Context: an optimization exercise on an open-source flow, tuned for small area, a short achievable clock period and few clock cycles per item. The choices shown serve that exercise and are no tape-out recipe. Function was checked by simulation only, so behaviour that the tests miss may differ from the original. Some runs may be left out. An edit can pass the tests and still lose a function that they never use.

**flow/run.sh**
```bash
#!/bin/bash
# The standard layout (standard.sh, unchanged synthesis and steps),
# with repair_timing asked for 16.5 ns of extra setup slack so that it works
# on the paths that set the achieved period. Same clock and constraints.
set -euo pipefail
bash standard.sh SETUP_SLACK_MARGIN=16.5 finish > flow_make.log 2>&1
```
**standard.sh**
```bash
#!/bin/bash
# synth_recipe.tcl (not shown) runs the flow's synth.tcl, then flattens the netlist and writes it again
# the make line also repeats each setting of config.mk as NAME=value (left out here)
make -C /OpenROAD-flow-scripts/flow DESIGN_CONFIG=/design/flow/config.mk WORK_HOME=/design/flow/orfs CLKGATE_MAP_FILE= SYNTH_SCRIPT=/design/flow/synth_recipe.tcl "${@:-finish}"
```
**config.mk**
```make
export PLATFORM = sky130hd
export DESIGN_NAME = geofence
export DESIGN_NICKNAME = geofence
export VERILOG_FILES = /design/flow/design.v
export SDC_FILE = /design/flow/constraint.sdc
export NUM_CORES = 4
export LEC_CHECK = 0
export ABC_CLOCK_PERIOD_IN_PS = 6000
export CAP_MARGIN = 20
export CORE_MARGIN = 2
export CORE_UTILIZATION = 60
export SLEW_MARGIN = 20
```
**constraint.sdc**
```tcl
create_clock -name core_clock -period 22.0 [get_ports {clk}]
set_input_delay 4.4000 -clock core_clock [delete_from_list [all_inputs] [get_ports {clk}]]
set_output_delay 4.4000 -clock core_clock [all_outputs]
set_load 0.01 [all_outputs]
```
**design.v**
```verilog
module geofence_sqrt #(parameter [11:0] CUT = 12'b0000_0100_0100) (
    input         clk,
    input  [23:0] a,
    output [11:0] root
);
genvar k;
generate
for (k = 1; k <= 12; k = k + 1) begin : st
    wire [k-1:0]        r_in;
    wire [2*(13-k)-1:0] a_in;
    wire [k:0]          r_out;
    wire [k-1:0]        q_out;
    wire [k+1:0]        rem2;
    wire [k+2:0]        diff;
    wire                ge;
    if (k == 1) begin : f
        assign r_in = 1'b0;
        assign a_in = a;
        assign rem2 = {r_in, a_in[23:22]};
        assign diff = {1'b0, rem2} - 4'd1;
        assign ge = ~diff[k+2];
        assign q_out = ge;
    end else begin : n
        wire [k-2:0] q_in;
        if (CUT[k-2]) begin : c
            reg [k-2:0]         q_r;
            reg [k-1:0]         r_r;
            reg [2*(13-k)-1:0]  a_r;
            always @(posedge clk) begin
                q_r <= st[k-1].q_out;
                r_r <= st[k-1].r_out;
                a_r <= st[k-1].a_in[2*(13-k)-1:0];
            end
            assign q_in = q_r;
            assign r_in = r_r;
            assign a_in = a_r;
        end else begin : w
            assign q_in = st[k-1].q_out;
            assign r_in = st[k-1].r_out;
            assign a_in = st[k-1].a_in[2*(13-k)-1:0];
        end
        assign rem2 = {r_in, a_in[2*(13-k)-1:2*(12-k)]};
        assign diff = {1'b0, rem2} - {2'b00, q_in, 2'b01};
        assign ge = ~diff[k+2];
        assign q_out = {q_in, ge};
    end
    assign r_out = ge ? diff[k:0] : rem2[k:0];
end
endgenerate
reg [11:0] root_r;
always @(posedge clk) root_r <= st[12].q_out;
assign root = root_r;
endmodule
module geofence ( clk,reset,X,Y,R,valid,is_inside);
input clk;
input reset;
input [9:0] X;
input [9:0] Y;
input [10:0] R;
output valid;
output is_inside;
reg [5:0] cyc;
reg valid_r, isin_r;
reg [1:0] opm;    
reg       npm;    
reg [2:0] npa, npb;
reg [2:0] nrot;   
reg       sq;     
reg [2:0] nre;    
reg       ce;     
reg [2:0] ci, cj;
reg       acc;    
localparam LAST = 6'd35;
always @(*) begin
    opm = 2'd0; sq = 1'b0; acc = 1'b0; ce = 1'b0; ci = 3'd0; cj = 3'd0;
    npm = 1'b0; npa = 3'd0; npb = 3'd0; nre = 3'd0; nrot = 3'd0;
    case (cyc)
    6'd0: begin opm = 2'd0; sq = 1'b0; acc = 1'b0; ce = 1'b0; ci = 3'd0; cj = 3'd0; npm = 1'b0; npa = 3'd0; npb = 3'd0; nre = 3'd0; nrot = 3'd1; end
    6'd1: begin opm = 2'd0; sq = 1'b0; acc = 1'b0; ce = 1'b0; ci = 3'd0; cj = 3'd0; npm = 1'b0; npa = 3'd0; npb = 3'd0; nre = 3'd0; nrot = 3'd2; end
    6'd2: begin opm = 2'd0; sq = 1'b0; acc = 1'b0; ce = 1'b0; ci = 3'd0; cj = 3'd0; npm = 1'b0; npa = 3'd1; npb = 3'd2; nre = 3'd0; nrot = 3'd3; end
    6'd3: begin opm = 2'd0; sq = 1'b0; acc = 1'b0; ce = 1'b0; ci = 3'd0; cj = 3'd0; npm = 1'b0; npa = 3'd1; npb = 3'd3; nre = 3'd0; nrot = 3'd4; end
    6'd4: begin opm = 2'd0; sq = 1'b0; acc = 1'b0; ce = 1'b0; ci = 3'd0; cj = 3'd0; npm = 1'b0; npa = 3'd2; npb = 3'd3; nre = 3'd0; nrot = 3'd5; end
    6'd5: begin opm = 2'd0; sq = 1'b0; acc = 1'b0; ce = 1'b1; ci = 3'd1; cj = 3'd2; npm = 1'b0; npa = 3'd1; npb = 3'd4; nre = 3'd0; nrot = 3'd0; end
    6'd6: begin opm = 2'd0; sq = 1'b0; acc = 1'b0; ce = 1'b1; ci = 3'd1; cj = 3'd3; npm = 1'b0; npa = 3'd2; npb = 3'd4; nre = 3'd0; nrot = 3'd1; end
    6'd7: begin opm = 2'd0; sq = 1'b0; acc = 1'b0; ce = 1'b1; ci = 3'd2; cj = 3'd3; npm = 1'b0; npa = 3'd3; npb = 3'd4; nre = 3'd0; nrot = 3'd2; end
    6'd8: begin opm = 2'd0; sq = 1'b0; acc = 1'b0; ce = 1'b1; ci = 3'd1; cj = 3'd4; npm = 1'b0; npa = 3'd1; npb = 3'd5; nre = 3'd0; nrot = 3'd3; end
    6'd9: begin opm = 2'd0; sq = 1'b0; acc = 1'b0; ce = 1'b1; ci = 3'd2; cj = 3'd4; npm = 1'b0; npa = 3'd2; npb = 3'd5; nre = 3'd0; nrot = 3'd4; end
    6'd10: begin opm = 2'd0; sq = 1'b0; acc = 1'b0; ce = 1'b1; ci = 3'd3; cj = 3'd4; npm = 1'b0; npa = 3'd3; npb = 3'd5; nre = 3'd0; nrot = 3'd5; end
    6'd11: begin opm = 2'd0; sq = 1'b0; acc = 1'b0; ce = 1'b1; ci = 3'd1; cj = 3'd5; npm = 1'b0; npa = 3'd4; npb = 3'd5; nre = 3'd0; nrot = 3'd0; end
    6'd12: begin opm = 2'd0; sq = 1'b0; acc = 1'b0; ce = 1'b1; ci = 3'd2; cj = 3'd5; npm = 1'b0; npa = 3'd0; npb = 3'd0; nre = 3'd0; nrot = 3'd1; end
    6'd13: begin opm = 2'd0; sq = 1'b0; acc = 1'b0; ce = 1'b1; ci = 3'd3; cj = 3'd5; npm = 1'b0; npa = 3'd0; npb = 3'd0; nre = 3'd0; nrot = 3'd2; end
    6'd14: begin opm = 2'd0; sq = 1'b0; acc = 1'b0; ce = 1'b1; ci = 3'd4; cj = 3'd5; npm = 1'b1; npa = 3'd0; npb = 3'd0; nre = 3'd0; nrot = 3'd3; end
    6'd15: begin opm = 2'd1; sq = 1'b0; acc = 1'b0; ce = 1'b0; ci = 3'd0; cj = 3'd0; npm = 1'b1; npa = 3'd1; npb = 3'd0; nre = 3'd0; nrot = 3'd4; end
    6'd16: begin opm = 2'd1; sq = 1'b0; acc = 1'b0; ce = 1'b0; ci = 3'd0; cj = 3'd0; npm = 1'b1; npa = 3'd2; npb = 3'd0; nre = 3'd0; nrot = 3'd5; end
    6'd17: begin opm = 2'd1; sq = 1'b0; acc = 1'b0; ce = 1'b0; ci = 3'd0; cj = 3'd0; npm = 1'b1; npa = 3'd3; npb = 3'd0; nre = 3'd0; nrot = 3'd0; end
    6'd18: begin opm = 2'd1; sq = 1'b0; acc = 1'b0; ce = 1'b0; ci = 3'd0; cj = 3'd0; npm = 1'b1; npa = 3'd4; npb = 3'd0; nre = 3'd0; nrot = 3'd1; end
    6'd19: begin opm = 2'd1; sq = 1'b0; acc = 1'b0; ce = 1'b0; ci = 3'd0; cj = 3'd0; npm = 1'b1; npa = 3'd5; npb = 3'd0; nre = 3'd0; nrot = 3'd2; end
    6'd20: begin opm = 2'd1; sq = 1'b0; acc = 1'b0; ce = 1'b0; ci = 3'd0; cj = 3'd0; npm = 1'b0; npa = 3'd0; npb = 3'd0; nre = 3'd1; nrot = 3'd3; end
    6'd21: begin opm = 2'd2; sq = 1'b0; acc = 1'b0; ce = 1'b0; ci = 3'd0; cj = 3'd0; npm = 1'b0; npa = 3'd0; npb = 3'd0; nre = 3'd2; nrot = 3'd4; end
    6'd22: begin opm = 2'd2; sq = 1'b0; acc = 1'b0; ce = 1'b0; ci = 3'd0; cj = 3'd0; npm = 1'b0; npa = 3'd0; npb = 3'd0; nre = 3'd3; nrot = 3'd5; end
    6'd23: begin opm = 2'd2; sq = 1'b1; acc = 1'b0; ce = 1'b0; ci = 3'd0; cj = 3'd0; npm = 1'b0; npa = 3'd0; npb = 3'd0; nre = 3'd4; nrot = 3'd0; end
    6'd24: begin opm = 2'd2; sq = 1'b1; acc = 1'b0; ce = 1'b0; ci = 3'd0; cj = 3'd0; npm = 1'b0; npa = 3'd0; npb = 3'd0; nre = 3'd5; nrot = 3'd1; end
    6'd25: begin opm = 2'd2; sq = 1'b1; acc = 1'b0; ce = 1'b0; ci = 3'd0; cj = 3'd0; npm = 1'b0; npa = 3'd0; npb = 3'd0; nre = 3'd0; nrot = 3'd2; end
    6'd26: begin opm = 2'd2; sq = 1'b1; acc = 1'b0; ce = 1'b0; ci = 3'd0; cj = 3'd0; npm = 1'b1; npa = 3'd0; npb = 3'd0; nre = 3'd0; nrot = 3'd3; end
    6'd27: begin opm = 2'd3; sq = 1'b1; acc = 1'b0; ce = 1'b0; ci = 3'd0; cj = 3'd0; npm = 1'b1; npa = 3'd1; npb = 3'd0; nre = 3'd0; nrot = 3'd4; end
    6'd28: begin opm = 2'd3; sq = 1'b1; acc = 1'b0; ce = 1'b0; ci = 3'd0; cj = 3'd0; npm = 1'b1; npa = 3'd2; npb = 3'd0; nre = 3'd0; nrot = 3'd5; end
    6'd29: begin opm = 2'd3; sq = 1'b0; acc = 1'b1; ce = 1'b0; ci = 3'd0; cj = 3'd0; npm = 1'b1; npa = 3'd3; npb = 3'd0; nre = 3'd0; nrot = 3'd0; end
    6'd30: begin opm = 2'd3; sq = 1'b0; acc = 1'b1; ce = 1'b0; ci = 3'd0; cj = 3'd0; npm = 1'b1; npa = 3'd4; npb = 3'd0; nre = 3'd0; nrot = 3'd1; end
    6'd31: begin opm = 2'd3; sq = 1'b0; acc = 1'b1; ce = 1'b0; ci = 3'd0; cj = 3'd0; npm = 1'b1; npa = 3'd5; npb = 3'd0; nre = 3'd0; nrot = 3'd2; end
    6'd32: begin opm = 2'd3; sq = 1'b0; acc = 1'b1; ce = 1'b0; ci = 3'd0; cj = 3'd0; npm = 1'b0; npa = 3'd0; npb = 3'd0; nre = 3'd0; nrot = 3'd3; end
    6'd33: begin opm = 2'd0; sq = 1'b0; acc = 1'b1; ce = 1'b0; ci = 3'd0; cj = 3'd0; npm = 1'b0; npa = 3'd0; npb = 3'd0; nre = 3'd0; nrot = 3'd4; end
    6'd34: begin opm = 2'd0; sq = 1'b0; acc = 1'b1; ce = 1'b0; ci = 3'd0; cj = 3'd0; npm = 1'b0; npa = 3'd0; npb = 3'd0; nre = 3'd0; nrot = 3'd5; end
    6'd35: begin opm = 2'd0; sq = 1'b0; acc = 1'b0; ce = 1'b0; ci = 3'd0; cj = 3'd0; npm = 1'b0; npa = 3'd0; npb = 3'd0; nre = 3'd0; nrot = 3'd0; end
    default: ;
    endcase
end
always @(posedge clk, posedge reset) begin
    if (reset) begin
        cyc <= 6'd0;
        valid_r <= 1'b0;
    end else begin
        cyc <= (cyc == LAST) ? 6'd0 : cyc + 6'd1;
        valid_r <= (cyc == LAST - 6'd1);
    end
end
assign valid = valid_r;
assign is_inside = isin_r;
reg [30:0] ring [0:5];
reg [9:0]  x0, y0;    
integer n;
always @(posedge clk) begin
    for (n = 0; n < 5; n = n + 1)
        ring[n] <= ring[n+1];
    ring[5] <= (cyc < 6'd6) ? {X, Y, R} : ring[0];
    if (cyc == 6'd0) begin
        x0 <= X;
        y0 <= Y;
    end
end
reg [2:0] rank [1:5];
reg [2:0] rankn [1:5];    
reg [5:0] la, lb, lra, lrb;    
reg [5:0] na, nb, nra, nrb;    
reg [5:0] sa, sb, sra, srb;
integer m;
always @(*) begin
    la = 6'd0; lb = 6'd0;
    if (!npm) begin
        la[npa] = 1'b1;
        lb[npb] = 1'b1;
    end else begin
        la[0] = (npa == 3'd0);
        lb[0] = (npa == 3'd5);
        for (m = 1; m < 6; m = m + 1) begin
            la[m] = (rankn[m] == npa - 3'd1);
            lb[m] = (rankn[m] == npa);
        end
    end
    lra[0] = (nre == 3'd0);
    lrb[0] = (nre == 3'd5);
    for (m = 1; m < 6; m = m + 1) begin
        lra[m] = (rankn[m] == nre - 3'd1);
        lrb[m] = (rankn[m] == nre);
    end
    for (m = 0; m < 6; m = m + 1) begin
        na[m] = la[(m + nrot) % 6];
        nb[m] = lb[(m + nrot) % 6];
        nra[m] = lra[(m + nrot) % 6];
        nrb[m] = lrb[(m + nrot) % 6];
    end
end
always @(posedge clk) begin
    sa <= na;
    sb <= nb;
    sra <= nra;
    srb <= nrb;
end
reg [9:0]  xa, ya, xb, yb;
reg [10:0] ra, rb;
always @(*) begin
    xa = 10'd0; ya = 10'd0; ra = 11'd0; xb = 10'd0; yb = 10'd0; rb = 11'd0;
    for (m = 0; m < 6; m = m + 1) begin
        xa = xa | (ring[m][30:21] & {10{sa[m]}});
        ya = ya | (ring[m][20:11] & {10{sa[m]}});
        ra = ra | (ring[m][10:0]  & {11{sra[m]}});
        xb = xb | (ring[m][30:21] & {10{sb[m]}});
        yb = yb | (ring[m][20:11] & {10{sb[m]}});
        rb = rb | (ring[m][10:0]  & {11{srb[m]}});
    end
end
wire [11:0] sqo;             
wire [11:0] sqo1;            
reg  [11:0] rsum;            
reg  [11:0] rdif;            
wire [11:0] as = sqo;        
reg  [23:0] p1, p2;          
reg         g1, g2;          
reg         gp1, gp2;        
always @(posedge clk) begin
    rsum <= ra + rb;
    rdif <= ra - rb;
end
reg [13:0] u1p, u1q, u2p, u2q, u3p, u3q, u4p, u4q;
reg        sb1, sb2, sb3, sb4, hv;
always @(*) begin
    sb1 = 1'b1; sb2 = 1'b1; sb3 = 1'b1; sb4 = 1'b1; hv = 1'b0;
    case (opm)
    2'd0: begin  
        u1p = xa;  u1q = x0;
        u2p = yb;  u2q = y0;
        u3p = ya;  u3q = y0;
        u4p = xb;  u4q = x0;
    end
    2'd1: begin  
        u1p = xa;  u1q = xb;
        u2p = xa;  u2q = xb;
        u3p = ya;  u3q = yb;
        u4p = yb;  u4q = ya;
    end
    2'd2: begin  
        hv = 1'b1;
        u1p = as;   u1q = rsum; sb1 = 1'b0;
        u2p = as;   u2q = {{2{rdif[11]}}, rdif};
        u3p = as;   u3q = {{2{rdif[11]}}, rdif}; sb3 = 1'b0;
        u4p = rsum; u4q = as;
    end
    default: begin  
        u1p = sqo; u1q = 14'd0;
        u2p = sqo1; u2q = 14'd0;
        u3p = xa;  u3q = xb; sb3 = 1'b0;
        u4p = yb;  u4q = ya;
    end
    endcase
end
function [12:0] opu;    
    input [13:0] p, q;
    input        sub, h;
    reg [13:0] x, y;
    begin
        x = sub ? p - q : p + q;
        y = h ? {x[13], x[13:1]} : x;
        opu = {y[13], (y[13] ? -y[11:0] : y[11:0])};
    end
endfunction
wire [12:0] d1 = opu(u1p, u1q, sb1, hv);
wire [12:0] d2 = opu(u2p, u2q, sb2, hv);
wire [12:0] d3 = opu(u3p, u3q, sb3, hv);
wire [12:0] d4 = opu(u4p, u4q, sb4, hv);
reg [11:0] o1, o2, o3, o4;
always @(posedge clk) begin
    o1 <= d1[11:0]; o2 <= d2[11:0]; o3 <= d3[11:0]; o4 <= d4[11:0];
    g1 <= d1[12] ^ d2[12];
    g2 <= d3[12] ^ d4[12];
    p1 <= o1 * o2;
    p2 <= o3 * o4;
    gp1 <= g1;
    gp2 <= g2;
end
wire p2gt = p2 > p1;
wire ccw = gp2 ? (gp1 ? p2gt : 1'b1) : (gp1 ? 1'b0 : !p2gt);
always @(*) begin
    for (m = 1; m < 6; m = m + 1) begin
        if (cyc == 6'd0)
            rankn[m] = 3'd0;
        else if (ce && ((ccw && cj == m) || (!ccw && ci == m)))
            rankn[m] = rank[m] + 3'd1;
        else
            rankn[m] = rank[m];
    end
end
always @(posedge clk) begin
    for (m = 1; m < 6; m = m + 1)
        rank[m] <= rankn[m];
end
wire [23:0] sqi = sq ? p1 : p1 + p2;
geofence_sqrt #(.CUT(12'b0001_0010_0100)) U_SQ (.clk(clk), .a(sqi), .root(sqo));
geofence_sqrt #(.CUT(12'b0001_0010_0100)) U_SQ1 (.clk(clk), .a(p2), .root(sqo1));
reg  [26:0] dacc;
wire [26:0] dadd = {2'b00, p1, 1'b0} + (gp2 ? {3'b000, p2} : ~{3'b000, p2}) + {26'd0, ~gp2};
wire [26:0] dnew = dacc + dadd;
always @(posedge clk) begin
    if (cyc == 6'd0)
        dacc <= 27'd0;
    else if (acc)
        dacc <= dnew;
    if (cyc == LAST - 6'd1)
        isin_r <= dnew[26] || (dnew == 27'd0);
end
endmodule
```
==> out/results.txt, run 1 <==
CTS clk-pin slew, worst paths: 0.08 ns
Die Footprint: 78100 µm²
Non-clock buffer share: 3.900%
cell family with most CP delay: compound AO/OA/AOI/OAI gates
Floorplan Core Area: 75570 µm²
global route hottest layer: met2
count leader, synth: inv_1
Synth area leaders: dfxtp_1 (24%), ha_1 (13%), fa_1 (10%), inv_1 (5.1%), xnor2_1 (4.9%)
routability cong.: 0.9945
Synth Area in Simple Gates: 15.83%
share of cells above drive strength 1: 13.25%
Final period util: 25.45%
CLK BUF: 81
clock latency on the worst-skew pair: 0.65 ns
first drt pass iteration count: 8
CP Class: flop to flop
Rows: 101
met3 Usage GRT: 5.188%
largest registers: ring: 186 flops, U_SQ.st.n.c.a_r: 36 flops, U_SQ1.st.n.c.a_r: 36 flops
worst setup path endpoint: o3[11]
Area Growth Syn to Fin: 14.08%
RSZ-0062 raised after global routing: true
Crit. End Element: flop
register area: 11920 µm²
Cells after Synth: 5343
commonest non-fill, non-tap cells in the layout: inv_1 (598), nand2_1 (531), dfxtp_1 (499), ha_1 (440), nor2_1 (352)
sequential cell area share: 22.95%
Syn Nets: 6085
outcome: complete, no violations
met2 WL: 59.32 mm
Ys Warns: 5
setup violators final: 0
CTS resizes: 185
flops & latches, synth: 577
fin area: 51940 µm²
antenna cell count: 1
register with the most flip-flops: ring
register area share after synthesis: 25.91%
Reg2Reg Setup Slack: 16.40 ns
DR iter-0 viols: 3119
min cycle time layout: 5.598 ns
Worst path slowest cell: fa_1
final wirelength: 129.5 mm
Post-Synth XOR/XNOR Area: 6.791%
number of synthesized flops with an enable pin: 21
Post-Synth Adder-Cell Area: 23.33%
filler cell count: 6247
Worst Path Max Fanout: 5
Worst Path Required: 22.60 ns
vias per cell: 5.988
Max Used Layer: met5
multi-input logic cell count: 3939
worst hold path class: flop to flop
mux cell area share after synthesis: 2.817%
Port-buffer cells: 34
stages on the worst setup path: 26
Testbench counts for the RTL of run 1, summed over its fixed seeds: cycles 86,392, objects 2,400.
==> run_1/m1.png <==
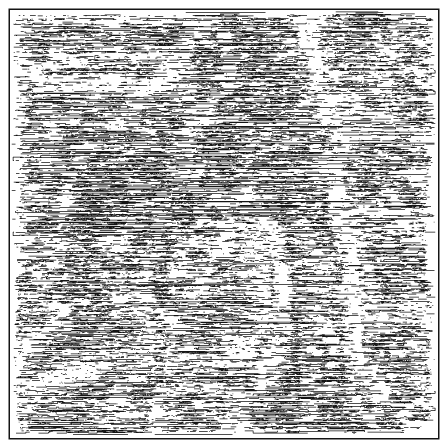
- nets with wire on the layer: 5801
- longest straight run: 137 µm
- main direction: horizontal
- share of all routed wire: 44%

==> run_1/m2.png <==
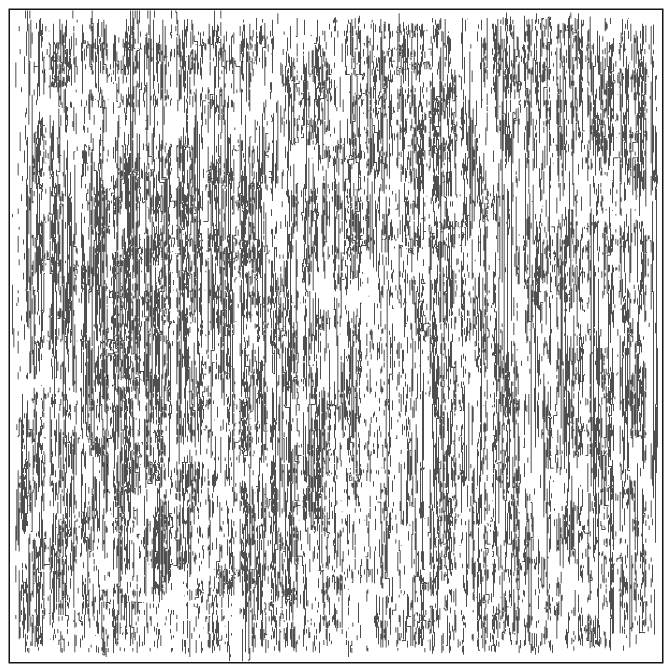
- main direction: vertical
- nets with wire on the layer: 5183

==> run_1/m3.png <==
Bar = 100 µm.
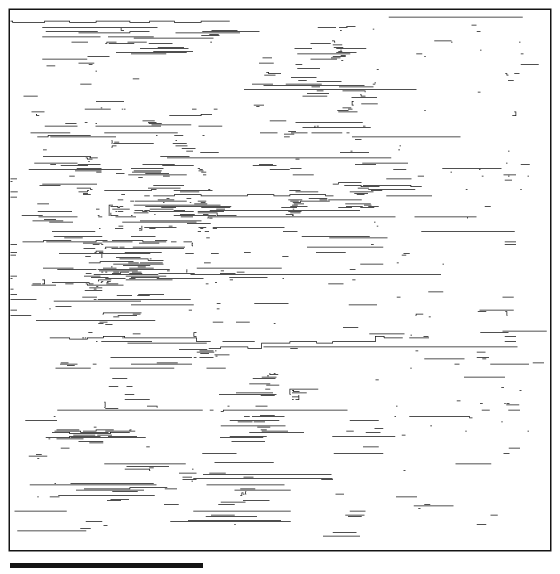
- share of all routed wire: 6.5%
- nets with wire on the layer: 435
- longest straight run: 131 µm

==> run_1/m4.png <==
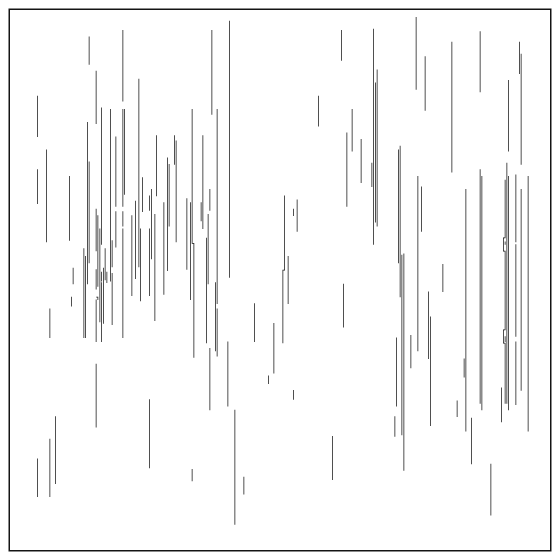
- nets with wire on the layer: 101
- main direction: vertical
- longest straight run: 133 µm
- wire length on this layer: 5380 µm
- share of all routed wire: 4.2%

--- run 2 (diff from run 1) ---
--- a/config.mk
+++ b/config.mk
@@ -10,3 +10,3 @@
 export CORE_MARGIN = 2
-export CORE_UTILIZATION = 60
+export CORE_UTILIZATION = 40
 export SLEW_MARGIN = 20
==> run_2/m4.png <==
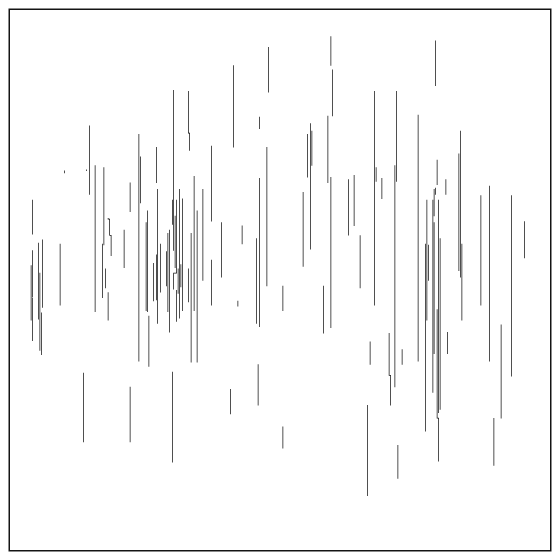
- wire length on this layer: 5350 µm
- share of all routed wire: 4.1%
- nets with wire on the layer: 89
- longest straight run: 156 µm

==> run_2/m1.png <==
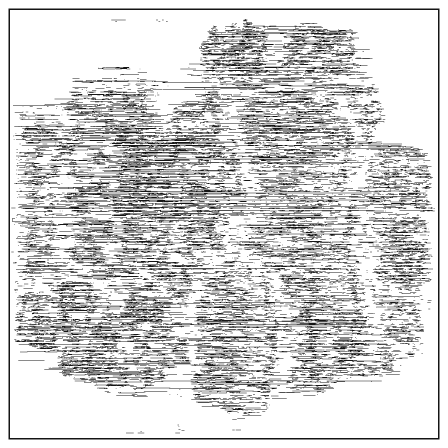
- longest straight run: 193 µm
- wire length on this layer: 58.6 mm

==> out/results.txt, run 2 <==
register area share after synthesis: 25.91% (unchanged)
clock latency on the worst-skew pair: 0.63 ns (-0.02 ns)
final wirelength: 131.3 mm (+1.3%)
sequential cell area share: 22.73% (-0.23 points)
cell family with most CP delay: compound AO/OA/AOI/OAI gates
global route hottest layer: met2
total of max-cap violations: 0
Cells after Synth: 5343 (unchanged)
Floorplan Core Area: 112700 µm² (+49%)
commonest non-fill, non-tap cells in the layout: inv_1 (611), nand2_1 (542), dfxtp_1 (502), ha_1 (442), nor2_1 (349)
Ys Warns: 5 (unchanged)
worst setup path endpoint: U_SQ1.root_r[0]
Worst path slowest cell: dfxtp_1
fin area: 52500 µm² (+1.1%)
register area: 11930 µm² (about the same)
Final period util: 25.25% (-0.20 points)
count leader, synth: inv_1
min cycle time layout: 5.555 ns (-0.04330 ns)
Post-Synth Adder-Cell Area: 23.33% (unchanged)
Synth area leaders: dfxtp_1 (24%), ha_1 (13%), fa_1 (10%), inv_1 (5.1%), xnor2_1 (4.9%)
Rows: 123 (+22%)
antenna cell count: 0 (-1)
Synth Area in Simple Gates: 15.83% (unchanged)
filler cell count: 10850 (+74%)
Post-Synth XOR/XNOR Area: 6.791% (unchanged)
setup violators final: 0 (unchanged)
flops & latches, synth: 577 (unchanged)
Worst Path Required: 22.50 ns (-0.10 ns)
fin util: 46.61%
DR iter-0 viols: 2725 (-13%)
Non-clock buffer share: 3.615% (-0.28 points)
first drt pass iteration count: 7 (-1)
CTS clk-pin slew, worst paths: 0.06 ns (-0.02 ns)
vias per cell: 5.434 (-9.2%)
largest registers: ring: 186 flops, U_SQ.st.n.c.a_r: 36 flops, U_SQ1.st.n.c.a_r: 36 flops
Syn Nets: 6085 (unchanged)
mux cell area share after synthesis: 2.817% (unchanged)
CLK BUF: 91 (+12%)
stages on the worst setup path: 28 (+7.7%)
Area Growth Syn to Fin: 15.32%
worst hold path class: flop to flop
Reg2Reg Setup Slack: 16.45 ns (+0.04 ns)
multi-input logic cell count: 3943 (+0.10%)
Worst Path Max Fanout: 8 (+3)
met3 Usage GRT: 2.861% (-2.3 points)
CTS resizes: 190 (+2.7%)
CP Class: flop to flop
register with the most flip-flops: ring
outcome: complete, no violations
Port-buffer cells: 34 (unchanged)
--- run 3 (diff from run 2) ---
--- a/design.v
+++ b/design.v
@@ -53,2 +53,227 @@
 endmodule
+module geofence_mul (input [11:0] a, input [11:0] b, output [23:0] y);
+wire w0 = (a[0] & b[9]) ^ (a[1] & b[8]);
+wire w1 = (a[0] & b[9]) & (a[1] & b[8]);
+wire w2 = (a[0] & b[10]) ^ (a[1] & b[9]) ^ (a[2] & b[8]);
+wire w3 = ((a[0] & b[10]) & (a[1] & b[9])) | ((a[0] & b[10]) & (a[2] & b[8])) | ((a[1] & b[9]) & (a[2] & b[8]));
+wire w4 = (a[3] & b[7]) ^ (a[4] & b[6]);
+wire w5 = (a[3] & b[7]) & (a[4] & b[6]);
+wire w6 = (a[0] & b[11]) ^ (a[1] & b[10]) ^ (a[2] & b[9]);
+wire w7 = ((a[0] & b[11]) & (a[1] & b[10])) | ((a[0] & b[11]) & (a[2] & b[9])) | ((a[1] & b[10]) & (a[2] & b[9]));
+wire w8 = (a[3] & b[8]) ^ (a[4] & b[7]) ^ (a[5] & b[6]);
+wire w9 = ((a[3] & b[8]) & (a[4] & b[7])) | ((a[3] & b[8]) & (a[5] & b[6])) | ((a[4] & b[7]) & (a[5] & b[6]));
+wire w10 = (a[6] & b[5]) ^ (a[7] & b[4]);
+wire w11 = (a[6] & b[5]) & (a[7] & b[4]);
+wire w12 = (a[1] & b[11]) ^ (a[2] & b[10]) ^ (a[3] & b[9]);
+wire w13 = ((a[1] & b[11]) & (a[2] & b[10])) | ((a[1] & b[11]) & (a[3] & b[9])) | ((a[2] & b[10]) & (a[3] & b[9]));
+wire w14 = (a[4] & b[8]) ^ (a[5] & b[7]) ^ (a[6] & b[6]);
+wire w15 = ((a[4] & b[8]) & (a[5] & b[7])) | ((a[4] & b[8]) & (a[6] & b[6])) | ((a[5] & b[7]) & (a[6] & b[6]));
+wire w16 = (a[7] & b[5]) ^ (a[8] & b[4]);
+wire w17 = (a[7] & b[5]) & (a[8] & b[4]);
+wire w18 = (a[2] & b[11]) ^ (a[3] & b[10]) ^ (a[4] & b[9]);
+wire w19 = ((a[2] & b[11]) & (a[3] & b[10])) | ((a[2] & b[11]) & (a[4] & b[9])) | ((a[3] & b[10]) & (a[4] & b[9]));
+wire w20 = (a[5] & b[8]) ^ (a[6] & b[7]) ^ (a[7] & b[6]);
+wire w21 = ((a[5] & b[8]) & (a[6] & b[7])) | ((a[5] & b[8]) & (a[7] & b[6])) | ((a[6] & b[7]) & (a[7] & b[6]));
+wire w22 = (a[3] & b[11]) ^ (a[4] & b[10]) ^ (a[5] & b[9]);
+wire w23 = ((a[3] & b[11]) & (a[4] & b[10])) | ((a[3] & b[11]) & (a[5] & b[9])) | ((a[4] & b[10]) & (a[5] & b[9]));
+wire w24 = (a[0] & b[6]) ^ (a[1] & b[5]);
+wire w25 = (a[0] & b[6]) & (a[1] & b[5]);
+wire w26 = (a[0] & b[7]) ^ (a[1] & b[6]) ^ (a[2] & b[5]);
+wire w27 = ((a[0] & b[7]) & (a[1] & b[6])) | ((a[0] & b[7]) & (a[2] & b[5])) | ((a[1] & b[6]) & (a[2] & b[5]));
+wire w28 = (a[3] & b[4]) ^ (a[4] & b[3]);
+wire w29 = (a[3] & b[4]) & (a[4] & b[3]);
+wire w30 = (a[0] & b[8]) ^ (a[1] & b[7]) ^ (a[2] & b[6]);
+wire w31 = ((a[0] & b[8]) & (a[1] & b[7])) | ((a[0] & b[8]) & (a[2] & b[6])) | ((a[1] & b[7]) & (a[2] & b[6]));
+wire w32 = (a[3] & b[5]) ^ (a[4] & b[4]) ^ (a[5] & b[3]);
+wire w33 = ((a[3] & b[5]) & (a[4] & b[4])) | ((a[3] & b[5]) & (a[5] & b[3])) | ((a[4] & b[4]) & (a[5] & b[3]));
+wire w34 = (a[6] & b[2]) ^ (a[7] & b[1]);
+wire w35 = (a[6] & b[2]) & (a[7] & b[1]);
+wire w36 = (w0) ^ (a[2] & b[7]) ^ (a[3] & b[6]);
+wire w37 = ((w0) & (a[2] & b[7])) | ((w0) & (a[3] & b[6])) | ((a[2] & b[7]) & (a[3] & b[6]));
+wire w38 = (a[4] & b[5]) ^ (a[5] & b[4]) ^ (a[6] & b[3]);
+wire w39 = ((a[4] & b[5]) & (a[5] & b[4])) | ((a[4] & b[5]) & (a[6] & b[3])) | ((a[5] & b[4]) & (a[6] & b[3]));
+wire w40 = (a[7] & b[2]) ^ (a[8] & b[1]) ^ (a[9] & b[0]);
+wire w41 = ((a[7] & b[2]) & (a[8] & b[1])) | ((a[7] & b[2]) & (a[9] & b[0])) | ((a[8] & b[1]) & (a[9] & b[0]));
+wire w42 = (w2) ^ (w4) ^ (a[5] & b[5]);
+wire w43 = ((w2) & (w4)) | ((w2) & (a[5] & b[5])) | ((w4) & (a[5] & b[5]));
+wire w44 = (a[6] & b[4]) ^ (a[7] & b[3]) ^ (a[8] & b[2]);
+wire w45 = ((a[6] & b[4]) & (a[7] & b[3])) | ((a[6] & b[4]) & (a[8] & b[2])) | ((a[7] & b[3]) & (a[8] & b[2]));
+wire w46 = (a[9] & b[1]) ^ (a[10] & b[0]) ^ (w1);
+wire w47 = ((a[9] & b[1]) & (a[10] & b[0])) | ((a[9] & b[1]) & (w1)) | ((a[10] & b[0]) & (w1));
+wire w48 = (w6) ^ (w8) ^ (w10);
+wire w49 = ((w6) & (w8)) | ((w6) & (w10)) | ((w8) & (w10));
+wire w50 = (a[8] & b[3]) ^ (a[9] & b[2]) ^ (a[10] & b[1]);
+wire w51 = ((a[8] & b[3]) & (a[9] & b[2])) | ((a[8] & b[3]) & (a[10] & b[1])) | ((a[9] & b[2]) & (a[10] & b[1]));
+wire w52 = (a[11] & b[0]) ^ (w3) ^ (w5);
+wire w53 = ((a[11] & b[0]) & (w3)) | ((a[11] & b[0]) & (w5)) | ((w3) & (w5));
+wire w54 = (w12) ^ (w14) ^ (w16);
+wire w55 = ((w12) & (w14)) | ((w12) & (w16)) | ((w14) & (w16));
+wire w56 = (a[9] & b[3]) ^ (a[10] & b[2]) ^ (a[11] & b[1]);
+wire w57 = ((a[9] & b[3]) & (a[10] & b[2])) | ((a[9] & b[3]) & (a[11] & b[1])) | ((a[10] & b[2]) & (a[11] & b[1]));
+wire w58 = (w7) ^ (w9) ^ (w11);
+wire w59 = ((w7) & (w9)) | ((w7) & (w11)) | ((w9) & (w11));
+wire w60 = (w18) ^ (w20) ^ (a[8] & b[5]);
+wire w61 = ((w18) & (w20)) | ((w18) & (a[8] & b[5])) | ((w20) & (a[8] & b[5]));
+wire w62 = (a[9] & b[4]) ^ (a[10] & b[3]) ^ (a[11] & b[2]);
+wire w63 = ((a[9] & b[4]) & (a[10] & b[3])) | ((a[9] & b[4]) & (a[11] & b[2])) | ((a[10] & b[3]) & (a[11] & b[2]));
+wire w64 = (w13) ^ (w15) ^ (w17);
+wire w65 = ((w13) & (w15)) | ((w13) & (w17)) | ((w15) & (w17));
+wire w66 = (w22) ^ (a[6] & b[8]) ^ (a[7] & b[7]);
+wire w67 = ((w22) & (a[6] & b[8])) | ((w22) & (a[7] & b[7])) | ((a[6] & b[8]) & (a[7] & b[7]));
+wire w68 = (a[8] & b[6]) ^ (a[9] & b[5]) ^ (a[10] & b[4]);
+wire w69 = ((a[8] & b[6]) & (a[9] & b[5])) | ((a[8] & b[6]) & (a[10] & b[4])) | ((a[9] & b[5]) & (a[10] & b[4]));
+wire w70 = (a[11] & b[3]) ^ (w19) ^ (w21);
+wire w71 = ((a[11] & b[3]) & (w19)) | ((a[11] & b[3]) & (w21)) | ((w19) & (w21));
+wire w72 = (a[4] & b[11]) ^ (a[5] & b[10]) ^ (a[6] & b[9]);
+wire w73 = ((a[4] & b[11]) & (a[5] & b[10])) | ((a[4] & b[11]) & (a[6] & b[9])) | ((a[5] & b[10]) & (a[6] & b[9]));
+wire w74 = (a[7] & b[8]) ^ (a[8] & b[7]) ^ (a[9] & b[6]);
+wire w75 = ((a[7] & b[8]) & (a[8] & b[7])) | ((a[7] & b[8]) & (a[9] & b[6])) | ((a[8] & b[7]) & (a[9] & b[6]));
+wire w76 = (a[10] & b[5]) ^ (a[11] & b[4]) ^ (w23);
+wire w77 = ((a[10] & b[5]) & (a[11] & b[4])) | ((a[10] & b[5]) & (w23)) | ((a[11] & b[4]) & (w23));
+wire w78 = (a[5] & b[11]) ^ (a[6] & b[10]) ^ (a[7] & b[9]);
+wire w79 = ((a[5] & b[11]) & (a[6] & b[10])) | ((a[5] & b[11]) & (a[7] & b[9])) | ((a[6] & b[10]) & (a[7] & b[9]));
+wire w80 = (a[8] & b[8]) ^ (a[9] & b[7]) ^ (a[10] & b[6]);
+wire w81 = ((a[8] & b[8]) & (a[9] & b[7])) | ((a[8] & b[8]) & (a[10] & b[6])) | ((a[9] & b[7]) & (a[10] & b[6]));
+wire w82 = (a[6] & b[11]) ^ (a[7] & b[10]) ^ (a[8] & b[9]);
+wire w83 = ((a[6] & b[11]) & (a[7] & b[10])) | ((a[6] & b[11]) & (a[8] & b[9])) | ((a[7] & b[10]) & (a[8] & b[9]));
+wire w84 = (a[0] & b[4]) ^ (a[1] & b[3]);
+wire w85 = (a[0] & b[4]) & (a[1] & b[3]);
+wire w86 = (a[0] & b[5]) ^ (a[1] & b[4]) ^ (a[2] & b[3]);
+wire w87 = ((a[0] & b[5]) & (a[1] & b[4])) | ((a[0] & b[5]) & (a[2] & b[3])) | ((a[1] & b[4]) & (a[2] & b[3]));
+wire w88 = (a[3] & b[2]) ^ (a[4] & b[1]);
+wire w89 = (a[3] & b[2]) & (a[4] & b[1]);
+wire w90 = (w24) ^ (a[2] & b[4]) ^ (a[3] & b[3]);
+wire w91 = ((w24) & (a[2] & b[4])) | ((w24) & (a[3] & b[3])) | ((a[2] & b[4]) & (a[3] & b[3]));
+wire w92 = (a[4] & b[2]) ^ (a[5] & b[1]) ^ (a[6] & b[0]);
+wire w93 = ((a[4] & b[2]) & (a[5] & b[1])) | ((a[4] & b[2]) & (a[6] & b[0])) | ((a[5] & b[1]) & (a[6] & b[0]));
+wire w94 = (w26) ^ (w28) ^ (a[5] & b[2]);
+wire w95 = ((w26) & (w28)) | ((w26) & (a[5] & b[2])) | ((w28) & (a[5] & b[2]));
+wire w96 = (a[6] & b[1]) ^ (a[7] & b[0]) ^ (w25);
+wire w97 = ((a[6] & b[1]) & (a[7] & b[0])) | ((a[6] & b[1]) & (w25)) | ((a[7] & b[0]) & (w25));
+wire w98 = (w30) ^ (w32) ^ (w34);
+wire w99 = ((w30) & (w32)) | ((w30) & (w34)) | ((w32) & (w34));
+wire w100 = (a[8] & b[0]) ^ (w27) ^ (w29);
+wire w101 = ((a[8] & b[0]) & (w27)) | ((a[8] & b[0]) & (w29)) | ((w27) & (w29));
+wire w102 = (w36) ^ (w38) ^ (w40);
+wire w103 = ((w36) & (w38)) | ((w36) & (w40)) | ((w38) & (w40));
+wire w104 = (w31) ^ (w33) ^ (w35);
+wire w105 = ((w31) & (w33)) | ((w31) & (w35)) | ((w33) & (w35));
+wire w106 = (w42) ^ (w44) ^ (w46);
+wire w107 = ((w42) & (w44)) | ((w42) & (w46)) | ((w44) & (w46));
+wire w108 = (w37) ^ (w39) ^ (w41);
+wire w109 = ((w37) & (w39)) | ((w37) & (w41)) | ((w39) & (w41));
+wire w110 = (w48) ^ (w50) ^ (w52);
+wire w111 = ((w48) & (w50)) | ((w48) & (w52)) | ((w50) & (w52));
+wire w112 = (w43) ^ (w45) ^ (w47);
+wire w113 = ((w43) & (w45)) | ((w43) & (w47)) | ((w45) & (w47));
+wire w114 = (w54) ^ (w56) ^ (w58);
+wire w115 = ((w54) & (w56)) | ((w54) & (w58)) | ((w56) & (w58));
+wire w116 = (w49) ^ (w51) ^ (w53);
+wire w117 = ((w49) & (w51)) | ((w49) & (w53)) | ((w51) & (w53));
+wire w118 = (w60) ^ (w62) ^ (w64);
+wire w119 = ((w60) & (w62)) | ((w60) & (w64)) | ((w62) & (w64));
+wire w120 = (w55) ^ (w57) ^ (w59);
+wire w121 = ((w55) & (w57)) | ((w55) & (w59)) | ((w57) & (w59));
+wire w122 = (w66) ^ (w68) ^ (w70);
+wire w123 = ((w66) & (w68)) | ((w66) & (w70)) | ((w68) & (w70));
+wire w124 = (w61) ^ (w63) ^ (w65);
+wire w125 = ((w61) & (w63)) | ((w61) & (w65)) | ((w63) & (w65));
+wire w126 = (w72) ^ (w74) ^ (w76);
+wire w127 = ((w72) & (w74)) | ((w72) & (w76)) | ((w74) & (w76));
+wire w128 = (w67) ^ (w69) ^ (w71);
+wire w129 = ((w67) & (w69)) | ((w67) & (w71)) | ((w69) & (w71));
+wire w130 = (w78) ^ (w80) ^ (a[11] & b[5]);
+wire w131 = ((w78) & (w80)) | ((w78) & (a[11] & b[5])) | ((w80) & (a[11] & b[5]));
+wire w132 = (w73) ^ (w75) ^ (w77);
+wire w133 = ((w73) & (w75)) | ((w73) & (w77)) | ((w75) & (w77));
+wire w134 = (w82) ^ (a[9] & b[8]) ^ (a[10] & b[7]);
+wire w135 = ((w82) & (a[9] & b[8])) | ((w82) & (a[10] & b[7])) | ((a[9] & b[8]) & (a[10] & b[7]));
+wire w136 = (a[11] & b[6]) ^ (w79) ^ (w81);
+wire w137 = ((a[11] & b[6]) & (w79)) | ((a[11] & b[6]) & (w81)) | ((w79) & (w81));
+wire w138 = (a[7] & b[11]) ^ (a[8] & b[10]) ^ (a[9] & b[9]);
+wire w139 = ((a[7] & b[11]) & (a[8] & b[10])) | ((a[7] & b[11]) & (a[9] & b[9])) | ((a[8] & b[10]) & (a[9] & b[9]));
+wire w140 = (a[10] & b[8]) ^ (a[11] & b[7]) ^ (w83);
+wire w141 = ((a[10] & b[8]) & (a[11] & b[7])) | ((a[10] & b[8]) & (w83)) | ((a[11] & b[7]) & (w83));
+wire w142 = (a[8] & b[11]) ^ (a[9] & b[10]) ^ (a[10] & b[9]);
+wire w143 = ((a[8] & b[11]) & (a[9] & b[10])) | ((a[8] & b[11]) & (a[10] & b[9])) | ((a[9] & b[10]) & (a[10] & b[9]));
+wire w144 = (a[0] & b[3]) ^ (a[1] & b[2]);
+wire w145 = (a[0] & b[3]) & (a[1] & b[2]);
+wire w146 = (w84) ^ (a[2] & b[2]) ^ (a[3] & b[1]);
+wire w147 = ((w84) & (a[2] & b[2])) | ((w84) & (a[3] & b[1])) | ((a[2] & b[2]) & (a[3] & b[1]));
+wire w148 = (w86) ^ (w88) ^ (a[5] & b[0]);
+wire w149 = ((w86) & (w88)) | ((w86) & (a[5] & b[0])) | ((w88) & (a[5] & b[0]));
+wire w150 = (w90) ^ (w92) ^ (w87);
+wire w151 = ((w90) & (w92)) | ((w90) & (w87)) | ((w92) & (w87));
+wire w152 = (w94) ^ (w96) ^ (w91);
+wire w153 = ((w94) & (w96)) | ((w94) & (w91)) | ((w96) & (w91));
+wire w154 = (w98) ^ (w100) ^ (w95);
+wire w155 = ((w98) & (w100)) | ((w98) & (w95)) | ((w100) & (w95));
+wire w156 = (w102) ^ (w104) ^ (w99);
+wire w157 = ((w102) & (w104)) | ((w102) & (w99)) | ((w104) & (w99));
+wire w158 = (w106) ^ (w108) ^ (w103);
+wire w159 = ((w106) & (w108)) | ((w106) & (w103)) | ((w108) & (w103));
+wire w160 = (w110) ^ (w112) ^ (w107);
+wire w161 = ((w110) & (w112)) | ((w110) & (w107)) | ((w112) & (w107));
+wire w162 = (w114) ^ (w116) ^ (w111);
+wire w163 = ((w114) & (w116)) | ((w114) & (w111)) | ((w116) & (w111));
+wire w164 = (w118) ^ (w120) ^ (w115);
+wire w165 = ((w118) & (w120)) | ((w118) & (w115)) | ((w120) & (w115));
+wire w166 = (w122) ^ (w124) ^ (w119);
+wire w167 = ((w122) & (w124)) | ((w122) & (w119)) | ((w124) & (w119));
+wire w168 = (w126) ^ (w128) ^ (w123);
+wire w169 = ((w126) & (w128)) | ((w126) & (w123)) | ((w128) & (w123));
+wire w170 = (w130) ^ (w132) ^ (w127);
+wire w171 = ((w130) & (w132)) | ((w130) & (w127)) | ((w132) & (w127));
+wire w172 = (w134) ^ (w136) ^ (w131);
+wire w173 = ((w134) & (w136)) | ((w134) & (w131)) | ((w136) & (w131));
+wire w174 = (w138) ^ (w140) ^ (w135);
+wire w175 = ((w138) & (w140)) | ((w138) & (w135)) | ((w140) & (w135));
+wire w176 = (w142) ^ (a[11] & b[8]) ^ (w139);
+wire w177 = ((w142) & (a[11] & b[8])) | ((w142) & (w139)) | ((a[11] & b[8]) & (w139));
+wire w178 = (a[9] & b[11]) ^ (a[10] & b[10]) ^ (a[11] & b[9]);
+wire w179 = ((a[9] & b[11]) & (a[10] & b[10])) | ((a[9] & b[11]) & (a[11] & b[9])) | ((a[10] & b[10]) & (a[11] & b[9]));
+wire w180 = (a[0] & b[2]) ^ (a[1] & b[1]);
+wire w181 = (a[0] & b[2]) & (a[1] & b[1]);
+wire w182 = (w144) ^ (a[2] & b[1]) ^ (a[3] & b[0]);
+wire w183 = ((w144) & (a[2] & b[1])) | ((w144) & (a[3] & b[0])) | ((a[2] & b[1]) & (a[3] & b[0]));
+wire w184 = (w146) ^ (a[4] & b[0]) ^ (w145);
+wire w185 = ((w146) & (a[4] & b[0])) | ((w146) & (w145)) | ((a[4] & b[0]) & (w145));
+wire w186 = (w148) ^ (w85) ^ (w147);
+wire w187 = ((w148) & (w85)) | ((w148) & (w147)) | ((w85) & (w147));
+wire w188 = (w150) ^ (w89) ^ (w149);
+wire w189 = ((w150) & (w89)) | ((w150) & (w149)) | ((w89) & (w149));
+wire w190 = (w152) ^ (w93) ^ (w151);
+wire w191 = ((w152) & (w93)) | ((w152) & (w151)) | ((w93) & (w151));
+wire w192 = (w154) ^ (w97) ^ (w153);
+wire w193 = ((w154) & (w97)) | ((w154) & (w153)) | ((w97) & (w153));
+wire w194 = (w156) ^ (w101) ^ (w155);
+wire w195 = ((w156) & (w101)) | ((w156) & (w155)) | ((w101) & (w155));
+wire w196 = (w158) ^ (w105) ^ (w157);
+wire w197 = ((w158) & (w105)) | ((w158) & (w157)) | ((w105) & (w157));
+wire w198 = (w160) ^ (w109) ^ (w159);
+wire w199 = ((w160) & (w109)) | ((w160) & (w159)) | ((w109) & (w159));
+wire w200 = (w162) ^ (w113) ^ (w161);
+wire w201 = ((w162) & (w113)) | ((w162) & (w161)) | ((w113) & (w161));
+wire w202 = (w164) ^ (w117) ^ (w163);
+wire w203 = ((w164) & (w117)) | ((w164) & (w163)) | ((w117) & (w163));
+wire w204 = (w166) ^ (w121) ^ (w165);
+wire w205 = ((w166) & (w121)) | ((w166) & (w165)) | ((w121) & (w165));
+wire w206 = (w168) ^ (w125) ^ (w167);
+wire w207 = ((w168) & (w125)) | ((w168) & (w167)) | ((w125) & (w167));
+wire w208 = (w170) ^ (w129) ^ (w169);
+wire w209 = ((w170) & (w129)) | ((w170) & (w169)) | ((w129) & (w169));
+wire w210 = (w172) ^ (w133) ^ (w171);
+wire w211 = ((w172) & (w133)) | ((w172) & (w171)) | ((w133) & (w171));
+wire w212 = (w174) ^ (w137) ^ (w173);
+wire w213 = ((w174) & (w137)) | ((w174) & (w173)) | ((w137) & (w173));
+wire w214 = (w176) ^ (w141) ^ (w175);
+wire w215 = ((w176) & (w141)) | ((w176) & (w175)) | ((w141) & (w175));
+wire w216 = (w178) ^ (w143) ^ (w177);
+wire w217 = ((w178) & (w143)) | ((w178) & (w177)) | ((w143) & (w177));
+wire w218 = (a[10] & b[11]) ^ (a[11] & b[10]) ^ (w179);
+wire w219 = ((a[10] & b[11]) & (a[11] & b[10])) | ((a[10] & b[11]) & (w179)) | ((a[11] & b[10]) & (w179));
+wire [23:0] r0 = {1'b0, a[11] & b[11], w218, w216, w214, w212, w210, w208, w206, w204, w202, w200, w198, w196, w194, w192, w190, w188, w186, w184, w182, w180, a[0] & b[1], a[0] & b[0]};
+wire [23:0] r1 = {1'b0, w219, w217, w215, w213, w211, w209, w207, w205, w203, w201, w199, w197, w195, w193, w191, w189, w187, w185, w183, w181, a[2] & b[0], a[1] & b[0], 1'b0};
+assign y = r0 + r1;
+endmodule
 module geofence ( clk,reset,X,Y,R,valid,is_inside);
@@ -249,2 +474,5 @@
 reg [11:0] o1, o2, o3, o4;
+wire [23:0] m12, m34;
+geofence_mul U_M1 (.a(o1), .b(o2), .y(m12));
+geofence_mul U_M2 (.a(o3), .b(o4), .y(m34));
 always @(posedge clk) begin
@@ -253,4 +481,4 @@
     g2 <= d3[12] ^ d4[12];
-    p1 <= o1 * o2;
-    p2 <= o3 * o4;
+    p1 <= m12;
+    p2 <= m34;
     gp1 <= g1;
==> flow/run.sh (replaced) <==
#!/bin/bash
# The standard layout (standard.sh, unchanged synthesis and steps),
# with repair_timing asked for 16.7 ns of extra setup slack so that it works
# on the paths that set the achieved period. Same clock and constraints.
set -euo pipefail
bash standard.sh SETUP_SLACK_MARGIN=16.7 finish > flow_make.log 2>&1
==> run_3/m3.png <==
Bar = 100 µm.
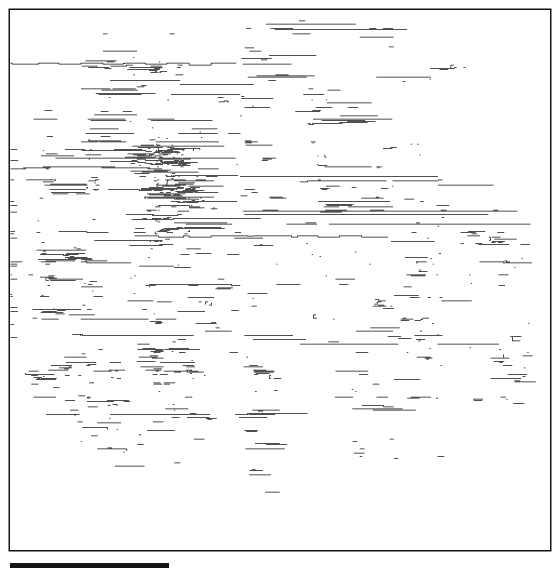
- longest straight run: 173 µm
- share of all routed wire: 5.9%
- nets with wire on the layer: 492
- main direction: horizontal
- wire length on this layer: 7890 µm

==> run_3/m2.png <==
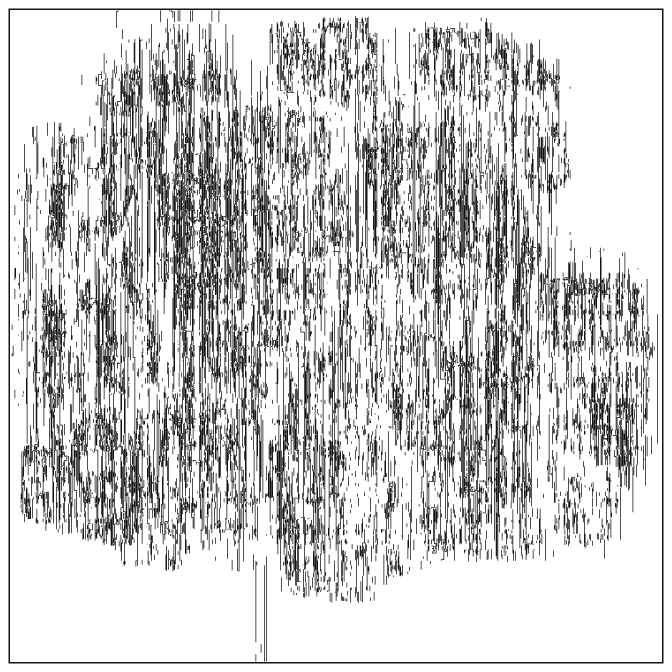
- nets with wire on the layer: 5094
- longest straight run: 119 µm

==> out/results.txt, run 3 <==
outcome: complete, no violations
Floorplan Core Area: 112200 µm² (-0.41%)
stages on the worst setup path: 1 (-96%)
CTS clk-pin slew, worst paths: 0.06 ns (about the same)
register with the most flip-flops: ring
register area share after synthesis: 26.17% (+0.26 points)
mux cell area share after synthesis: 2.046% (-0.77 points)
fin area: 52400 µm² (-0.20%)
DR iter-0 viols: 3317 (+22%)
CP Class: flop to output pin
largest registers: ring: 186 flops, U_SQ.st.n.c.a_r: 36 flops, U_SQ1.st.n.c.a_r: 36 flops
Worst path slowest cell: edfxtp_1
Rows: 123 (unchanged)
CTS resizes: 178 (-6.3%)
Synth area leaders: dfxtp_1 (24%), ha_1 (12%), fa_1 (10%), inv_1 (4.5%), xnor2_1 (4.5%)
Synth Area in Simple Gates: 17.29% (+1.5 points)
Non-clock buffer share: 4.499% (+0.88 points)
final wirelength: 134.4 mm (+2.4%)
min cycle time layout: 5.568 ns (+0.01280 ns)
filler cell count: 10670 (-1.7%)
Final period util: 25.31% (+0.058 points)
Post-Synth XOR/XNOR Area: 6.840% (+0.049 points)
count leader, synth: dfxtp_1
commonest non-fill, non-tap cells in the layout: inv_1 (527), dfxtp_1 (509), nand2_1 (384), ha_1 (375), nor2_1 (335)
Reg2Reg Setup Slack: 16.76 ns (+0.32 ns)
clock latency on the worst-skew pair: 0.67 ns (+0.04 ns)
Port-buffer cells: 34 (unchanged)
CLK BUF: 85 (-6.6%)
register area: 11920 µm² (-0.11%)
Syn Nets: 5944 (-2.3%)
Worst Path Required: 17.60 ns (-4.90 ns)
worst hold path class: flop to flop
antenna cell count: 1 (+1)
Post-Synth Adder-Cell Area: 21.92% (-1.4 points)
total of max-cap violations: 0 (unchanged)
fin util: 46.71% (+0.10 points)
flops & latches, synth: 577 (unchanged)
Testbench counts for the RTL of run 3, summed over its fixed seeds: cycles 86,392, objects 2,400.
--- run 4 (diff from run 3) ---
==> flow/run.sh (replaced) <==
#!/bin/bash
# The standard layout (standard.sh, unchanged synthesis and steps),
# with repair_timing asked for 16.3 ns of extra setup slack so that it works
# on the paths that set the achieved period. Same clock and constraints.
set -euo pipefail
bash standard.sh SETUP_SLACK_MARGIN=16.3 finish > flow_make.log 2>&1
==> run_4/placed.png <==
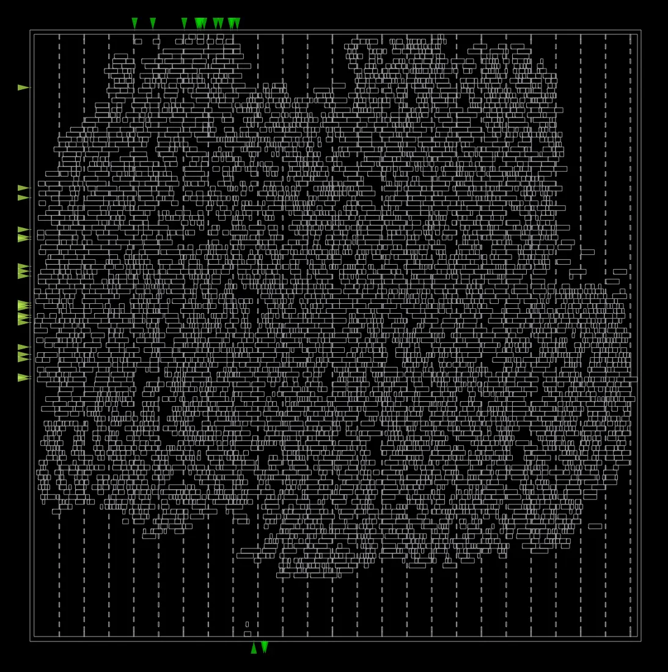
Floorplan Core Area: 112200 µm²
layout sequential cell count: 577
filler cell count: 10890

==> run_4/m2.png <==
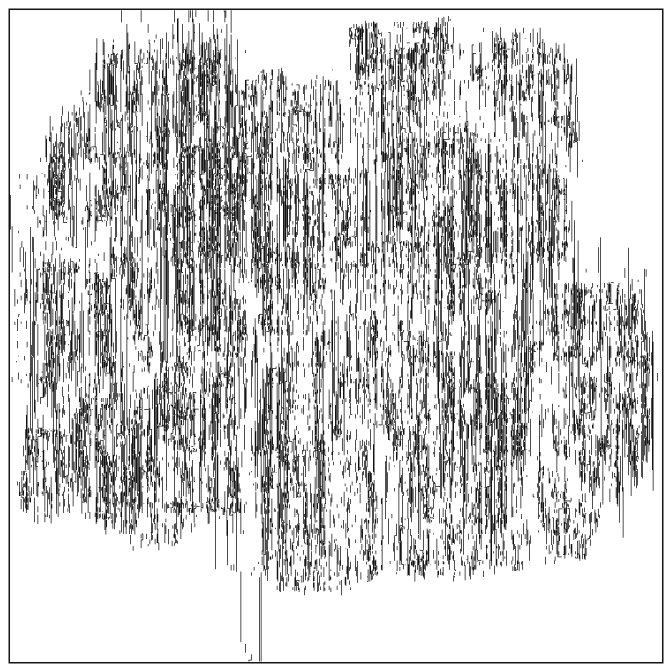
- nets with wire on the layer: 4928
- wire length on this layer: 60.6 mm

==> out/results.txt, run 4 <==
Non-clock buffer share: 2.336% (-2.2 points)
antenna cell count: 2 (+1)
mux cell area share after synthesis: 2.046% (unchanged)
register area share after synthesis: 26.17% (unchanged)
CTS clk-pin slew, worst paths: 0.06 ns (about the same)
commonest non-fill, non-tap cells in the layout: inv_1 (541), dfxtp_1 (527), ha_1 (409), nand2_1 (395), nor2_1 (342)
count leader, synth: dfxtp_1
Post-Synth XOR/XNOR Area: 6.840% (unchanged)
outcome: complete, no violations
clock latency on the worst-skew pair: 0.64 ns (-0.03 ns)
Post-Synth Adder-Cell Area: 21.92% (unchanged)
largest registers: ring: 186 flops, U_SQ.st.n.c.a_r: 36 flops, U_SQ1.st.n.c.a_r: 36 flops
total of max-cap violations: 0 (unchanged)
Synth Area in Simple Gates: 17.29% (unchanged)
register with the most flip-flops: ring
fin util: 44.83% (-1.9 points)
Worst path slowest cell: dfrtp_1
CTS resizes: 65 (-63%)
flops & latches, synth: 577 (unchanged)
Reg2Reg Setup Slack: 16.46 ns (-0.30 ns)
worst hold path class: flop to flop
CP Class: flop to output pin
final wirelength: 129.8 mm (-3.5%)
DR iter-0 viols: 3075 (-7.3%)
Worst Path Required: 17.60 ns (about the same)
--- run 5 (diff from run 4) ---
==> flow/run.sh (replaced) <==
#!/bin/bash
# The standard layout (standard.sh, unchanged synthesis and steps),
# with repair_timing asked for 16.5 ns of extra setup slack so that it works
# on the paths that set the achieved period. Same clock and constraints.
set -euo pipefail
bash standard.sh SETUP_SLACK_MARGIN=16.5 finish > flow_make.log 2>&1
==> run_5/m1.png <==
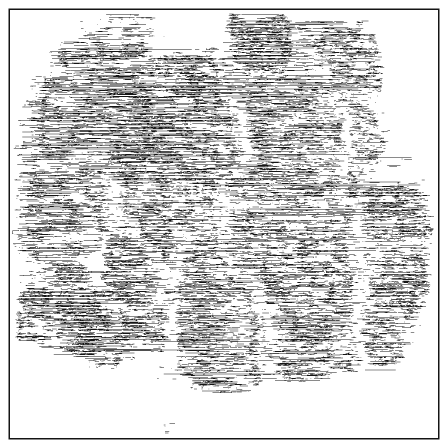
via count: 38190
grt met1 use: 28.90%

==> run_5/m2.png <==
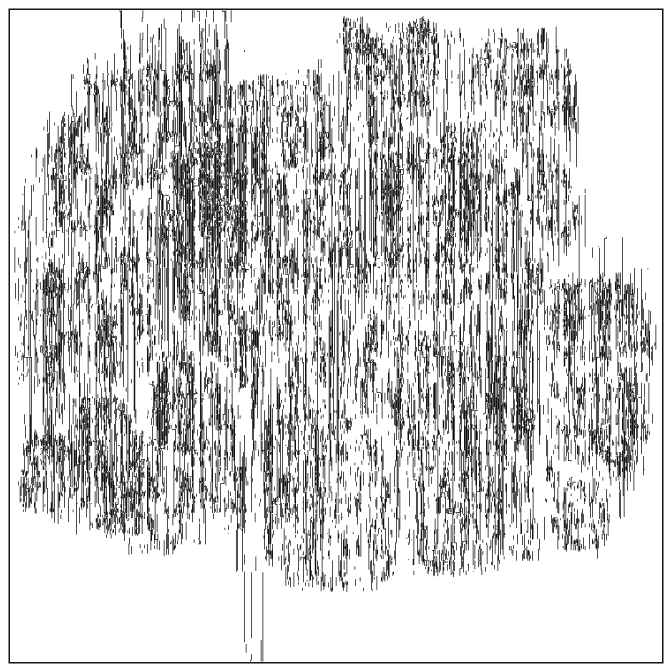
final wirelength: 133.2 mm
met2 Use GR: 36.69%

==> out/results.txt, run 5 <==
outcome: complete, no violations
Post-Synth Adder-Cell Area: 21.92% (unchanged)
fin util: 45.87% (+1.0 points)
register area share after synthesis: 26.17% (unchanged)
initial antenna violation count: 0
Synth Area in Simple Gates: 17.29% (unchanged)
largest registers: ring: 186 flops, U_SQ.st.n.c.a_r: 36 flops, U_SQ1.st.n.c.a_r: 36 flops
commonest non-fill, non-tap cells in the layout: inv_1 (535), dfxtp_1 (516), ha_1 (395), nand2_1 (394), nor2_1 (340)
DR iter-0 viols: 3177 (+3.3%)
DIE HEIGHT: 339.7 µm
Post-Synth XOR/XNOR Area: 6.840% (unchanged)
CTS clk-pin slew, worst paths: 0.06 ns (about the same)
Ys Warns: 5
share of cells above drive strength 1: 10.95%
All-Layer GR Usage: 22.03%
met2 WL: 61.66 mm
Floorplan Core Area: 112200 µm² (unchanged)
layout sequential cell count: 577 (unchanged)
Post-synth top flop: dfxtp_1
post-placement cell area: 46890 µm²
clock latency on the worst-skew pair: 0.66 ns (+0.02 ns)
cell accounting for the most synthesized area: dfxtp_1
Rows: 123
global route hottest layer: met2
crit path DAT: 1.15 ns
largest net degree at the start of global routing: 65
max reg flops: 186
count leader, synth: dfxtp_1
total of max-cap violations: 0 (unchanged)
register with the most flip-flops: ring
CTS tree: yes
CP Class: flop to output pin
Die Width: 339.7 µm
Cell variety after synth: 114
worst hold path class: flop to flop
flops & latches, synth: 577 (unchanged)
Reg2Reg Setup Slack: 16.62 ns (+0.16 ns)
Non-clock buffer share: 3.170% (+0.83 points)
Hold Violations, Final: 0
filler cell count: 10830 (-0.62%)
mux cell area share after synthesis: 2.046% (unchanged)
Inserted Clock Buffers: 67
Worst path slowest cell: dfrtp_1
Final period util: 25.22%
CTS resizes: 120 (+85%)
antenna cell count: 0 (-2)
Worst Path Required: 17.60 ns (about the same)
--- run 6: outline of the changes from run 5 ---
design.v: 517 -> 682 lines; modules unchanged: 0
  geofence_sqrt: edited, 53 -> 53 lines
  geofence_mul_a: new, 203 lines
  geofence_mul_b: new, 185 lines
  geofence: edited, 239 -> 241 lines
  removed: geofence_mul
==> module geofence_sqrt as of run 6 <==
module geofence_sqrt #(parameter NS = 11, parameter [NS-1:0] CUT = 'b10_0100_1000) (
    input             clk,
    input  [2*NS-1:0] a,
    output [NS-1:0]   root
);
genvar k;
generate
for (k = 1; k <= NS; k = k + 1) begin : st
    wire [k-1:0]          r_in;
    wire [2*(NS+1-k)-1:0] a_in;
    wire [k:0]            r_out;
    wire [k-1:0]          q_out;
    wire [k+1:0]          rem2;
    wire [k+2:0]          diff;
    wire                  ge;
    if (k == 1) begin : f
        assign r_in = 1'b0;
        assign a_in = a;
        assign rem2 = {r_in, a_in[2*NS-1:2*NS-2]};
        assign diff = {1'b0, rem2} - 4'd1;
        assign ge = ~diff[k+2];
        assign q_out = ge;
    end else begin : n
        wire [k-2:0] q_in;
        if (CUT[k-2]) begin : c
            reg [k-2:0]           q_r;
            reg [k-1:0]           r_r;
            reg [2*(NS+1-k)-1:0]  a_r;
            always @(posedge clk) begin
                q_r <= st[k-1].q_out;
                r_r <= st[k-1].r_out;
                a_r <= st[k-1].a_in[2*(NS+1-k)-1:0];
            end
            assign q_in = q_r;
            assign r_in = r_r;
            assign a_in = a_r;
        end else begin : w
            assign q_in = st[k-1].q_out;
            assign r_in = st[k-1].r_out;
            assign a_in = st[k-1].a_in[2*(NS+1-k)-1:0];
        end
        assign rem2 = {r_in, a_in[2*(NS+1-k)-1:2*(NS-k)]};
        assign diff = {1'b0, rem2} - {2'b00, q_in, 2'b01};
        assign ge = ~diff[k+2];
        assign q_out = {q_in, ge};
    end
    assign r_out = ge ? diff[k:0] : rem2[k:0];
end
endgenerate
reg [NS-1:0] root_r;
always @(posedge clk) root_r <= st[NS].q_out;
assign root = root_r;
endmodule
==> run_6/m4.png <==
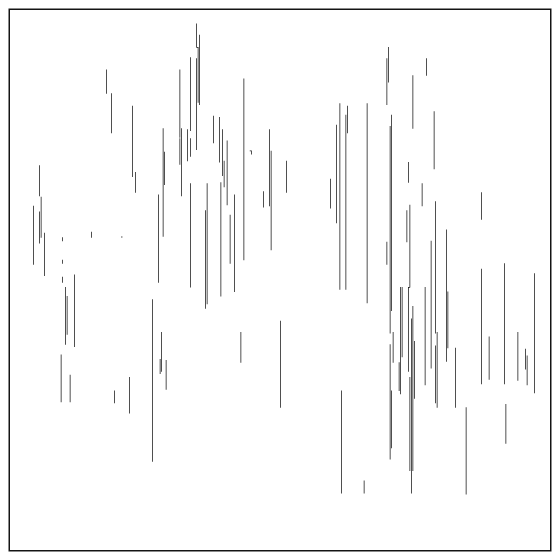
- wire length on this layer: 4210 µm
- longest straight run: 125 µm
- share of all routed wire: 3.5%

==> run_6/placed.png <==
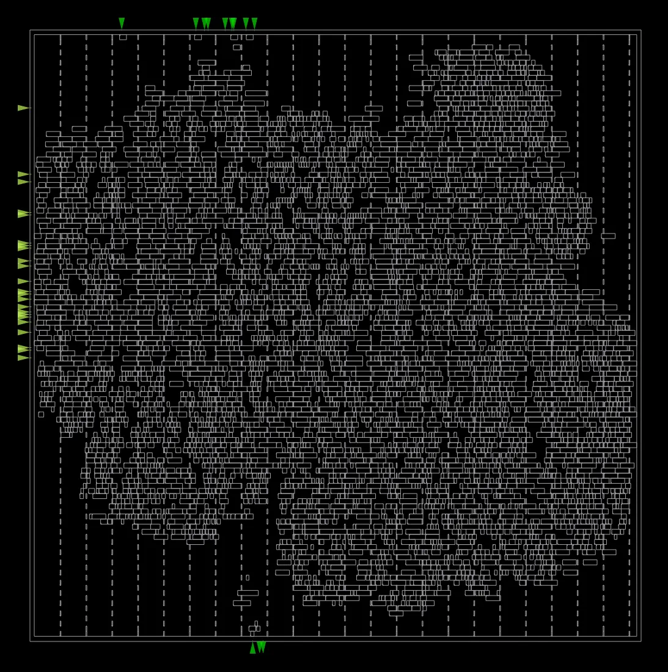
sequential cell area share: 23.98%
Rows: 118

==> out/results.txt, run 6 <==
CTS resizes: 129 (+7.5%)
Ys Warns: 5 (unchanged)
antenna cell count: 0 (unchanged)
DR iter-0 viols: 2537 (-20%)
Cell variety after synth: 105 (-7.9%)
All-Layer GR Usage: 21.51% (-0.52 points)
CTS clk-pin slew, worst paths: 0.06 ns (about the same)
cell accounting for the most synthesized area: dfxtp_1
total of max-cap violations: 0 (unchanged)
Post-Synth Adder-Cell Area: 21.13% (-0.79 points)
Non-clock buffer share: 3.756% (+0.59 points)
final wirelength: 119.9 mm (-10%)
filler cell count: 9814 (-9.3%)
CP Class: flop to output pin
mux cell area share after synthesis: 3.330% (+1.3 points)
Hold Violations, Final: 0 (unchanged)
outcome: complete, no violations
Inserted Clock Buffers: 60 (-10%)
clock latency on the worst-skew pair: 0.67 ns (about the same)
starting density of the core: 40.23%
multi-input logic cell count: 3596
Floorplan Core Area: 103200 µm² (-8.0%)
Worst Path Required: 17.60 ns (about the same)
flops & latches, synth: 556 (-3.6%)
commonest non-fill, non-tap cells in the layout: dfxtp_1 (481), inv_1 (461), nand2_1 (359), ha_1 (336), nor2_1 (316)
largest registers: ring: 186 flops, dacc: 27 flops
DIE HEIGHT: 326.2 µm (-4.0%)
CTS tree: yes
count leader, synth: dfxtp_1
crit path DAT: 1.16 ns (about the same)
Post-synth top flop: dfxtp_1
grt met1 use: 28.13% (-0.76 points)
Synth Area in Simple Gates: 17.22% (-0.072 points)
post-placement cell area: 43230 µm² (-7.8%)
Testbench counts for the RTL of run 6, summed over its fixed seeds: cycles 86,392, objects 2,400.
--- run 7 (diff from run 6) ---
--- a/design.v
+++ b/design.v
@@ -579,3 +579,3 @@
 wire [10:0] sqo;             
-wire [10:0] sqo1;            
+wire [9:0]  sqo1;            
 reg  [11:0] rsum;            
@@ -669,3 +669,3 @@
 geofence_sqrt #(.NS(11), .CUT(11'b100_1001_000)) U_SQ (.clk(clk), .a(sqi), .root(sqo));
-geofence_sqrt #(.NS(11), .CUT(11'b100_1001_000)) U_SQ1 (.clk(clk), .a(p2), .root(sqo1));
+geofence_sqrt #(.NS(10), .CUT(10'b10_0100_100)) U_SQ1 (.clk(clk), .a(p2[19:0]), .root(sqo1));
 reg  [26:0] dacc;
==> run_7/m2.png <==
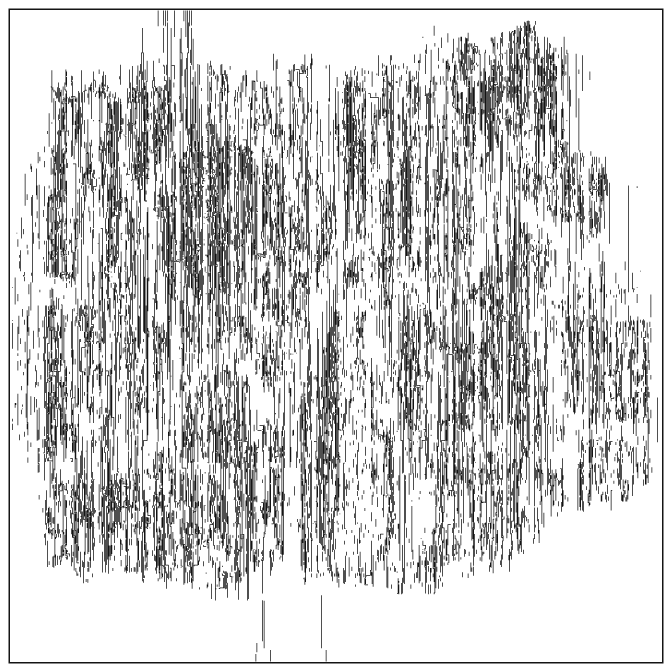
met2 Use GR: 37.44%
via count: 34340
final wirelength: 119.5 mm

==> run_7/m4.png <==
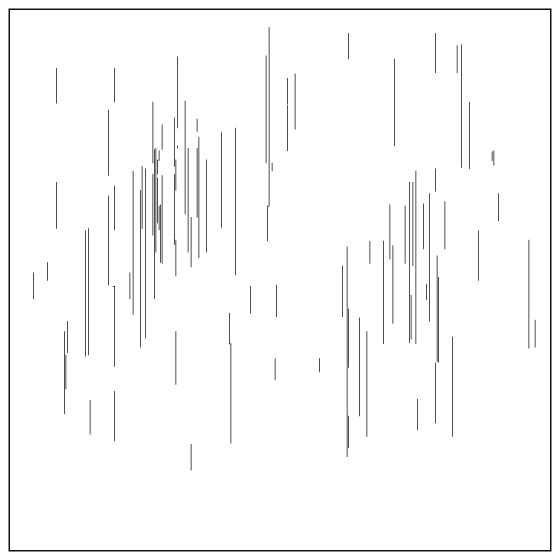

==> out/results.txt, run 7 <==
outcome: complete, no violations
WHS Path Cells: 0
commonest non-fill, non-tap cells in the layout: dfxtp_1 (490), inv_1 (473), nor2_1 (352), nand2_1 (338), ha_1 (334)
Rows: 117 (-0.85%)
cell accounting for the most synthesized area: dfxtp_1
sequential cell area share: 24.09% (+0.11 points)
CTS resizes: 119 (-7.8%)
CP Class: flop to output pin
multi-input logic cell count: 3571 (-0.70%)
met3 routed WL: 6.187 mm
Floorplan Core Area: 102000 µm² (-1.1%)
Critical Path Max Stage Delay: 0.37 ns
first drt pass iteration count: 7
antenna cell count: 2 (+2)
DR iter-0 viols: 2432 (-4.1%)
All-Layer GR Usage: 21.77% (+0.26 points)
mux cell area share after synthesis: 2.674% (-0.66 points)
post-placement cell area: 42870 µm² (-0.83%)
Worst path slowest cell: edfxtp_1
total of max-cap violations: 0 (unchanged)
Post-Synth Adder-Cell Area: 20.98% (-0.15 points)
crit path DAT: 1.18 ns (+0.02 ns)
Reg2Reg Setup Slack: 16.48 ns
flops & latches, synth: 549 (-1.3%)
most common library cells after synthesis: dfxtp_1 (521), inv_1 (490), ha_1 (368)
Non-clock buffer share: 3.106% (-0.65 points)
CTS tree: yes
Worst Path Required: 17.60 ns (about the same)
Reg-to-Reg Start: U_SQ.st[8].n.c.q_r[0]
Post-synth top flop: dfxtp_1
largest registers: ring: 186 flops, dacc: 27 flops
Fin Setup TNS: 0 ns
Inserted Clock Buffers: 61 (+1.7%)
Cell variety after synth: 107 (+1.9%)
Hold Violations, Final: 0 (unchanged)
Ys Warns: 6 (+1)
clock latency on the worst-skew pair: 0.67 ns (about the same)
DIE HEIGHT: 325.0 µm (-0.35%)
Synth Area in Simple Gates: 17.15% (-0.071 points)
post-synth top area share: 25.30%
CTS clk-pin slew, worst paths: 0.07 ns (about the same)
fin util: 45.95%
min cycle time layout: 5.582 ns
Testbench counts for the RTL of run 7, summed over its fixed seeds: cycles 86,392, objects 2,400.
--- run 8: outline of the changes from run 7 ---
design.v: 682 -> 663 lines; modules unchanged: 3
  geofence: edited, 241 -> 222 lines
==> run_8/m4.png <==
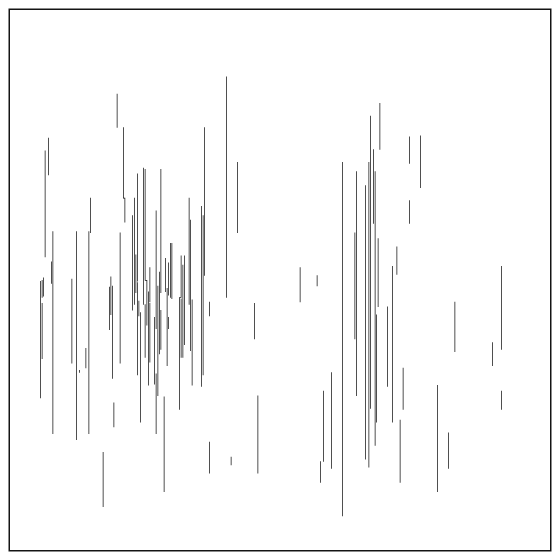
via count: 31670
final wirelength: 110.3 mm

==> run_8/m1.png <==
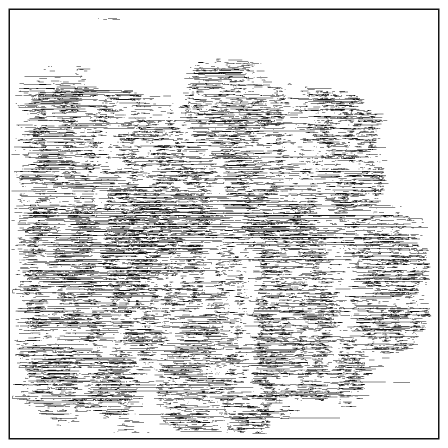
- longest straight run: 105 µm
- main direction: horizontal
- share of all routed wire: 44%

==> out/results.txt, run 8 <==
Post-Synth Adder-Cell Area: 21.46% (+0.48 points)
largest registers: ring: 186 flops, dacc: 27 flops
Reg-to-Reg Start: p2[5]
DR iter-0 viols: 2175 (-11%)
fin util: 45.80% (-0.15 points)
Synth Area in Simple Gates: 16.01% (-1.1 points)
filler cell count: 9413
post-placement cell area: 40950 µm² (-4.5%)
Floorplan Core Area: 97990 µm² (-4.0%)
Non-clock buffer share: 3.223% (+0.12 points)
outcome: complete, no violations
Fin Setup TNS: 0 ns (unchanged)
cell accounting for the most synthesized area: dfxtp_1
most common library cells after synthesis: dfxtp_1 (524), inv_1 (473), ha_1 (352)
Reg2Reg Setup Slack: 16.48 ns (about the same)
Inserted Clock Buffers: 58 (-4.9%)
Cell variety after synth: 98 (-8.4%)
Critical Path Max Stage Delay: 0.37 ns (about the same)
largest net degree at the start of global routing: 68
Ys Warns: 6 (unchanged)
min cycle time layout: 5.566 ns (-0.01640 ns)
antenna cell count: 4 (+2)
Post-synth top flop: dfxtp_1
mux cell area share after synthesis: 2.689% (+0.015 points)
multi-input logic cell count: 3296 (-7.7%)
All-Layer GR Usage: 21.02% (-0.75 points)
drt drc: 0
flops & latches, synth: 552 (+0.55%)
DIE HEIGHT: 317.7 µm (-2.2%)
first drt pass iteration count: 6 (-1)
clk buf depth: 3
crit path DAT: 1.17 ns (about the same)
commonest non-fill, non-tap cells in the layout: dfxtp_1 (483), inv_1 (463), nor2_1 (337), ha_1 (332), a21oi_1 (267)
CTS clk-pin slew, worst paths: 0.06 ns (about the same)
fmax: 179.7 MHz
Worst Skew: 0.04025 ns
clock latency on the worst-skew pair: 0.66 ns (about the same)
Rows: 115 (-1.7%)
CP Class: flop to output pin
CTS tree: yes
met2 Use GR: 35.31% (-2.1 points)
worst setup path endpoint: is_inside
Worst Path Required: 17.60 ns (about the same)
CTS resizes: 144 (+21%)
Testbench counts for the RTL of run 8, summed over its fixed seeds: cycles 86,392, objects 2,400.
--- run 9 (diff from run 8) ---
==> flow/run.sh (replaced) <==
#!/bin/bash
# The standard layout (standard.sh, unchanged synthesis and steps),
# with repair_timing asked for 16.3 ns of extra setup slack so that it works
# on the paths that set the achieved period. Same clock and constraints.
set -euo pipefail
bash standard.sh SETUP_SLACK_MARGIN=16.3 finish > flow_make.log 2>&1
--- a/config.mk
+++ b/config.mk
@@ -11,2 +11,4 @@
 export CORE_UTILIZATION = 40
+export CTS_CLUSTER_DIAMETER = 150
+export CTS_CLUSTER_SIZE = 20
 export SLEW_MARGIN = 20
==> run_9/m1.png <==
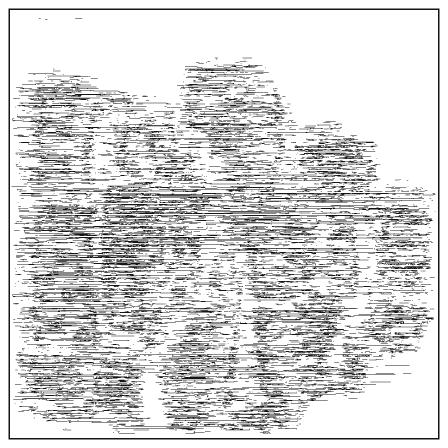
- nets with wire on the layer: 4786
- wire length on this layer: 48.9 mm
- main direction: horizontal
- longest straight run: 124 µm
- share of all routed wire: 45%

==> run_9/m2.png <==
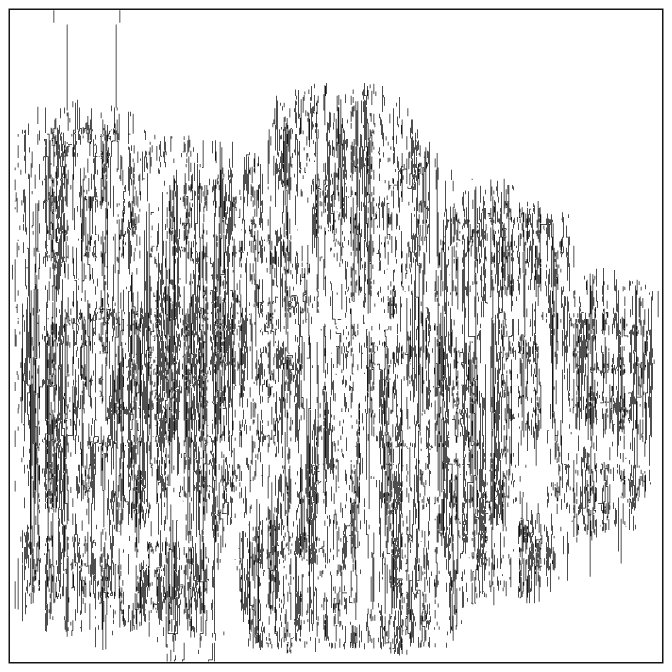
- nets with wire on the layer: 4181
- share of all routed wire: 46%
- longest straight run: 116 µm
- wire length on this layer: 50.7 mm

==> out/results.txt, run 9 <==
Worst Path Required: 17.60 ns (about the same)
clk buf depth: 3 (unchanged)
first drt pass iteration count: 7 (+1)
antenna cell count: 2 (-2)
CTS clk-pin slew, worst paths: 0.10 ns (+0.04 ns)
min cycle time layout: 5.660 ns (+0.09410 ns)
largest registers: ring: 186 flops, dacc: 27 flops
final wirelength: 109.3 mm (-0.95%)
Fin Setup TNS: 0 ns (unchanged)
met2 Use GR: 34.92% (-0.39 points)
drt drc: 0 (unchanged)
worst setup path endpoint: valid
most common library cells after synthesis: dfxtp_1 (524), inv_1 (473), ha_1 (352)
Critical Path Max Stage Delay: 0.37 ns (about the same)
via count: 31360 (-0.98%)
commonest non-fill, non-tap cells in the layout: dfxtp_1 (502), inv_1 (464), nor2_1 (337), ha_1 (333), a21oi_1 (267)
largest net degree at the start of global routing: 69 (+1.5%)
CTS resizes: 76 (-47%)
mux cell area share after synthesis: 2.689% (unchanged)
flops & latches, synth: 552 (unchanged)
fin util: 43.88% (-1.9 points)
fmax: 176.7 MHz (-1.7%)
crit path DAT: 1.26 ns (+0.09 ns)
multi-input logic cell count: 3296 (unchanged)
DIE HEIGHT: 317.7 µm (unchanged)
outcome: complete, no violations
Reg-to-Reg Start: p1[5]
Post-synth top flop: dfxtp_1
cell accounting for the most synthesized area: dfxtp_1
Floorplan Core Area: 97990 µm² (unchanged)
Cell variety after synth: 98 (unchanged)
--- run 10 (diff from run 9) ---
--- a/design.v
+++ b/design.v
@@ -484,8 +484,8 @@
     6'd19: begin opm = 2'd1; sq = 1'b0; acc = 1'b0; ce = 1'b0; ci = 3'd0; cj = 3'd0; npm = 1'b1; npa = 3'd5; npb = 3'd0; nre = 3'd0; end
-    6'd20: begin opm = 2'd1; sq = 1'b0; acc = 1'b0; ce = 1'b0; ci = 3'd0; cj = 3'd0; npm = 1'b0; npa = 3'd0; npb = 3'd0; nre = 3'd1; end
-    6'd21: begin opm = 2'd2; sq = 1'b0; acc = 1'b0; ce = 1'b0; ci = 3'd0; cj = 3'd0; npm = 1'b0; npa = 3'd0; npb = 3'd0; nre = 3'd2; end
-    6'd22: begin opm = 2'd2; sq = 1'b0; acc = 1'b0; ce = 1'b0; ci = 3'd0; cj = 3'd0; npm = 1'b0; npa = 3'd0; npb = 3'd0; nre = 3'd3; end
-    6'd23: begin opm = 2'd2; sq = 1'b1; acc = 1'b0; ce = 1'b0; ci = 3'd0; cj = 3'd0; npm = 1'b0; npa = 3'd0; npb = 3'd0; nre = 3'd4; end
-    6'd24: begin opm = 2'd2; sq = 1'b1; acc = 1'b0; ce = 1'b0; ci = 3'd0; cj = 3'd0; npm = 1'b0; npa = 3'd0; npb = 3'd0; nre = 3'd5; end
-    6'd25: begin opm = 2'd2; sq = 1'b1; acc = 1'b0; ce = 1'b0; ci = 3'd0; cj = 3'd0; npm = 1'b0; npa = 3'd0; npb = 3'd0; nre = 3'd0; end
+    6'd20: begin opm = 2'd1; sq = 1'b0; acc = 1'b0; ce = 1'b0; ci = 3'd0; cj = 3'd0; npm = 1'b0; npa = 3'd0; npb = 3'd0; nre = 3'd0; end
+    6'd21: begin opm = 2'd2; sq = 1'b0; acc = 1'b0; ce = 1'b0; ci = 3'd0; cj = 3'd0; npm = 1'b0; npa = 3'd0; npb = 3'd0; nre = 3'd1; end
+    6'd22: begin opm = 2'd2; sq = 1'b0; acc = 1'b0; ce = 1'b0; ci = 3'd0; cj = 3'd0; npm = 1'b0; npa = 3'd0; npb = 3'd0; nre = 3'd2; end
+    6'd23: begin opm = 2'd2; sq = 1'b1; acc = 1'b0; ce = 1'b0; ci = 3'd0; cj = 3'd0; npm = 1'b0; npa = 3'd0; npb = 3'd0; nre = 3'd3; end
+    6'd24: begin opm = 2'd2; sq = 1'b1; acc = 1'b0; ce = 1'b0; ci = 3'd0; cj = 3'd0; npm = 1'b0; npa = 3'd0; npb = 3'd0; nre = 3'd4; end
+    6'd25: begin opm = 2'd2; sq = 1'b1; acc = 1'b0; ce = 1'b0; ci = 3'd0; cj = 3'd0; npm = 1'b0; npa = 3'd0; npb = 3'd0; nre = 3'd5; end
     6'd26: begin opm = 2'd2; sq = 1'b1; acc = 1'b0; ce = 1'b0; ci = 3'd0; cj = 3'd0; npm = 1'b1; npa = 3'd0; npb = 3'd0; nre = 3'd0; end
@@ -571,4 +571,4 @@
 wire [9:0]  sqo1;            
-reg  [11:0] rsum;            
-reg  [11:0] rdif;            
+wire [11:0] rsum;            
+wire [11:0] rdif;            
 wire [10:0] as = sqo;        
@@ -577,6 +577,4 @@
 reg         gp1, gp2;        
-always @(posedge clk) begin
-    rsum <= ra + rb;
-    rdif <= ra - rb;
-end
+assign rsum = ra + rb;
+assign rdif = ra - rb;
 reg [13:0] u1p, u1q, u2p, u2q, u3p, u3q, u4p, u4q;
@@ -651,8 +649,8 @@
 geofence_sqrt #(.NS(10), .CUT(10'b10_0100_100)) U_SQ1 (.clk(clk), .a(p2[19:0]), .root(sqo1));
-reg  [26:0] dacc;
-wire [26:0] dadd = {4'b0000, p1, 1'b0} + (gp2 ? {5'b00000, p2} : ~{5'b00000, p2}) + {26'd0, ~gp2};
-wire [26:0] dnew = dacc + dadd;
+reg  [24:0] dacc;
+wire [24:0] dadd = {2'b00, p1, 1'b0} + (gp2 ? {3'b000, p2} : ~{3'b000, p2}) + {24'd0, ~gp2};
+wire [24:0] dnew = dacc + dadd;
 always @(posedge clk) begin
     if (cyc == 6'd0)
-        dacc <= 27'd0;
+        dacc <= 25'd0;
     else if (acc)
@@ -660,3 +658,3 @@
     if (cyc == LAST - 6'd1)
-        isin_r <= dnew[26] || (dnew == 27'd0);
+        isin_r <= dnew[24] || (dnew == 25'd0);
 end
==> flow/run.sh (replaced) <==
#!/bin/bash
# The standard layout (standard.sh, unchanged synthesis and steps),
# with repair_timing asked for 16.5 ns of extra setup slack so that it works
# on the paths that set the achieved period. Same clock and constraints.
set -euo pipefail
bash standard.sh SETUP_SLACK_MARGIN=16.5 finish > flow_make.log 2>&1
--- a/config.mk
+++ b/config.mk
@@ -11,4 +11,2 @@
 export CORE_UTILIZATION = 40
-export CTS_CLUSTER_DIAMETER = 150
-export CTS_CLUSTER_SIZE = 20
 export SLEW_MARGIN = 20
==> run_10/m2.png <==
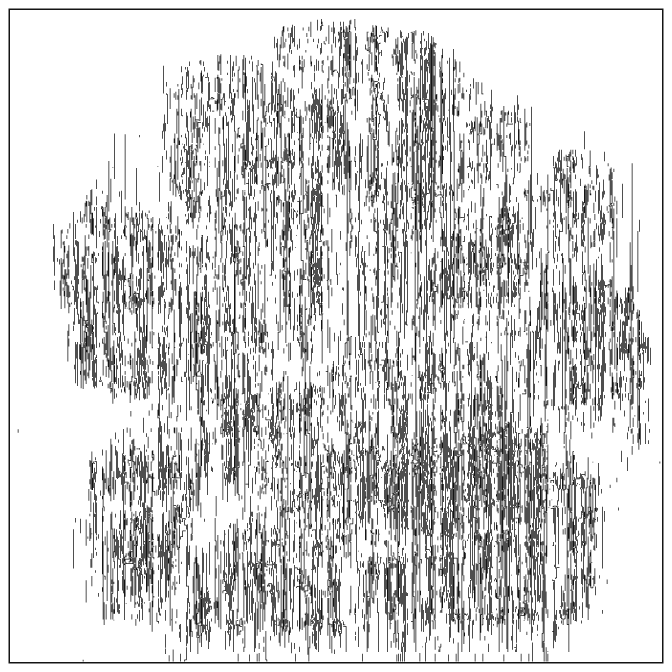
- main direction: vertical
- wire length on this layer: 50.8 mm
- longest straight run: 116 µm
- nets with wire on the layer: 4277
- share of all routed wire: 45%

==> run_10/m4.png <==
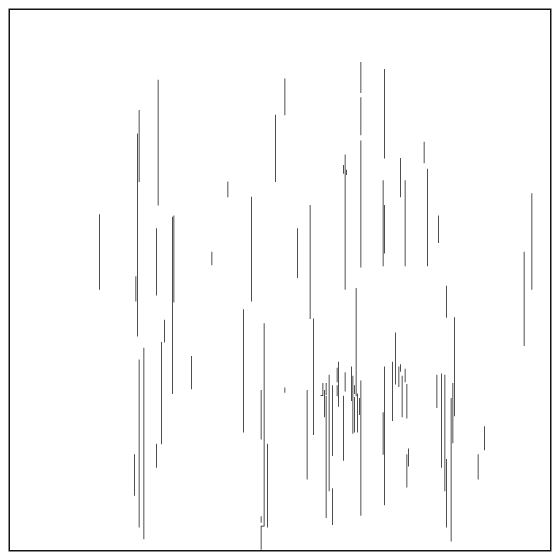
final wirelength: 113.9 mm
via count: 32040

==> out/results.txt, run 10 <==
drt drc: 0 (unchanged)
CTS clk-pin slew, worst paths: 0.06 ns (-0.04 ns)
Floorplan Core Area: 95010 µm² (-3.0%)
min cycle time layout: 5.688 ns (+0.02790 ns)
multi-input logic cell count: 3271 (-0.76%)
largest registers: ring: 186 flops, dacc: 25 flops
met2 Use GR: 35.21% (+0.29 points)
commonest non-fill, non-tap cells in the layout: dfxtp_1 (451), inv_1 (437), nand2_1 (329), ha_1 (312), nor2_1 (304)
antenna cell count: 1 (-1)
first drt pass iteration count: 6 (-1)
fmax: 175.8 MHz (-0.49%)
fin util: 47.32% (+3.4 points)
clk buf depth: 3 (unchanged)
Fin Setup TNS: 0 ns (unchanged)
CTS resizes: 151 (+99%)
cell accounting for the most synthesized area: dfxtp_1
most common library cells after synthesis: dfxtp_1 (499), inv_1 (451), ha_1 (350)
mux cell area share after synthesis: 2.362% (-0.33 points)
Critical Path Max Stage Delay: 0.47 ns (+0.10 ns)
outcome: complete, no violations
worst setup path endpoint: is_inside
Worst Path Required: 17.60 ns (about the same)
DIE HEIGHT: 313.6 µm (-1.3%)
flops & latches, synth: 527 (-4.5%)
Testbench counts for the RTL of run 10, summed over its fixed seeds: cycles 86,392, objects 2,400.
--- run 11 (diff from run 10) ---
==> flow/run.sh (replaced) <==
#!/bin/bash
# The standard layout (standard.sh, unchanged synthesis and steps),
# with repair_timing asked for 16.3 ns of extra setup slack so that it works
# on the paths that set the achieved period. Same clock and constraints.
set -euo pipefail
bash standard.sh SETUP_SLACK_MARGIN=16.3 finish > flow_make.log 2>&1
==> run_11/placed.png <==
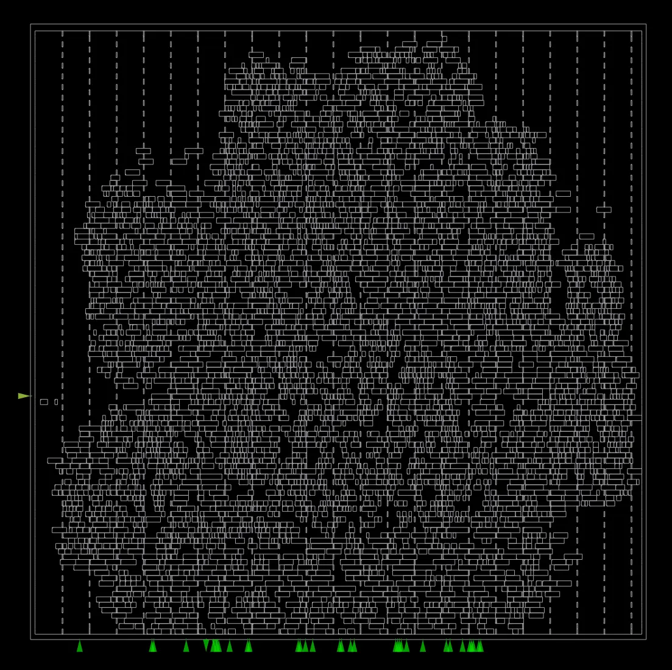
Rows: 113
sequential cell area share: 24.93%

==> run_11/m3.png <==
Bar = 100 µm.
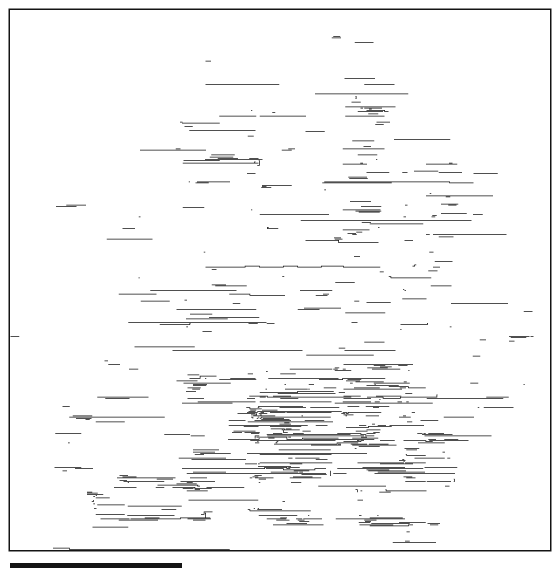
final wirelength: 110.7 mm
met3 Usage GRT: 2.606%

==> out/results.txt, run 11 <==
first drt pass iteration count: 6 (unchanged)
fin util: 46.07% (-1.2 points)
worst setup path endpoint: is_inside
Die Footprint: 98360 µm²
Die Width: 313.6 µm
CP cell instances: buf_2
Max Used Layer: met4
CTS resizes: 120 (-21%)
via count: 31520 (-1.6%)
CTS clk-pin slew, worst paths: 0.07 ns (about the same)
clk buf depth: 3 (unchanged)
multi-input logic cell count: 3271 (unchanged)
Post-CTS Setup Repair Bufs: 24
Fin Setup TNS: 0 ns (unchanged)
drt drc: 0 (unchanged)
Synth Area in Compound Gates: 17.59%
min-delay src: U_SQ1.st[4].n.c.a_r[0]
antenna cell count: 1 (unchanged)
fmax: 179.0 MHz (+1.8%)
commonest non-fill, non-tap cells in the layout: dfxtp_1 (454), inv_1 (441), nand2_1 (333), ha_1 (333), nor2_1 (309)
Critical Path Max Stage Delay: 0.43 ns (-0.04 ns)
flops & latches, synth: 527 (unchanged)
number of synthesized flops with an enable pin: 21
synthesized cell area: 38350 µm²
Worst Path Required: 17.60 ns (about the same)
most common library cells after synthesis: dfxtp_1 (499), inv_1 (451), ha_1 (350)
cell accounting for the most synthesized area: dfxtp_1
outcome: complete, no violations
Floorplan Core Area: 95010 µm² (unchanged)
DIE HEIGHT: 313.6 µm (unchanged)
mux cell area share after synthesis: 2.362% (unchanged)
Hold Violations, Final: 0
--- run 12 (diff from run 11) ---
--- a/config.mk
+++ b/config.mk
@@ -11,2 +11,4 @@
 export CORE_UTILIZATION = 40
+export CTS_CLUSTER_DIAMETER = 150
+export CTS_CLUSTER_SIZE = 20
 export SLEW_MARGIN = 20
==> run_12/m3.png <==
Bar = 100 µm.
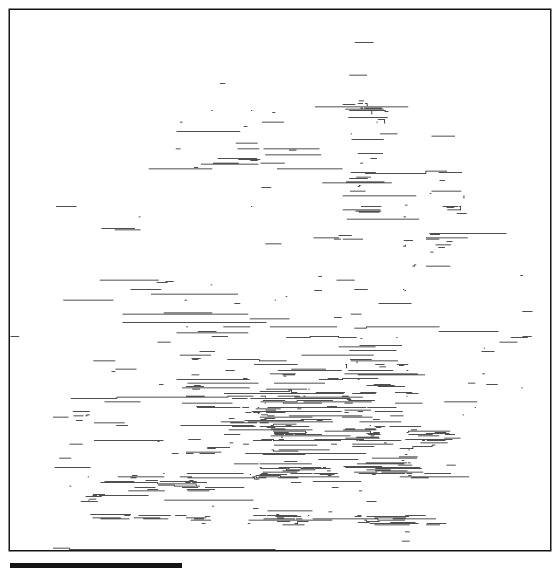
final wirelength: 110.1 mm
met3 Usage GRT: 2.256%

==> run_12/placed.png <==
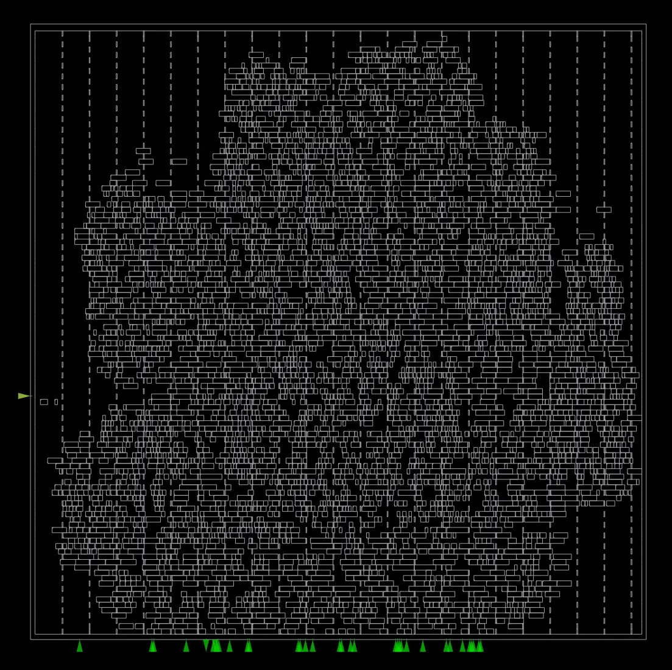
# Taps: 1265
Floorplan Core Area: 95010 µm²

==> out/results.txt, run 12 <==
register area share after synthesis: 28.15%
Fin Setup TNS: 0 ns (unchanged)
synthesized cell area: 38350 µm² (unchanged)
Die Width: 313.6 µm (unchanged)
number of synthesized flops with an enable pin: 21 (unchanged)
Worst Path Required: 17.60 ns (about the same)
commonest non-fill, non-tap cells in the layout: dfxtp_1 (457), inv_1 (440), nand2_1 (332), ha_1 (329), nor2_1 (309)
mux cell area share after synthesis: 2.362% (unchanged)
via count: 31150 (-1.2%)
CP cell instances: buf_2
Die Footprint: 98360 µm² (unchanged)
fmax: 177.2 MHz (-1.0%)
Rel. slew slack: 26.27%
outcome: complete, no violations
Worst Skew: 0.02999 ns
CTS clk-pin slew, worst paths: 0.09 ns (+0.02 ns)
CTS resizes: 127 (+5.8%)
WL/cell: 19.30 µm
Post-CTS Setup Repair Bufs: 26 (+8.3%)
most common library cells after synthesis: dfxtp_1 (499), inv_1 (451), ha_1 (350)
Synth Area in Compound Gates: 17.59% (unchanged)
CP Class: flop to output pin
register with the most flip-flops: ring
DIE HEIGHT: 313.6 µm (unchanged)
Hold Violations, Final: 0 (unchanged)
drt drc: 0 (unchanged)
Reg2Reg Setup Slack: 16.48 ns
min-delay src: U_SQ.st[5].n.c.a_r[7]
fin util: 44.79% (-1.3 points)
Critical Path Max Stage Delay: 0.45 ns (+0.02 ns)
Cells after Synth: 4436
clk buf depth: 3 (unchanged)
post-synth top area share: 26.05%
Rows: 113 (unchanged)
multi-input logic cell count: 3271 (unchanged)
flops & latches, synth: 527 (unchanged)
All-Layer GR Usage: 21.69%
met2 WL: 50.15 mm
antenna cell count: 0 (-1)
worst setup path endpoint: is_inside
sequential cell area share: 25.61% (+0.68 points)
Synth async-reset ratio: 1.328%
Max Used Layer: met4
--- run 13 (diff from run 12) ---
--- a/design.v
+++ b/design.v
@@ -647,4 +647,4 @@
 wire [21:0] sqi = sq ? p1 : p1 + p2;
-geofence_sqrt #(.NS(11), .CUT(11'b100_1001_000)) U_SQ (.clk(clk), .a(sqi), .root(sqo));
-geofence_sqrt #(.NS(10), .CUT(10'b10_0100_100)) U_SQ1 (.clk(clk), .a(p2[19:0]), .root(sqo1));
+geofence_sqrt #(.NS(11), .CUT(11'b001_0100_1000)) U_SQ (.clk(clk), .a(sqi), .root(sqo));
+geofence_sqrt #(.NS(10), .CUT(10'b00_1010_1000)) U_SQ1 (.clk(clk), .a(p2[19:0]), .root(sqo1));
 reg  [24:0] dacc;
==> run_13/placed.png <==
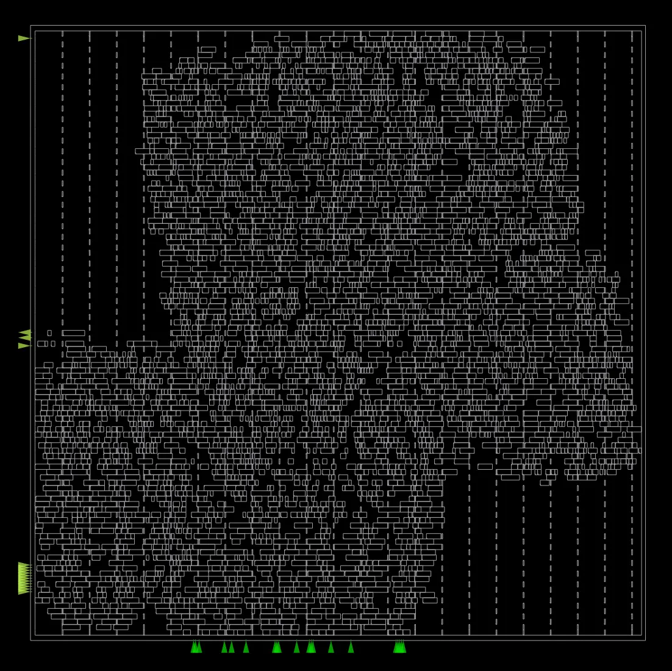
sequential cell area share: 26.07%
fin util: 43.88%
filler cell count: 9244
layout sequential cell count: 527
Final Non-Filler Cells: 5588

==> run_13/m2.png <==
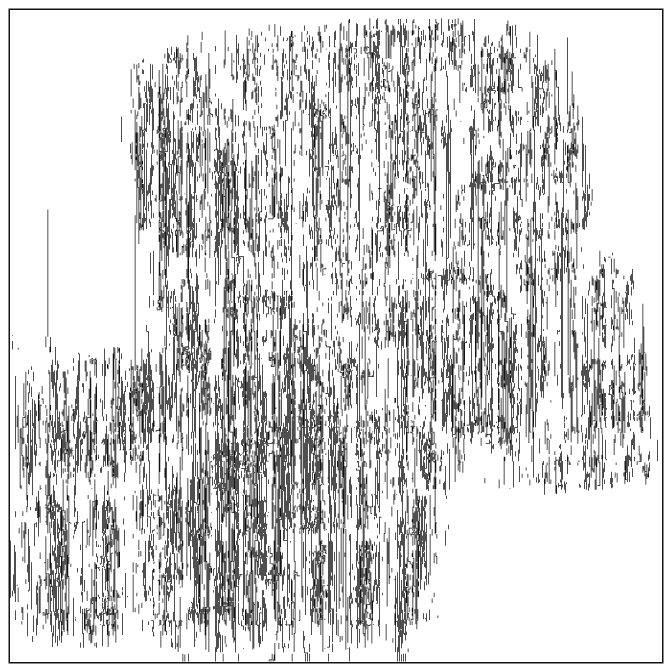
final wirelength: 106.5 mm
via count: 30480
met2 Use GR: 35.63%

==> out/results.txt, run 13 <==
outcome: complete, no violations
Die Width: 313.0 µm (-0.21%)
CP Class: flop to output pin
number of synthesized flops with an enable pin: 21 (unchanged)
min-delay src: U_SQ.st[5].n.c.a_r[7]
Fin Setup TNS: 0 ns (unchanged)
Rel. slew slack: 26.01% (-0.25 points)
Synth Area in Compound Gates: 18.42% (+0.82 points)
Cell variety after synth: 113
Worst Path Required: 17.60 ns (about the same)
# Taps: 1265 (unchanged)
drt drc: 0 (unchanged)
synthesized cell area: 38180 µm² (-0.42%)
root buf cell: clkbuf_16
Worst Skew: 0.06753 ns (+0.03754 ns)
Critical Path Max Stage Delay: 0.38 ns (-0.07 ns)
Rows: 113 (unchanged)
Cells after Synth: 4351 (-1.9%)
commonest non-fill, non-tap cells in the layout: dfxtp_1 (467), inv_1 (447), nand2_1 (343), ha_1 (333), a21oi_1 (258)
Die Footprint: 97950 µm² (-0.42%)
worst setup path endpoint: is_inside
flops & latches, synth: 527 (unchanged)
register with the most flip-flops: ring
CTS resizes: 62 (-51%)
Reg2Reg Setup Slack: 16.49 ns (about the same)
most common library cells after synthesis: dfxtp_1 (499), inv_1 (450), ha_1 (349)
multi-input logic cell count: 3189 (-2.5%)
Max Used Layer: met4
antenna cell count: 0 (unchanged)
fmax: 179.1 MHz (+1.0%)
WL/cell: 19.06 µm (-1.2%)
DIE HEIGHT: 313.0 µm (-0.21%)
register area share after synthesis: 28.27% (+0.12 points)
met3 Usage GRT: 2.243% (-0.013 points)
Floorplan Core Area: 94870 µm² (-0.15%)
Hold Violations, Final: 0 (unchanged)
mux cell area share after synthesis: 2.107% (-0.26 points)
Synth async-reset ratio: 1.328% (unchanged)
clk buf depth: 3 (unchanged)
Testbench counts for the RTL of run 13, summed over its fixed seeds: cycles 86,392, objects 2,400.
--- run 14: outline of the changes from run 13 ---
design.v: 661 -> 661 lines; modules unchanged: 3
  geofence: edited, 220 -> 220 lines
==> run_14/m4.png <==
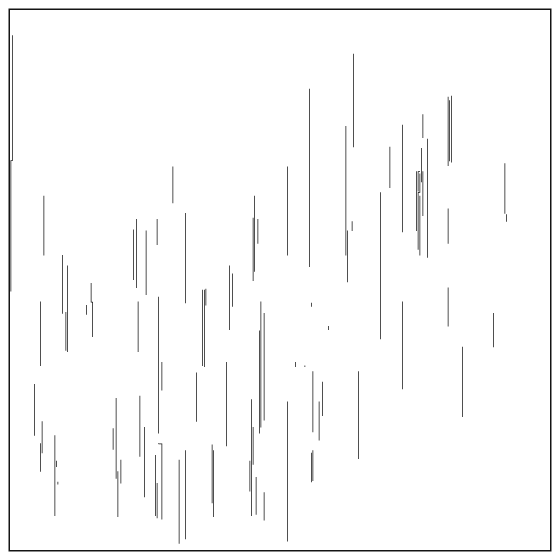
- longest straight run: 104 µm
- share of all routed wire: 3.0%
- wire length on this layer: 3230 µm
- main direction: vertical
- nets with wire on the layer: 72

==> run_14/placed.png <==
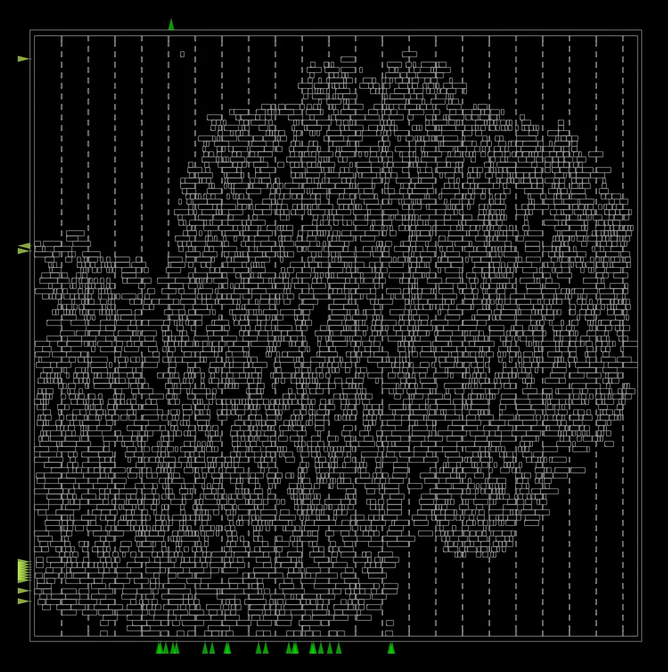
Floorplan Core Area: 96570 µm²
sequential cell area share: 26.57%

==> out/results.txt, run 14 <==
CTS resizes: 78 (+26%)
Worst Skew: 0.05132 ns (-0.01621 ns)
Post-CTS Setup Repair Bufs: 19
layout sequential cell count: 548 (+4.0%)
Die Footprint: 99730 µm² (+1.8%)
Critical Path Max Stage Delay: 0.47 ns (+0.09 ns)
Fin Setup TNS: 0 ns (unchanged)
most common library cells after synthesis: dfxtp_1 (520), inv_1 (465), ha_1 (339)
commonest non-fill, non-tap cells in the layout: dfxtp_1 (489), inv_1 (458), ha_1 (320), nor2_1 (307), nand2_1 (268)
worst setup path endpoint: U_SQ.st[5].n.c.r_r[3]
outcome: complete, no violations
via count: 30900 (+1.4%)
Reg2Reg Setup Slack: 16.15 ns (-0.34 ns)
Rows: 114 (+0.88%)
min-delay src: U_SQ1.st[7].n.c.a_r[2]
final wirelength: 106.3 mm (-0.17%)
Worst Path Required: 22.49 ns (+4.89 ns)
Post-synth top flop: dfxtp_1
filler cell count: 9429 (+2.0%)
Rel. slew slack: 29.59% (+3.6 points)
Synth Area in Compound Gates: 16.74% (-1.7 points)
multi-input logic cell count: 3205 (+0.50%)
met2 Use GR: 35.49% (-0.15 points)
mux cell area share after synthesis: 4.373% (+2.3 points)
antenna cell count: 0 (unchanged)
fin util: 44.02% (+0.15 points)
root buf cell: clkbuf_16
cell accounting for the most synthesized area: dfxtp_1
flops & latches, synth: 548 (+4.0%)
Final Non-Filler Cells: 5659 (+1.3%)
CP Class: flop to flop
Die Width: 315.8 µm (+0.91%)
register with the most flip-flops: ring
met2 WL: 50.35 mm
fmax: 171.0 MHz (-4.5%)
Hold Violations, Final: 0 (unchanged)
post-placement cell area: 40430 µm²
register area share after synthesis: 28.84% (+0.57 points)
synthesized cell area: 38890 µm² (+1.8%)
Max Used Layer: met5
Cells after Synth: 4415 (+1.5%)
Cell variety after synth: 82 (-27%)
met3 Usage GRT: 3.339% (+1.1 points)
# Taps: 1276 (+0.87%)
clk buf depth: 3 (unchanged)
number of synthesized flops with an enable pin: 21 (unchanged)
DIE HEIGHT: 315.8 µm (+0.91%)
Synth async-reset ratio: 1.277% (-0.051 points)
Testbench counts for the RTL of run 14, summed over its fixed seeds: cycles 86,392, objects 2,400.
--- run 15: outline of the changes from run 14 ---
design.v: 661 -> 663 lines; modules unchanged: 3
  geofence: edited, 220 -> 222 lines
==> run_15/m4.png <==
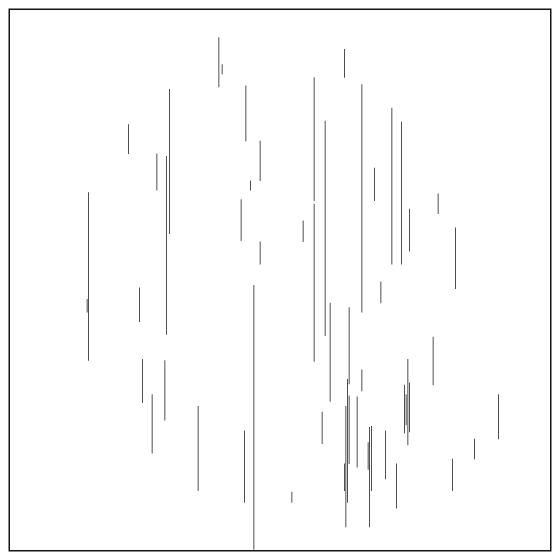
- wire length on this layer: 2290 µm
- main direction: vertical

==> run_15/m2.png <==
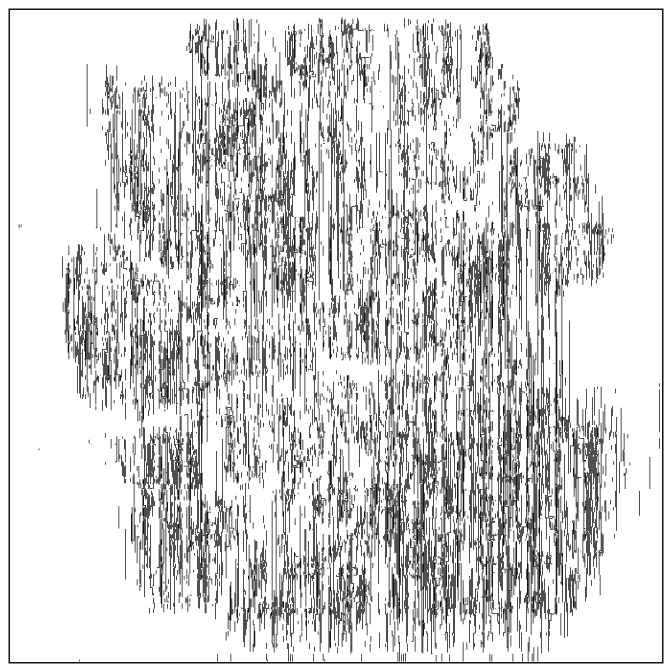
- wire length on this layer: 47.4 mm
- share of all routed wire: 45%
- longest straight run: 143 µm
- nets with wire on the layer: 4024
- main direction: vertical

==> out/results.txt, run 15 <==
synthesized cell area: 38150 µm² (-1.9%)
most common library cells after synthesis: dfxtp_1 (501), inv_1 (456), ha_1 (348)
Worst Path Required: 17.60 ns (-4.89 ns)
Rows: 113 (-0.88%)
register with the most flip-flops: ring
Cells after Synth: 4331 (-1.9%)
Floorplan Core Area: 94730 µm² (-1.9%)
number of synthesized flops with an enable pin: 21 (unchanged)
flops & latches, synth: 529 (-3.5%)
worst setup path endpoint: is_inside
final wirelength: 105.1 mm (-1.2%)
Post-CTS Setup Repair Bufs: 16 (-3)
post-placement cell area: 39660 µm² (-1.9%)
met3 Usage GRT: 1.952% (-1.4 points)
via count: 30120 (-2.5%)
fmax: 177.7 MHz (+3.9%)
sequential cell area share: 26.32% (-0.25 points)
Max Used Layer: met4
filler cell count: 9393 (-0.38%)
register area share after synthesis: 28.40% (-0.44 points)
met2 Use GR: 34.02% (-1.5 points)
Fin Setup TNS: 0 ns (unchanged)
layout sequential cell count: 529 (-3.5%)
multi-input logic cell count: 3166 (-1.2%)
DIE HEIGHT: 312.8 µm (-0.95%)
CP Class: flop to output pin
min-delay src: U_SQ1.st[7].n.c.a_r[3]
root buf cell: clkbuf_16
met2 WL: 47.45 mm (-5.8%)
Cell variety after synth: 98 (+20%)
CTS resizes: 53 (-32%)
Die Width: 312.8 µm (-0.95%)
Synth async-reset ratio: 1.323% (+0.046 points)
outcome: complete, no violations
fin util: 43.72% (-0.30 points)
Final Non-Filler Cells: 5570 (-1.6%)
commonest non-fill, non-tap cells in the layout: dfxtp_1 (464), inv_1 (451), ha_1 (329), nor2_1 (293), a21oi_1 (277)
Reg2Reg Setup Slack: 16.39 ns (+0.24 ns)
Hold Violations, Final: 0 (unchanged)
Testbench counts for the RTL of run 15, summed over its fixed seeds: cycles 86,392, objects 2,400.

==> layout pictures side by side <==
Cell outlines without signal wires.
Plate I
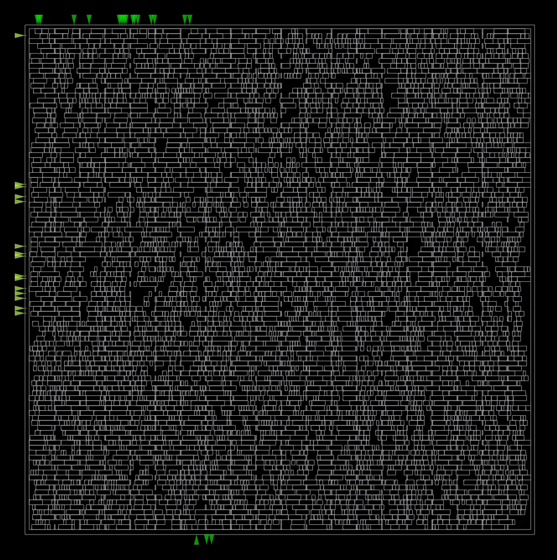
Plate II
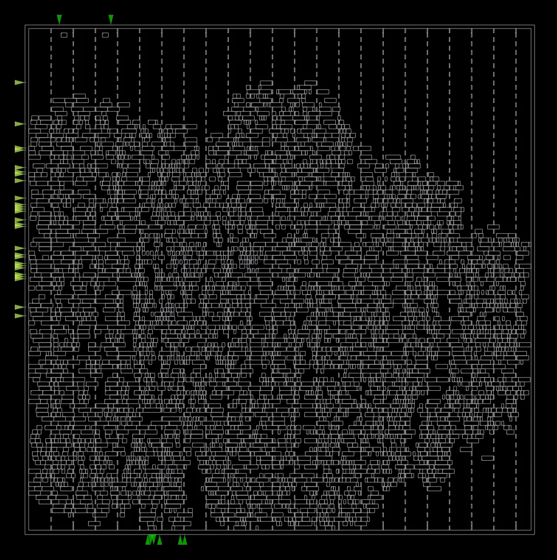
Plate III
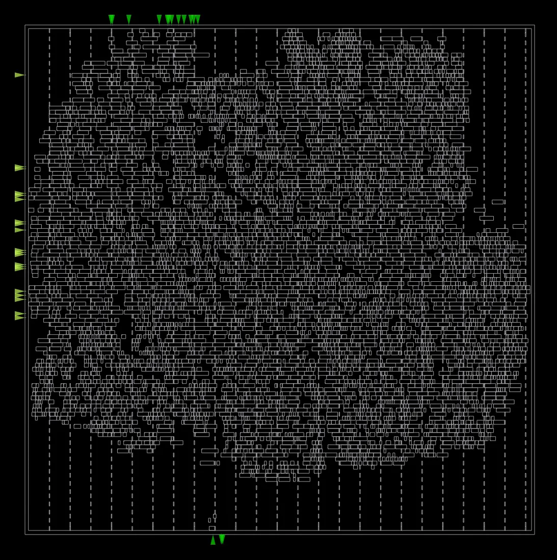
Plate IV
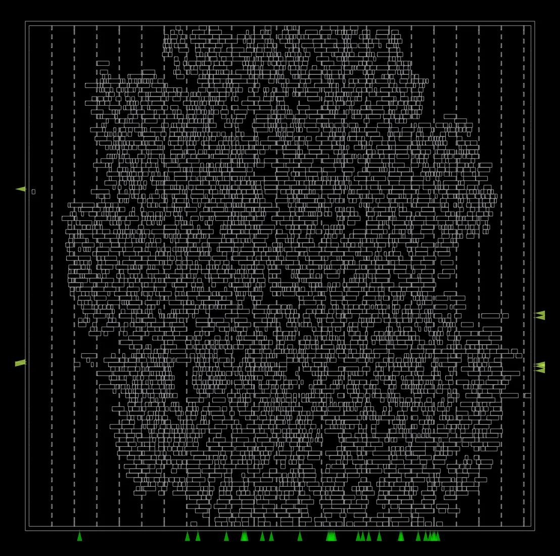
run 5 -> Plate III
run 9 -> Plate II
run 1 -> Plate I
run 15 -> Plate IV
The one with the highest utilization is Plate I.


==> screenshots <==
Met2 routing.
picture 1
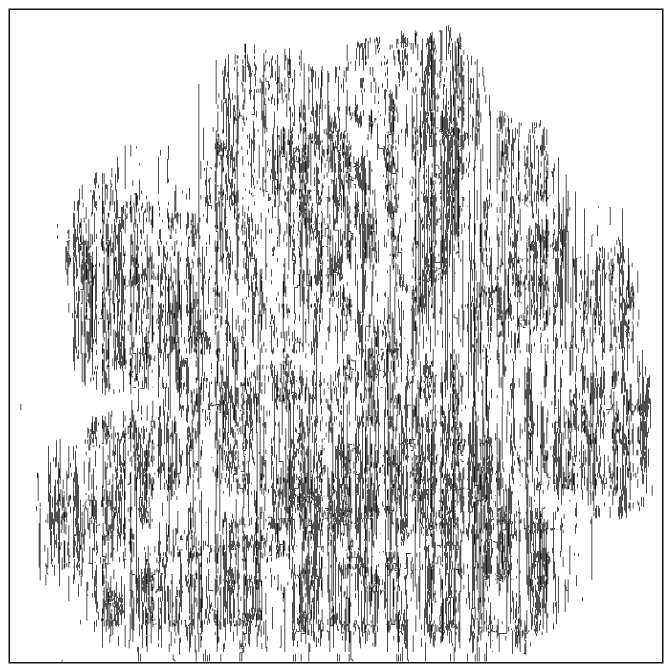
picture 2
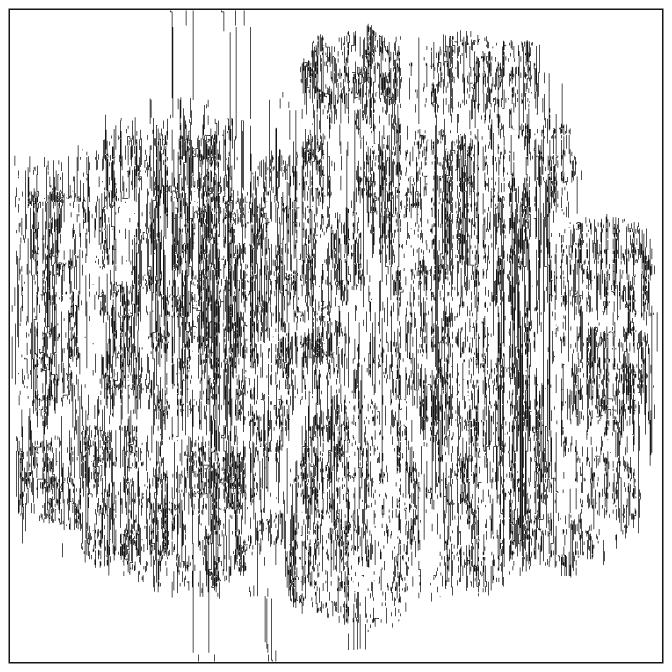
picture 3
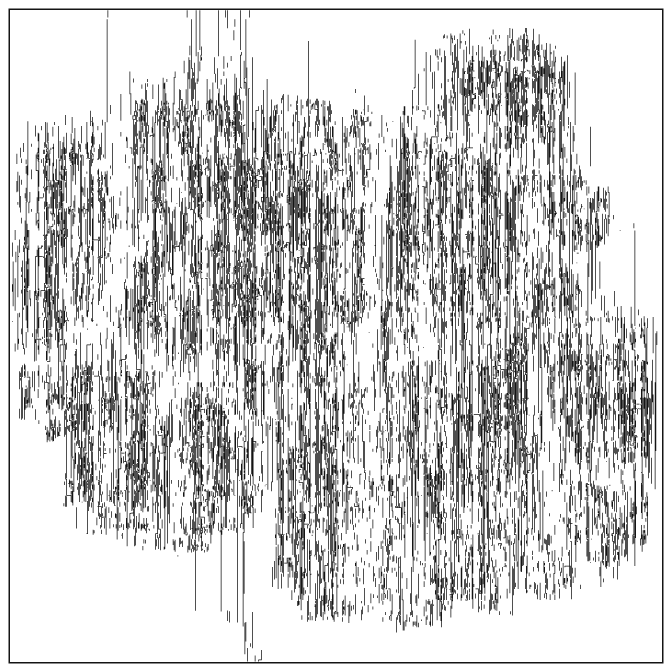
| from | picture |
|---|---|
| run 6 | picture 3 |
| run 11 | picture 1 |
| run 2 | picture 2 |

[re-timing with driven ports]
The flow's constraints put no driver on any port. The routed layouts listed below were extracted and timed again, unchanged, in two steps. Step 1 assumes that a clkbuf_16 drives the clock port and a buf_2 every other input. Step 2 times the ports against the registers' clock, not the clock port: input delays grow and output delays shrink by t, the midpoint of the rising clock arrivals with the driver on. Three values: no drivers, after step 1, after step 2; two values: the first two.
run | t (ns) | slack for setup (ns) | hold slack, ns | latest minus earliest clock arrival (ns) | worst slew at a driven data input, ns
run 1 | 0.695 | 16.402 / 16.402 / 16.402 | 0.299 / 0.299 / 0.299 | 0.049 / 0.049 | 0.06
run 2 | 0.685 | 16.445 / 16.408 / 16.445 | 0.320 / 0.320 / 0.320 | 0.027 / 0.027 | 0.07
run 3 | 0.722 | 16.432 / 16.361 / 16.620 | 0.325 / 0.325 / 0.325 | 0.037 / 0.037 | 0.04
run 4 | 0.696 | 16.364 / 16.297 / 16.458 | 0.320 / 0.320 / 0.320 | 0.017 / 0.017 | 0.04
run 5 | 0.695 | 16.452 / 16.388 / 16.624 | 0.322 / 0.322 / 0.322 | 0.058 / 0.059 | 0.04
run 6 | 0.720 | 16.437 / 16.367 / 16.477 | 0.324 / 0.324 / 0.324 | 0.045 / 0.045 | 0.09
run 7 | 0.717 | 16.418 / 16.353 / 16.483 | 0.305 / 0.305 / 0.305 | 0.046 / 0.046 | 0.04
run 8 | 0.705 | 16.434 / 16.369 / 16.476 | 0.324 / 0.324 / 0.324 | 0.043 / 0.043 | 0.07
run 9 | 0.703 | 16.340 / 16.278 / 16.484 | 0.331 / 0.331 / 0.331 | 0.059 / 0.059 | 0.04
run 10 | 0.696 | 16.312 / 16.250 / 16.541 | 0.323 / 0.323 / 0.323 | 0.058 / 0.057 | 0.04
run 11 | 0.680 | 16.415 / 16.348 / 16.500 | 0.324 / 0.324 / 0.324 | 0.073 / 0.073 | 0.04
run 12 | 0.688 | 16.358 / 16.295 / 16.483 | 0.321 / 0.321 / 0.321 | 0.033 / 0.033 | 0.04
run 13 | 0.693 | 16.417 / 16.355 / 16.491 | 0.331 / 0.331 / 0.331 | 0.068 / 0.068 | 0.04
run 14 | 0.655 | 16.152 / 16.152 / 16.152 | 0.331 / 0.331 / 0.331 | 0.053 / 0.052 | 0.04
run 15 | 0.709 | 16.373 / 16.308 / 16.387 | 0.331 / 0.331 / 0.331 | 0.049 / 0.049 | 0.04
After both steps every run listed still meets setup and hold.
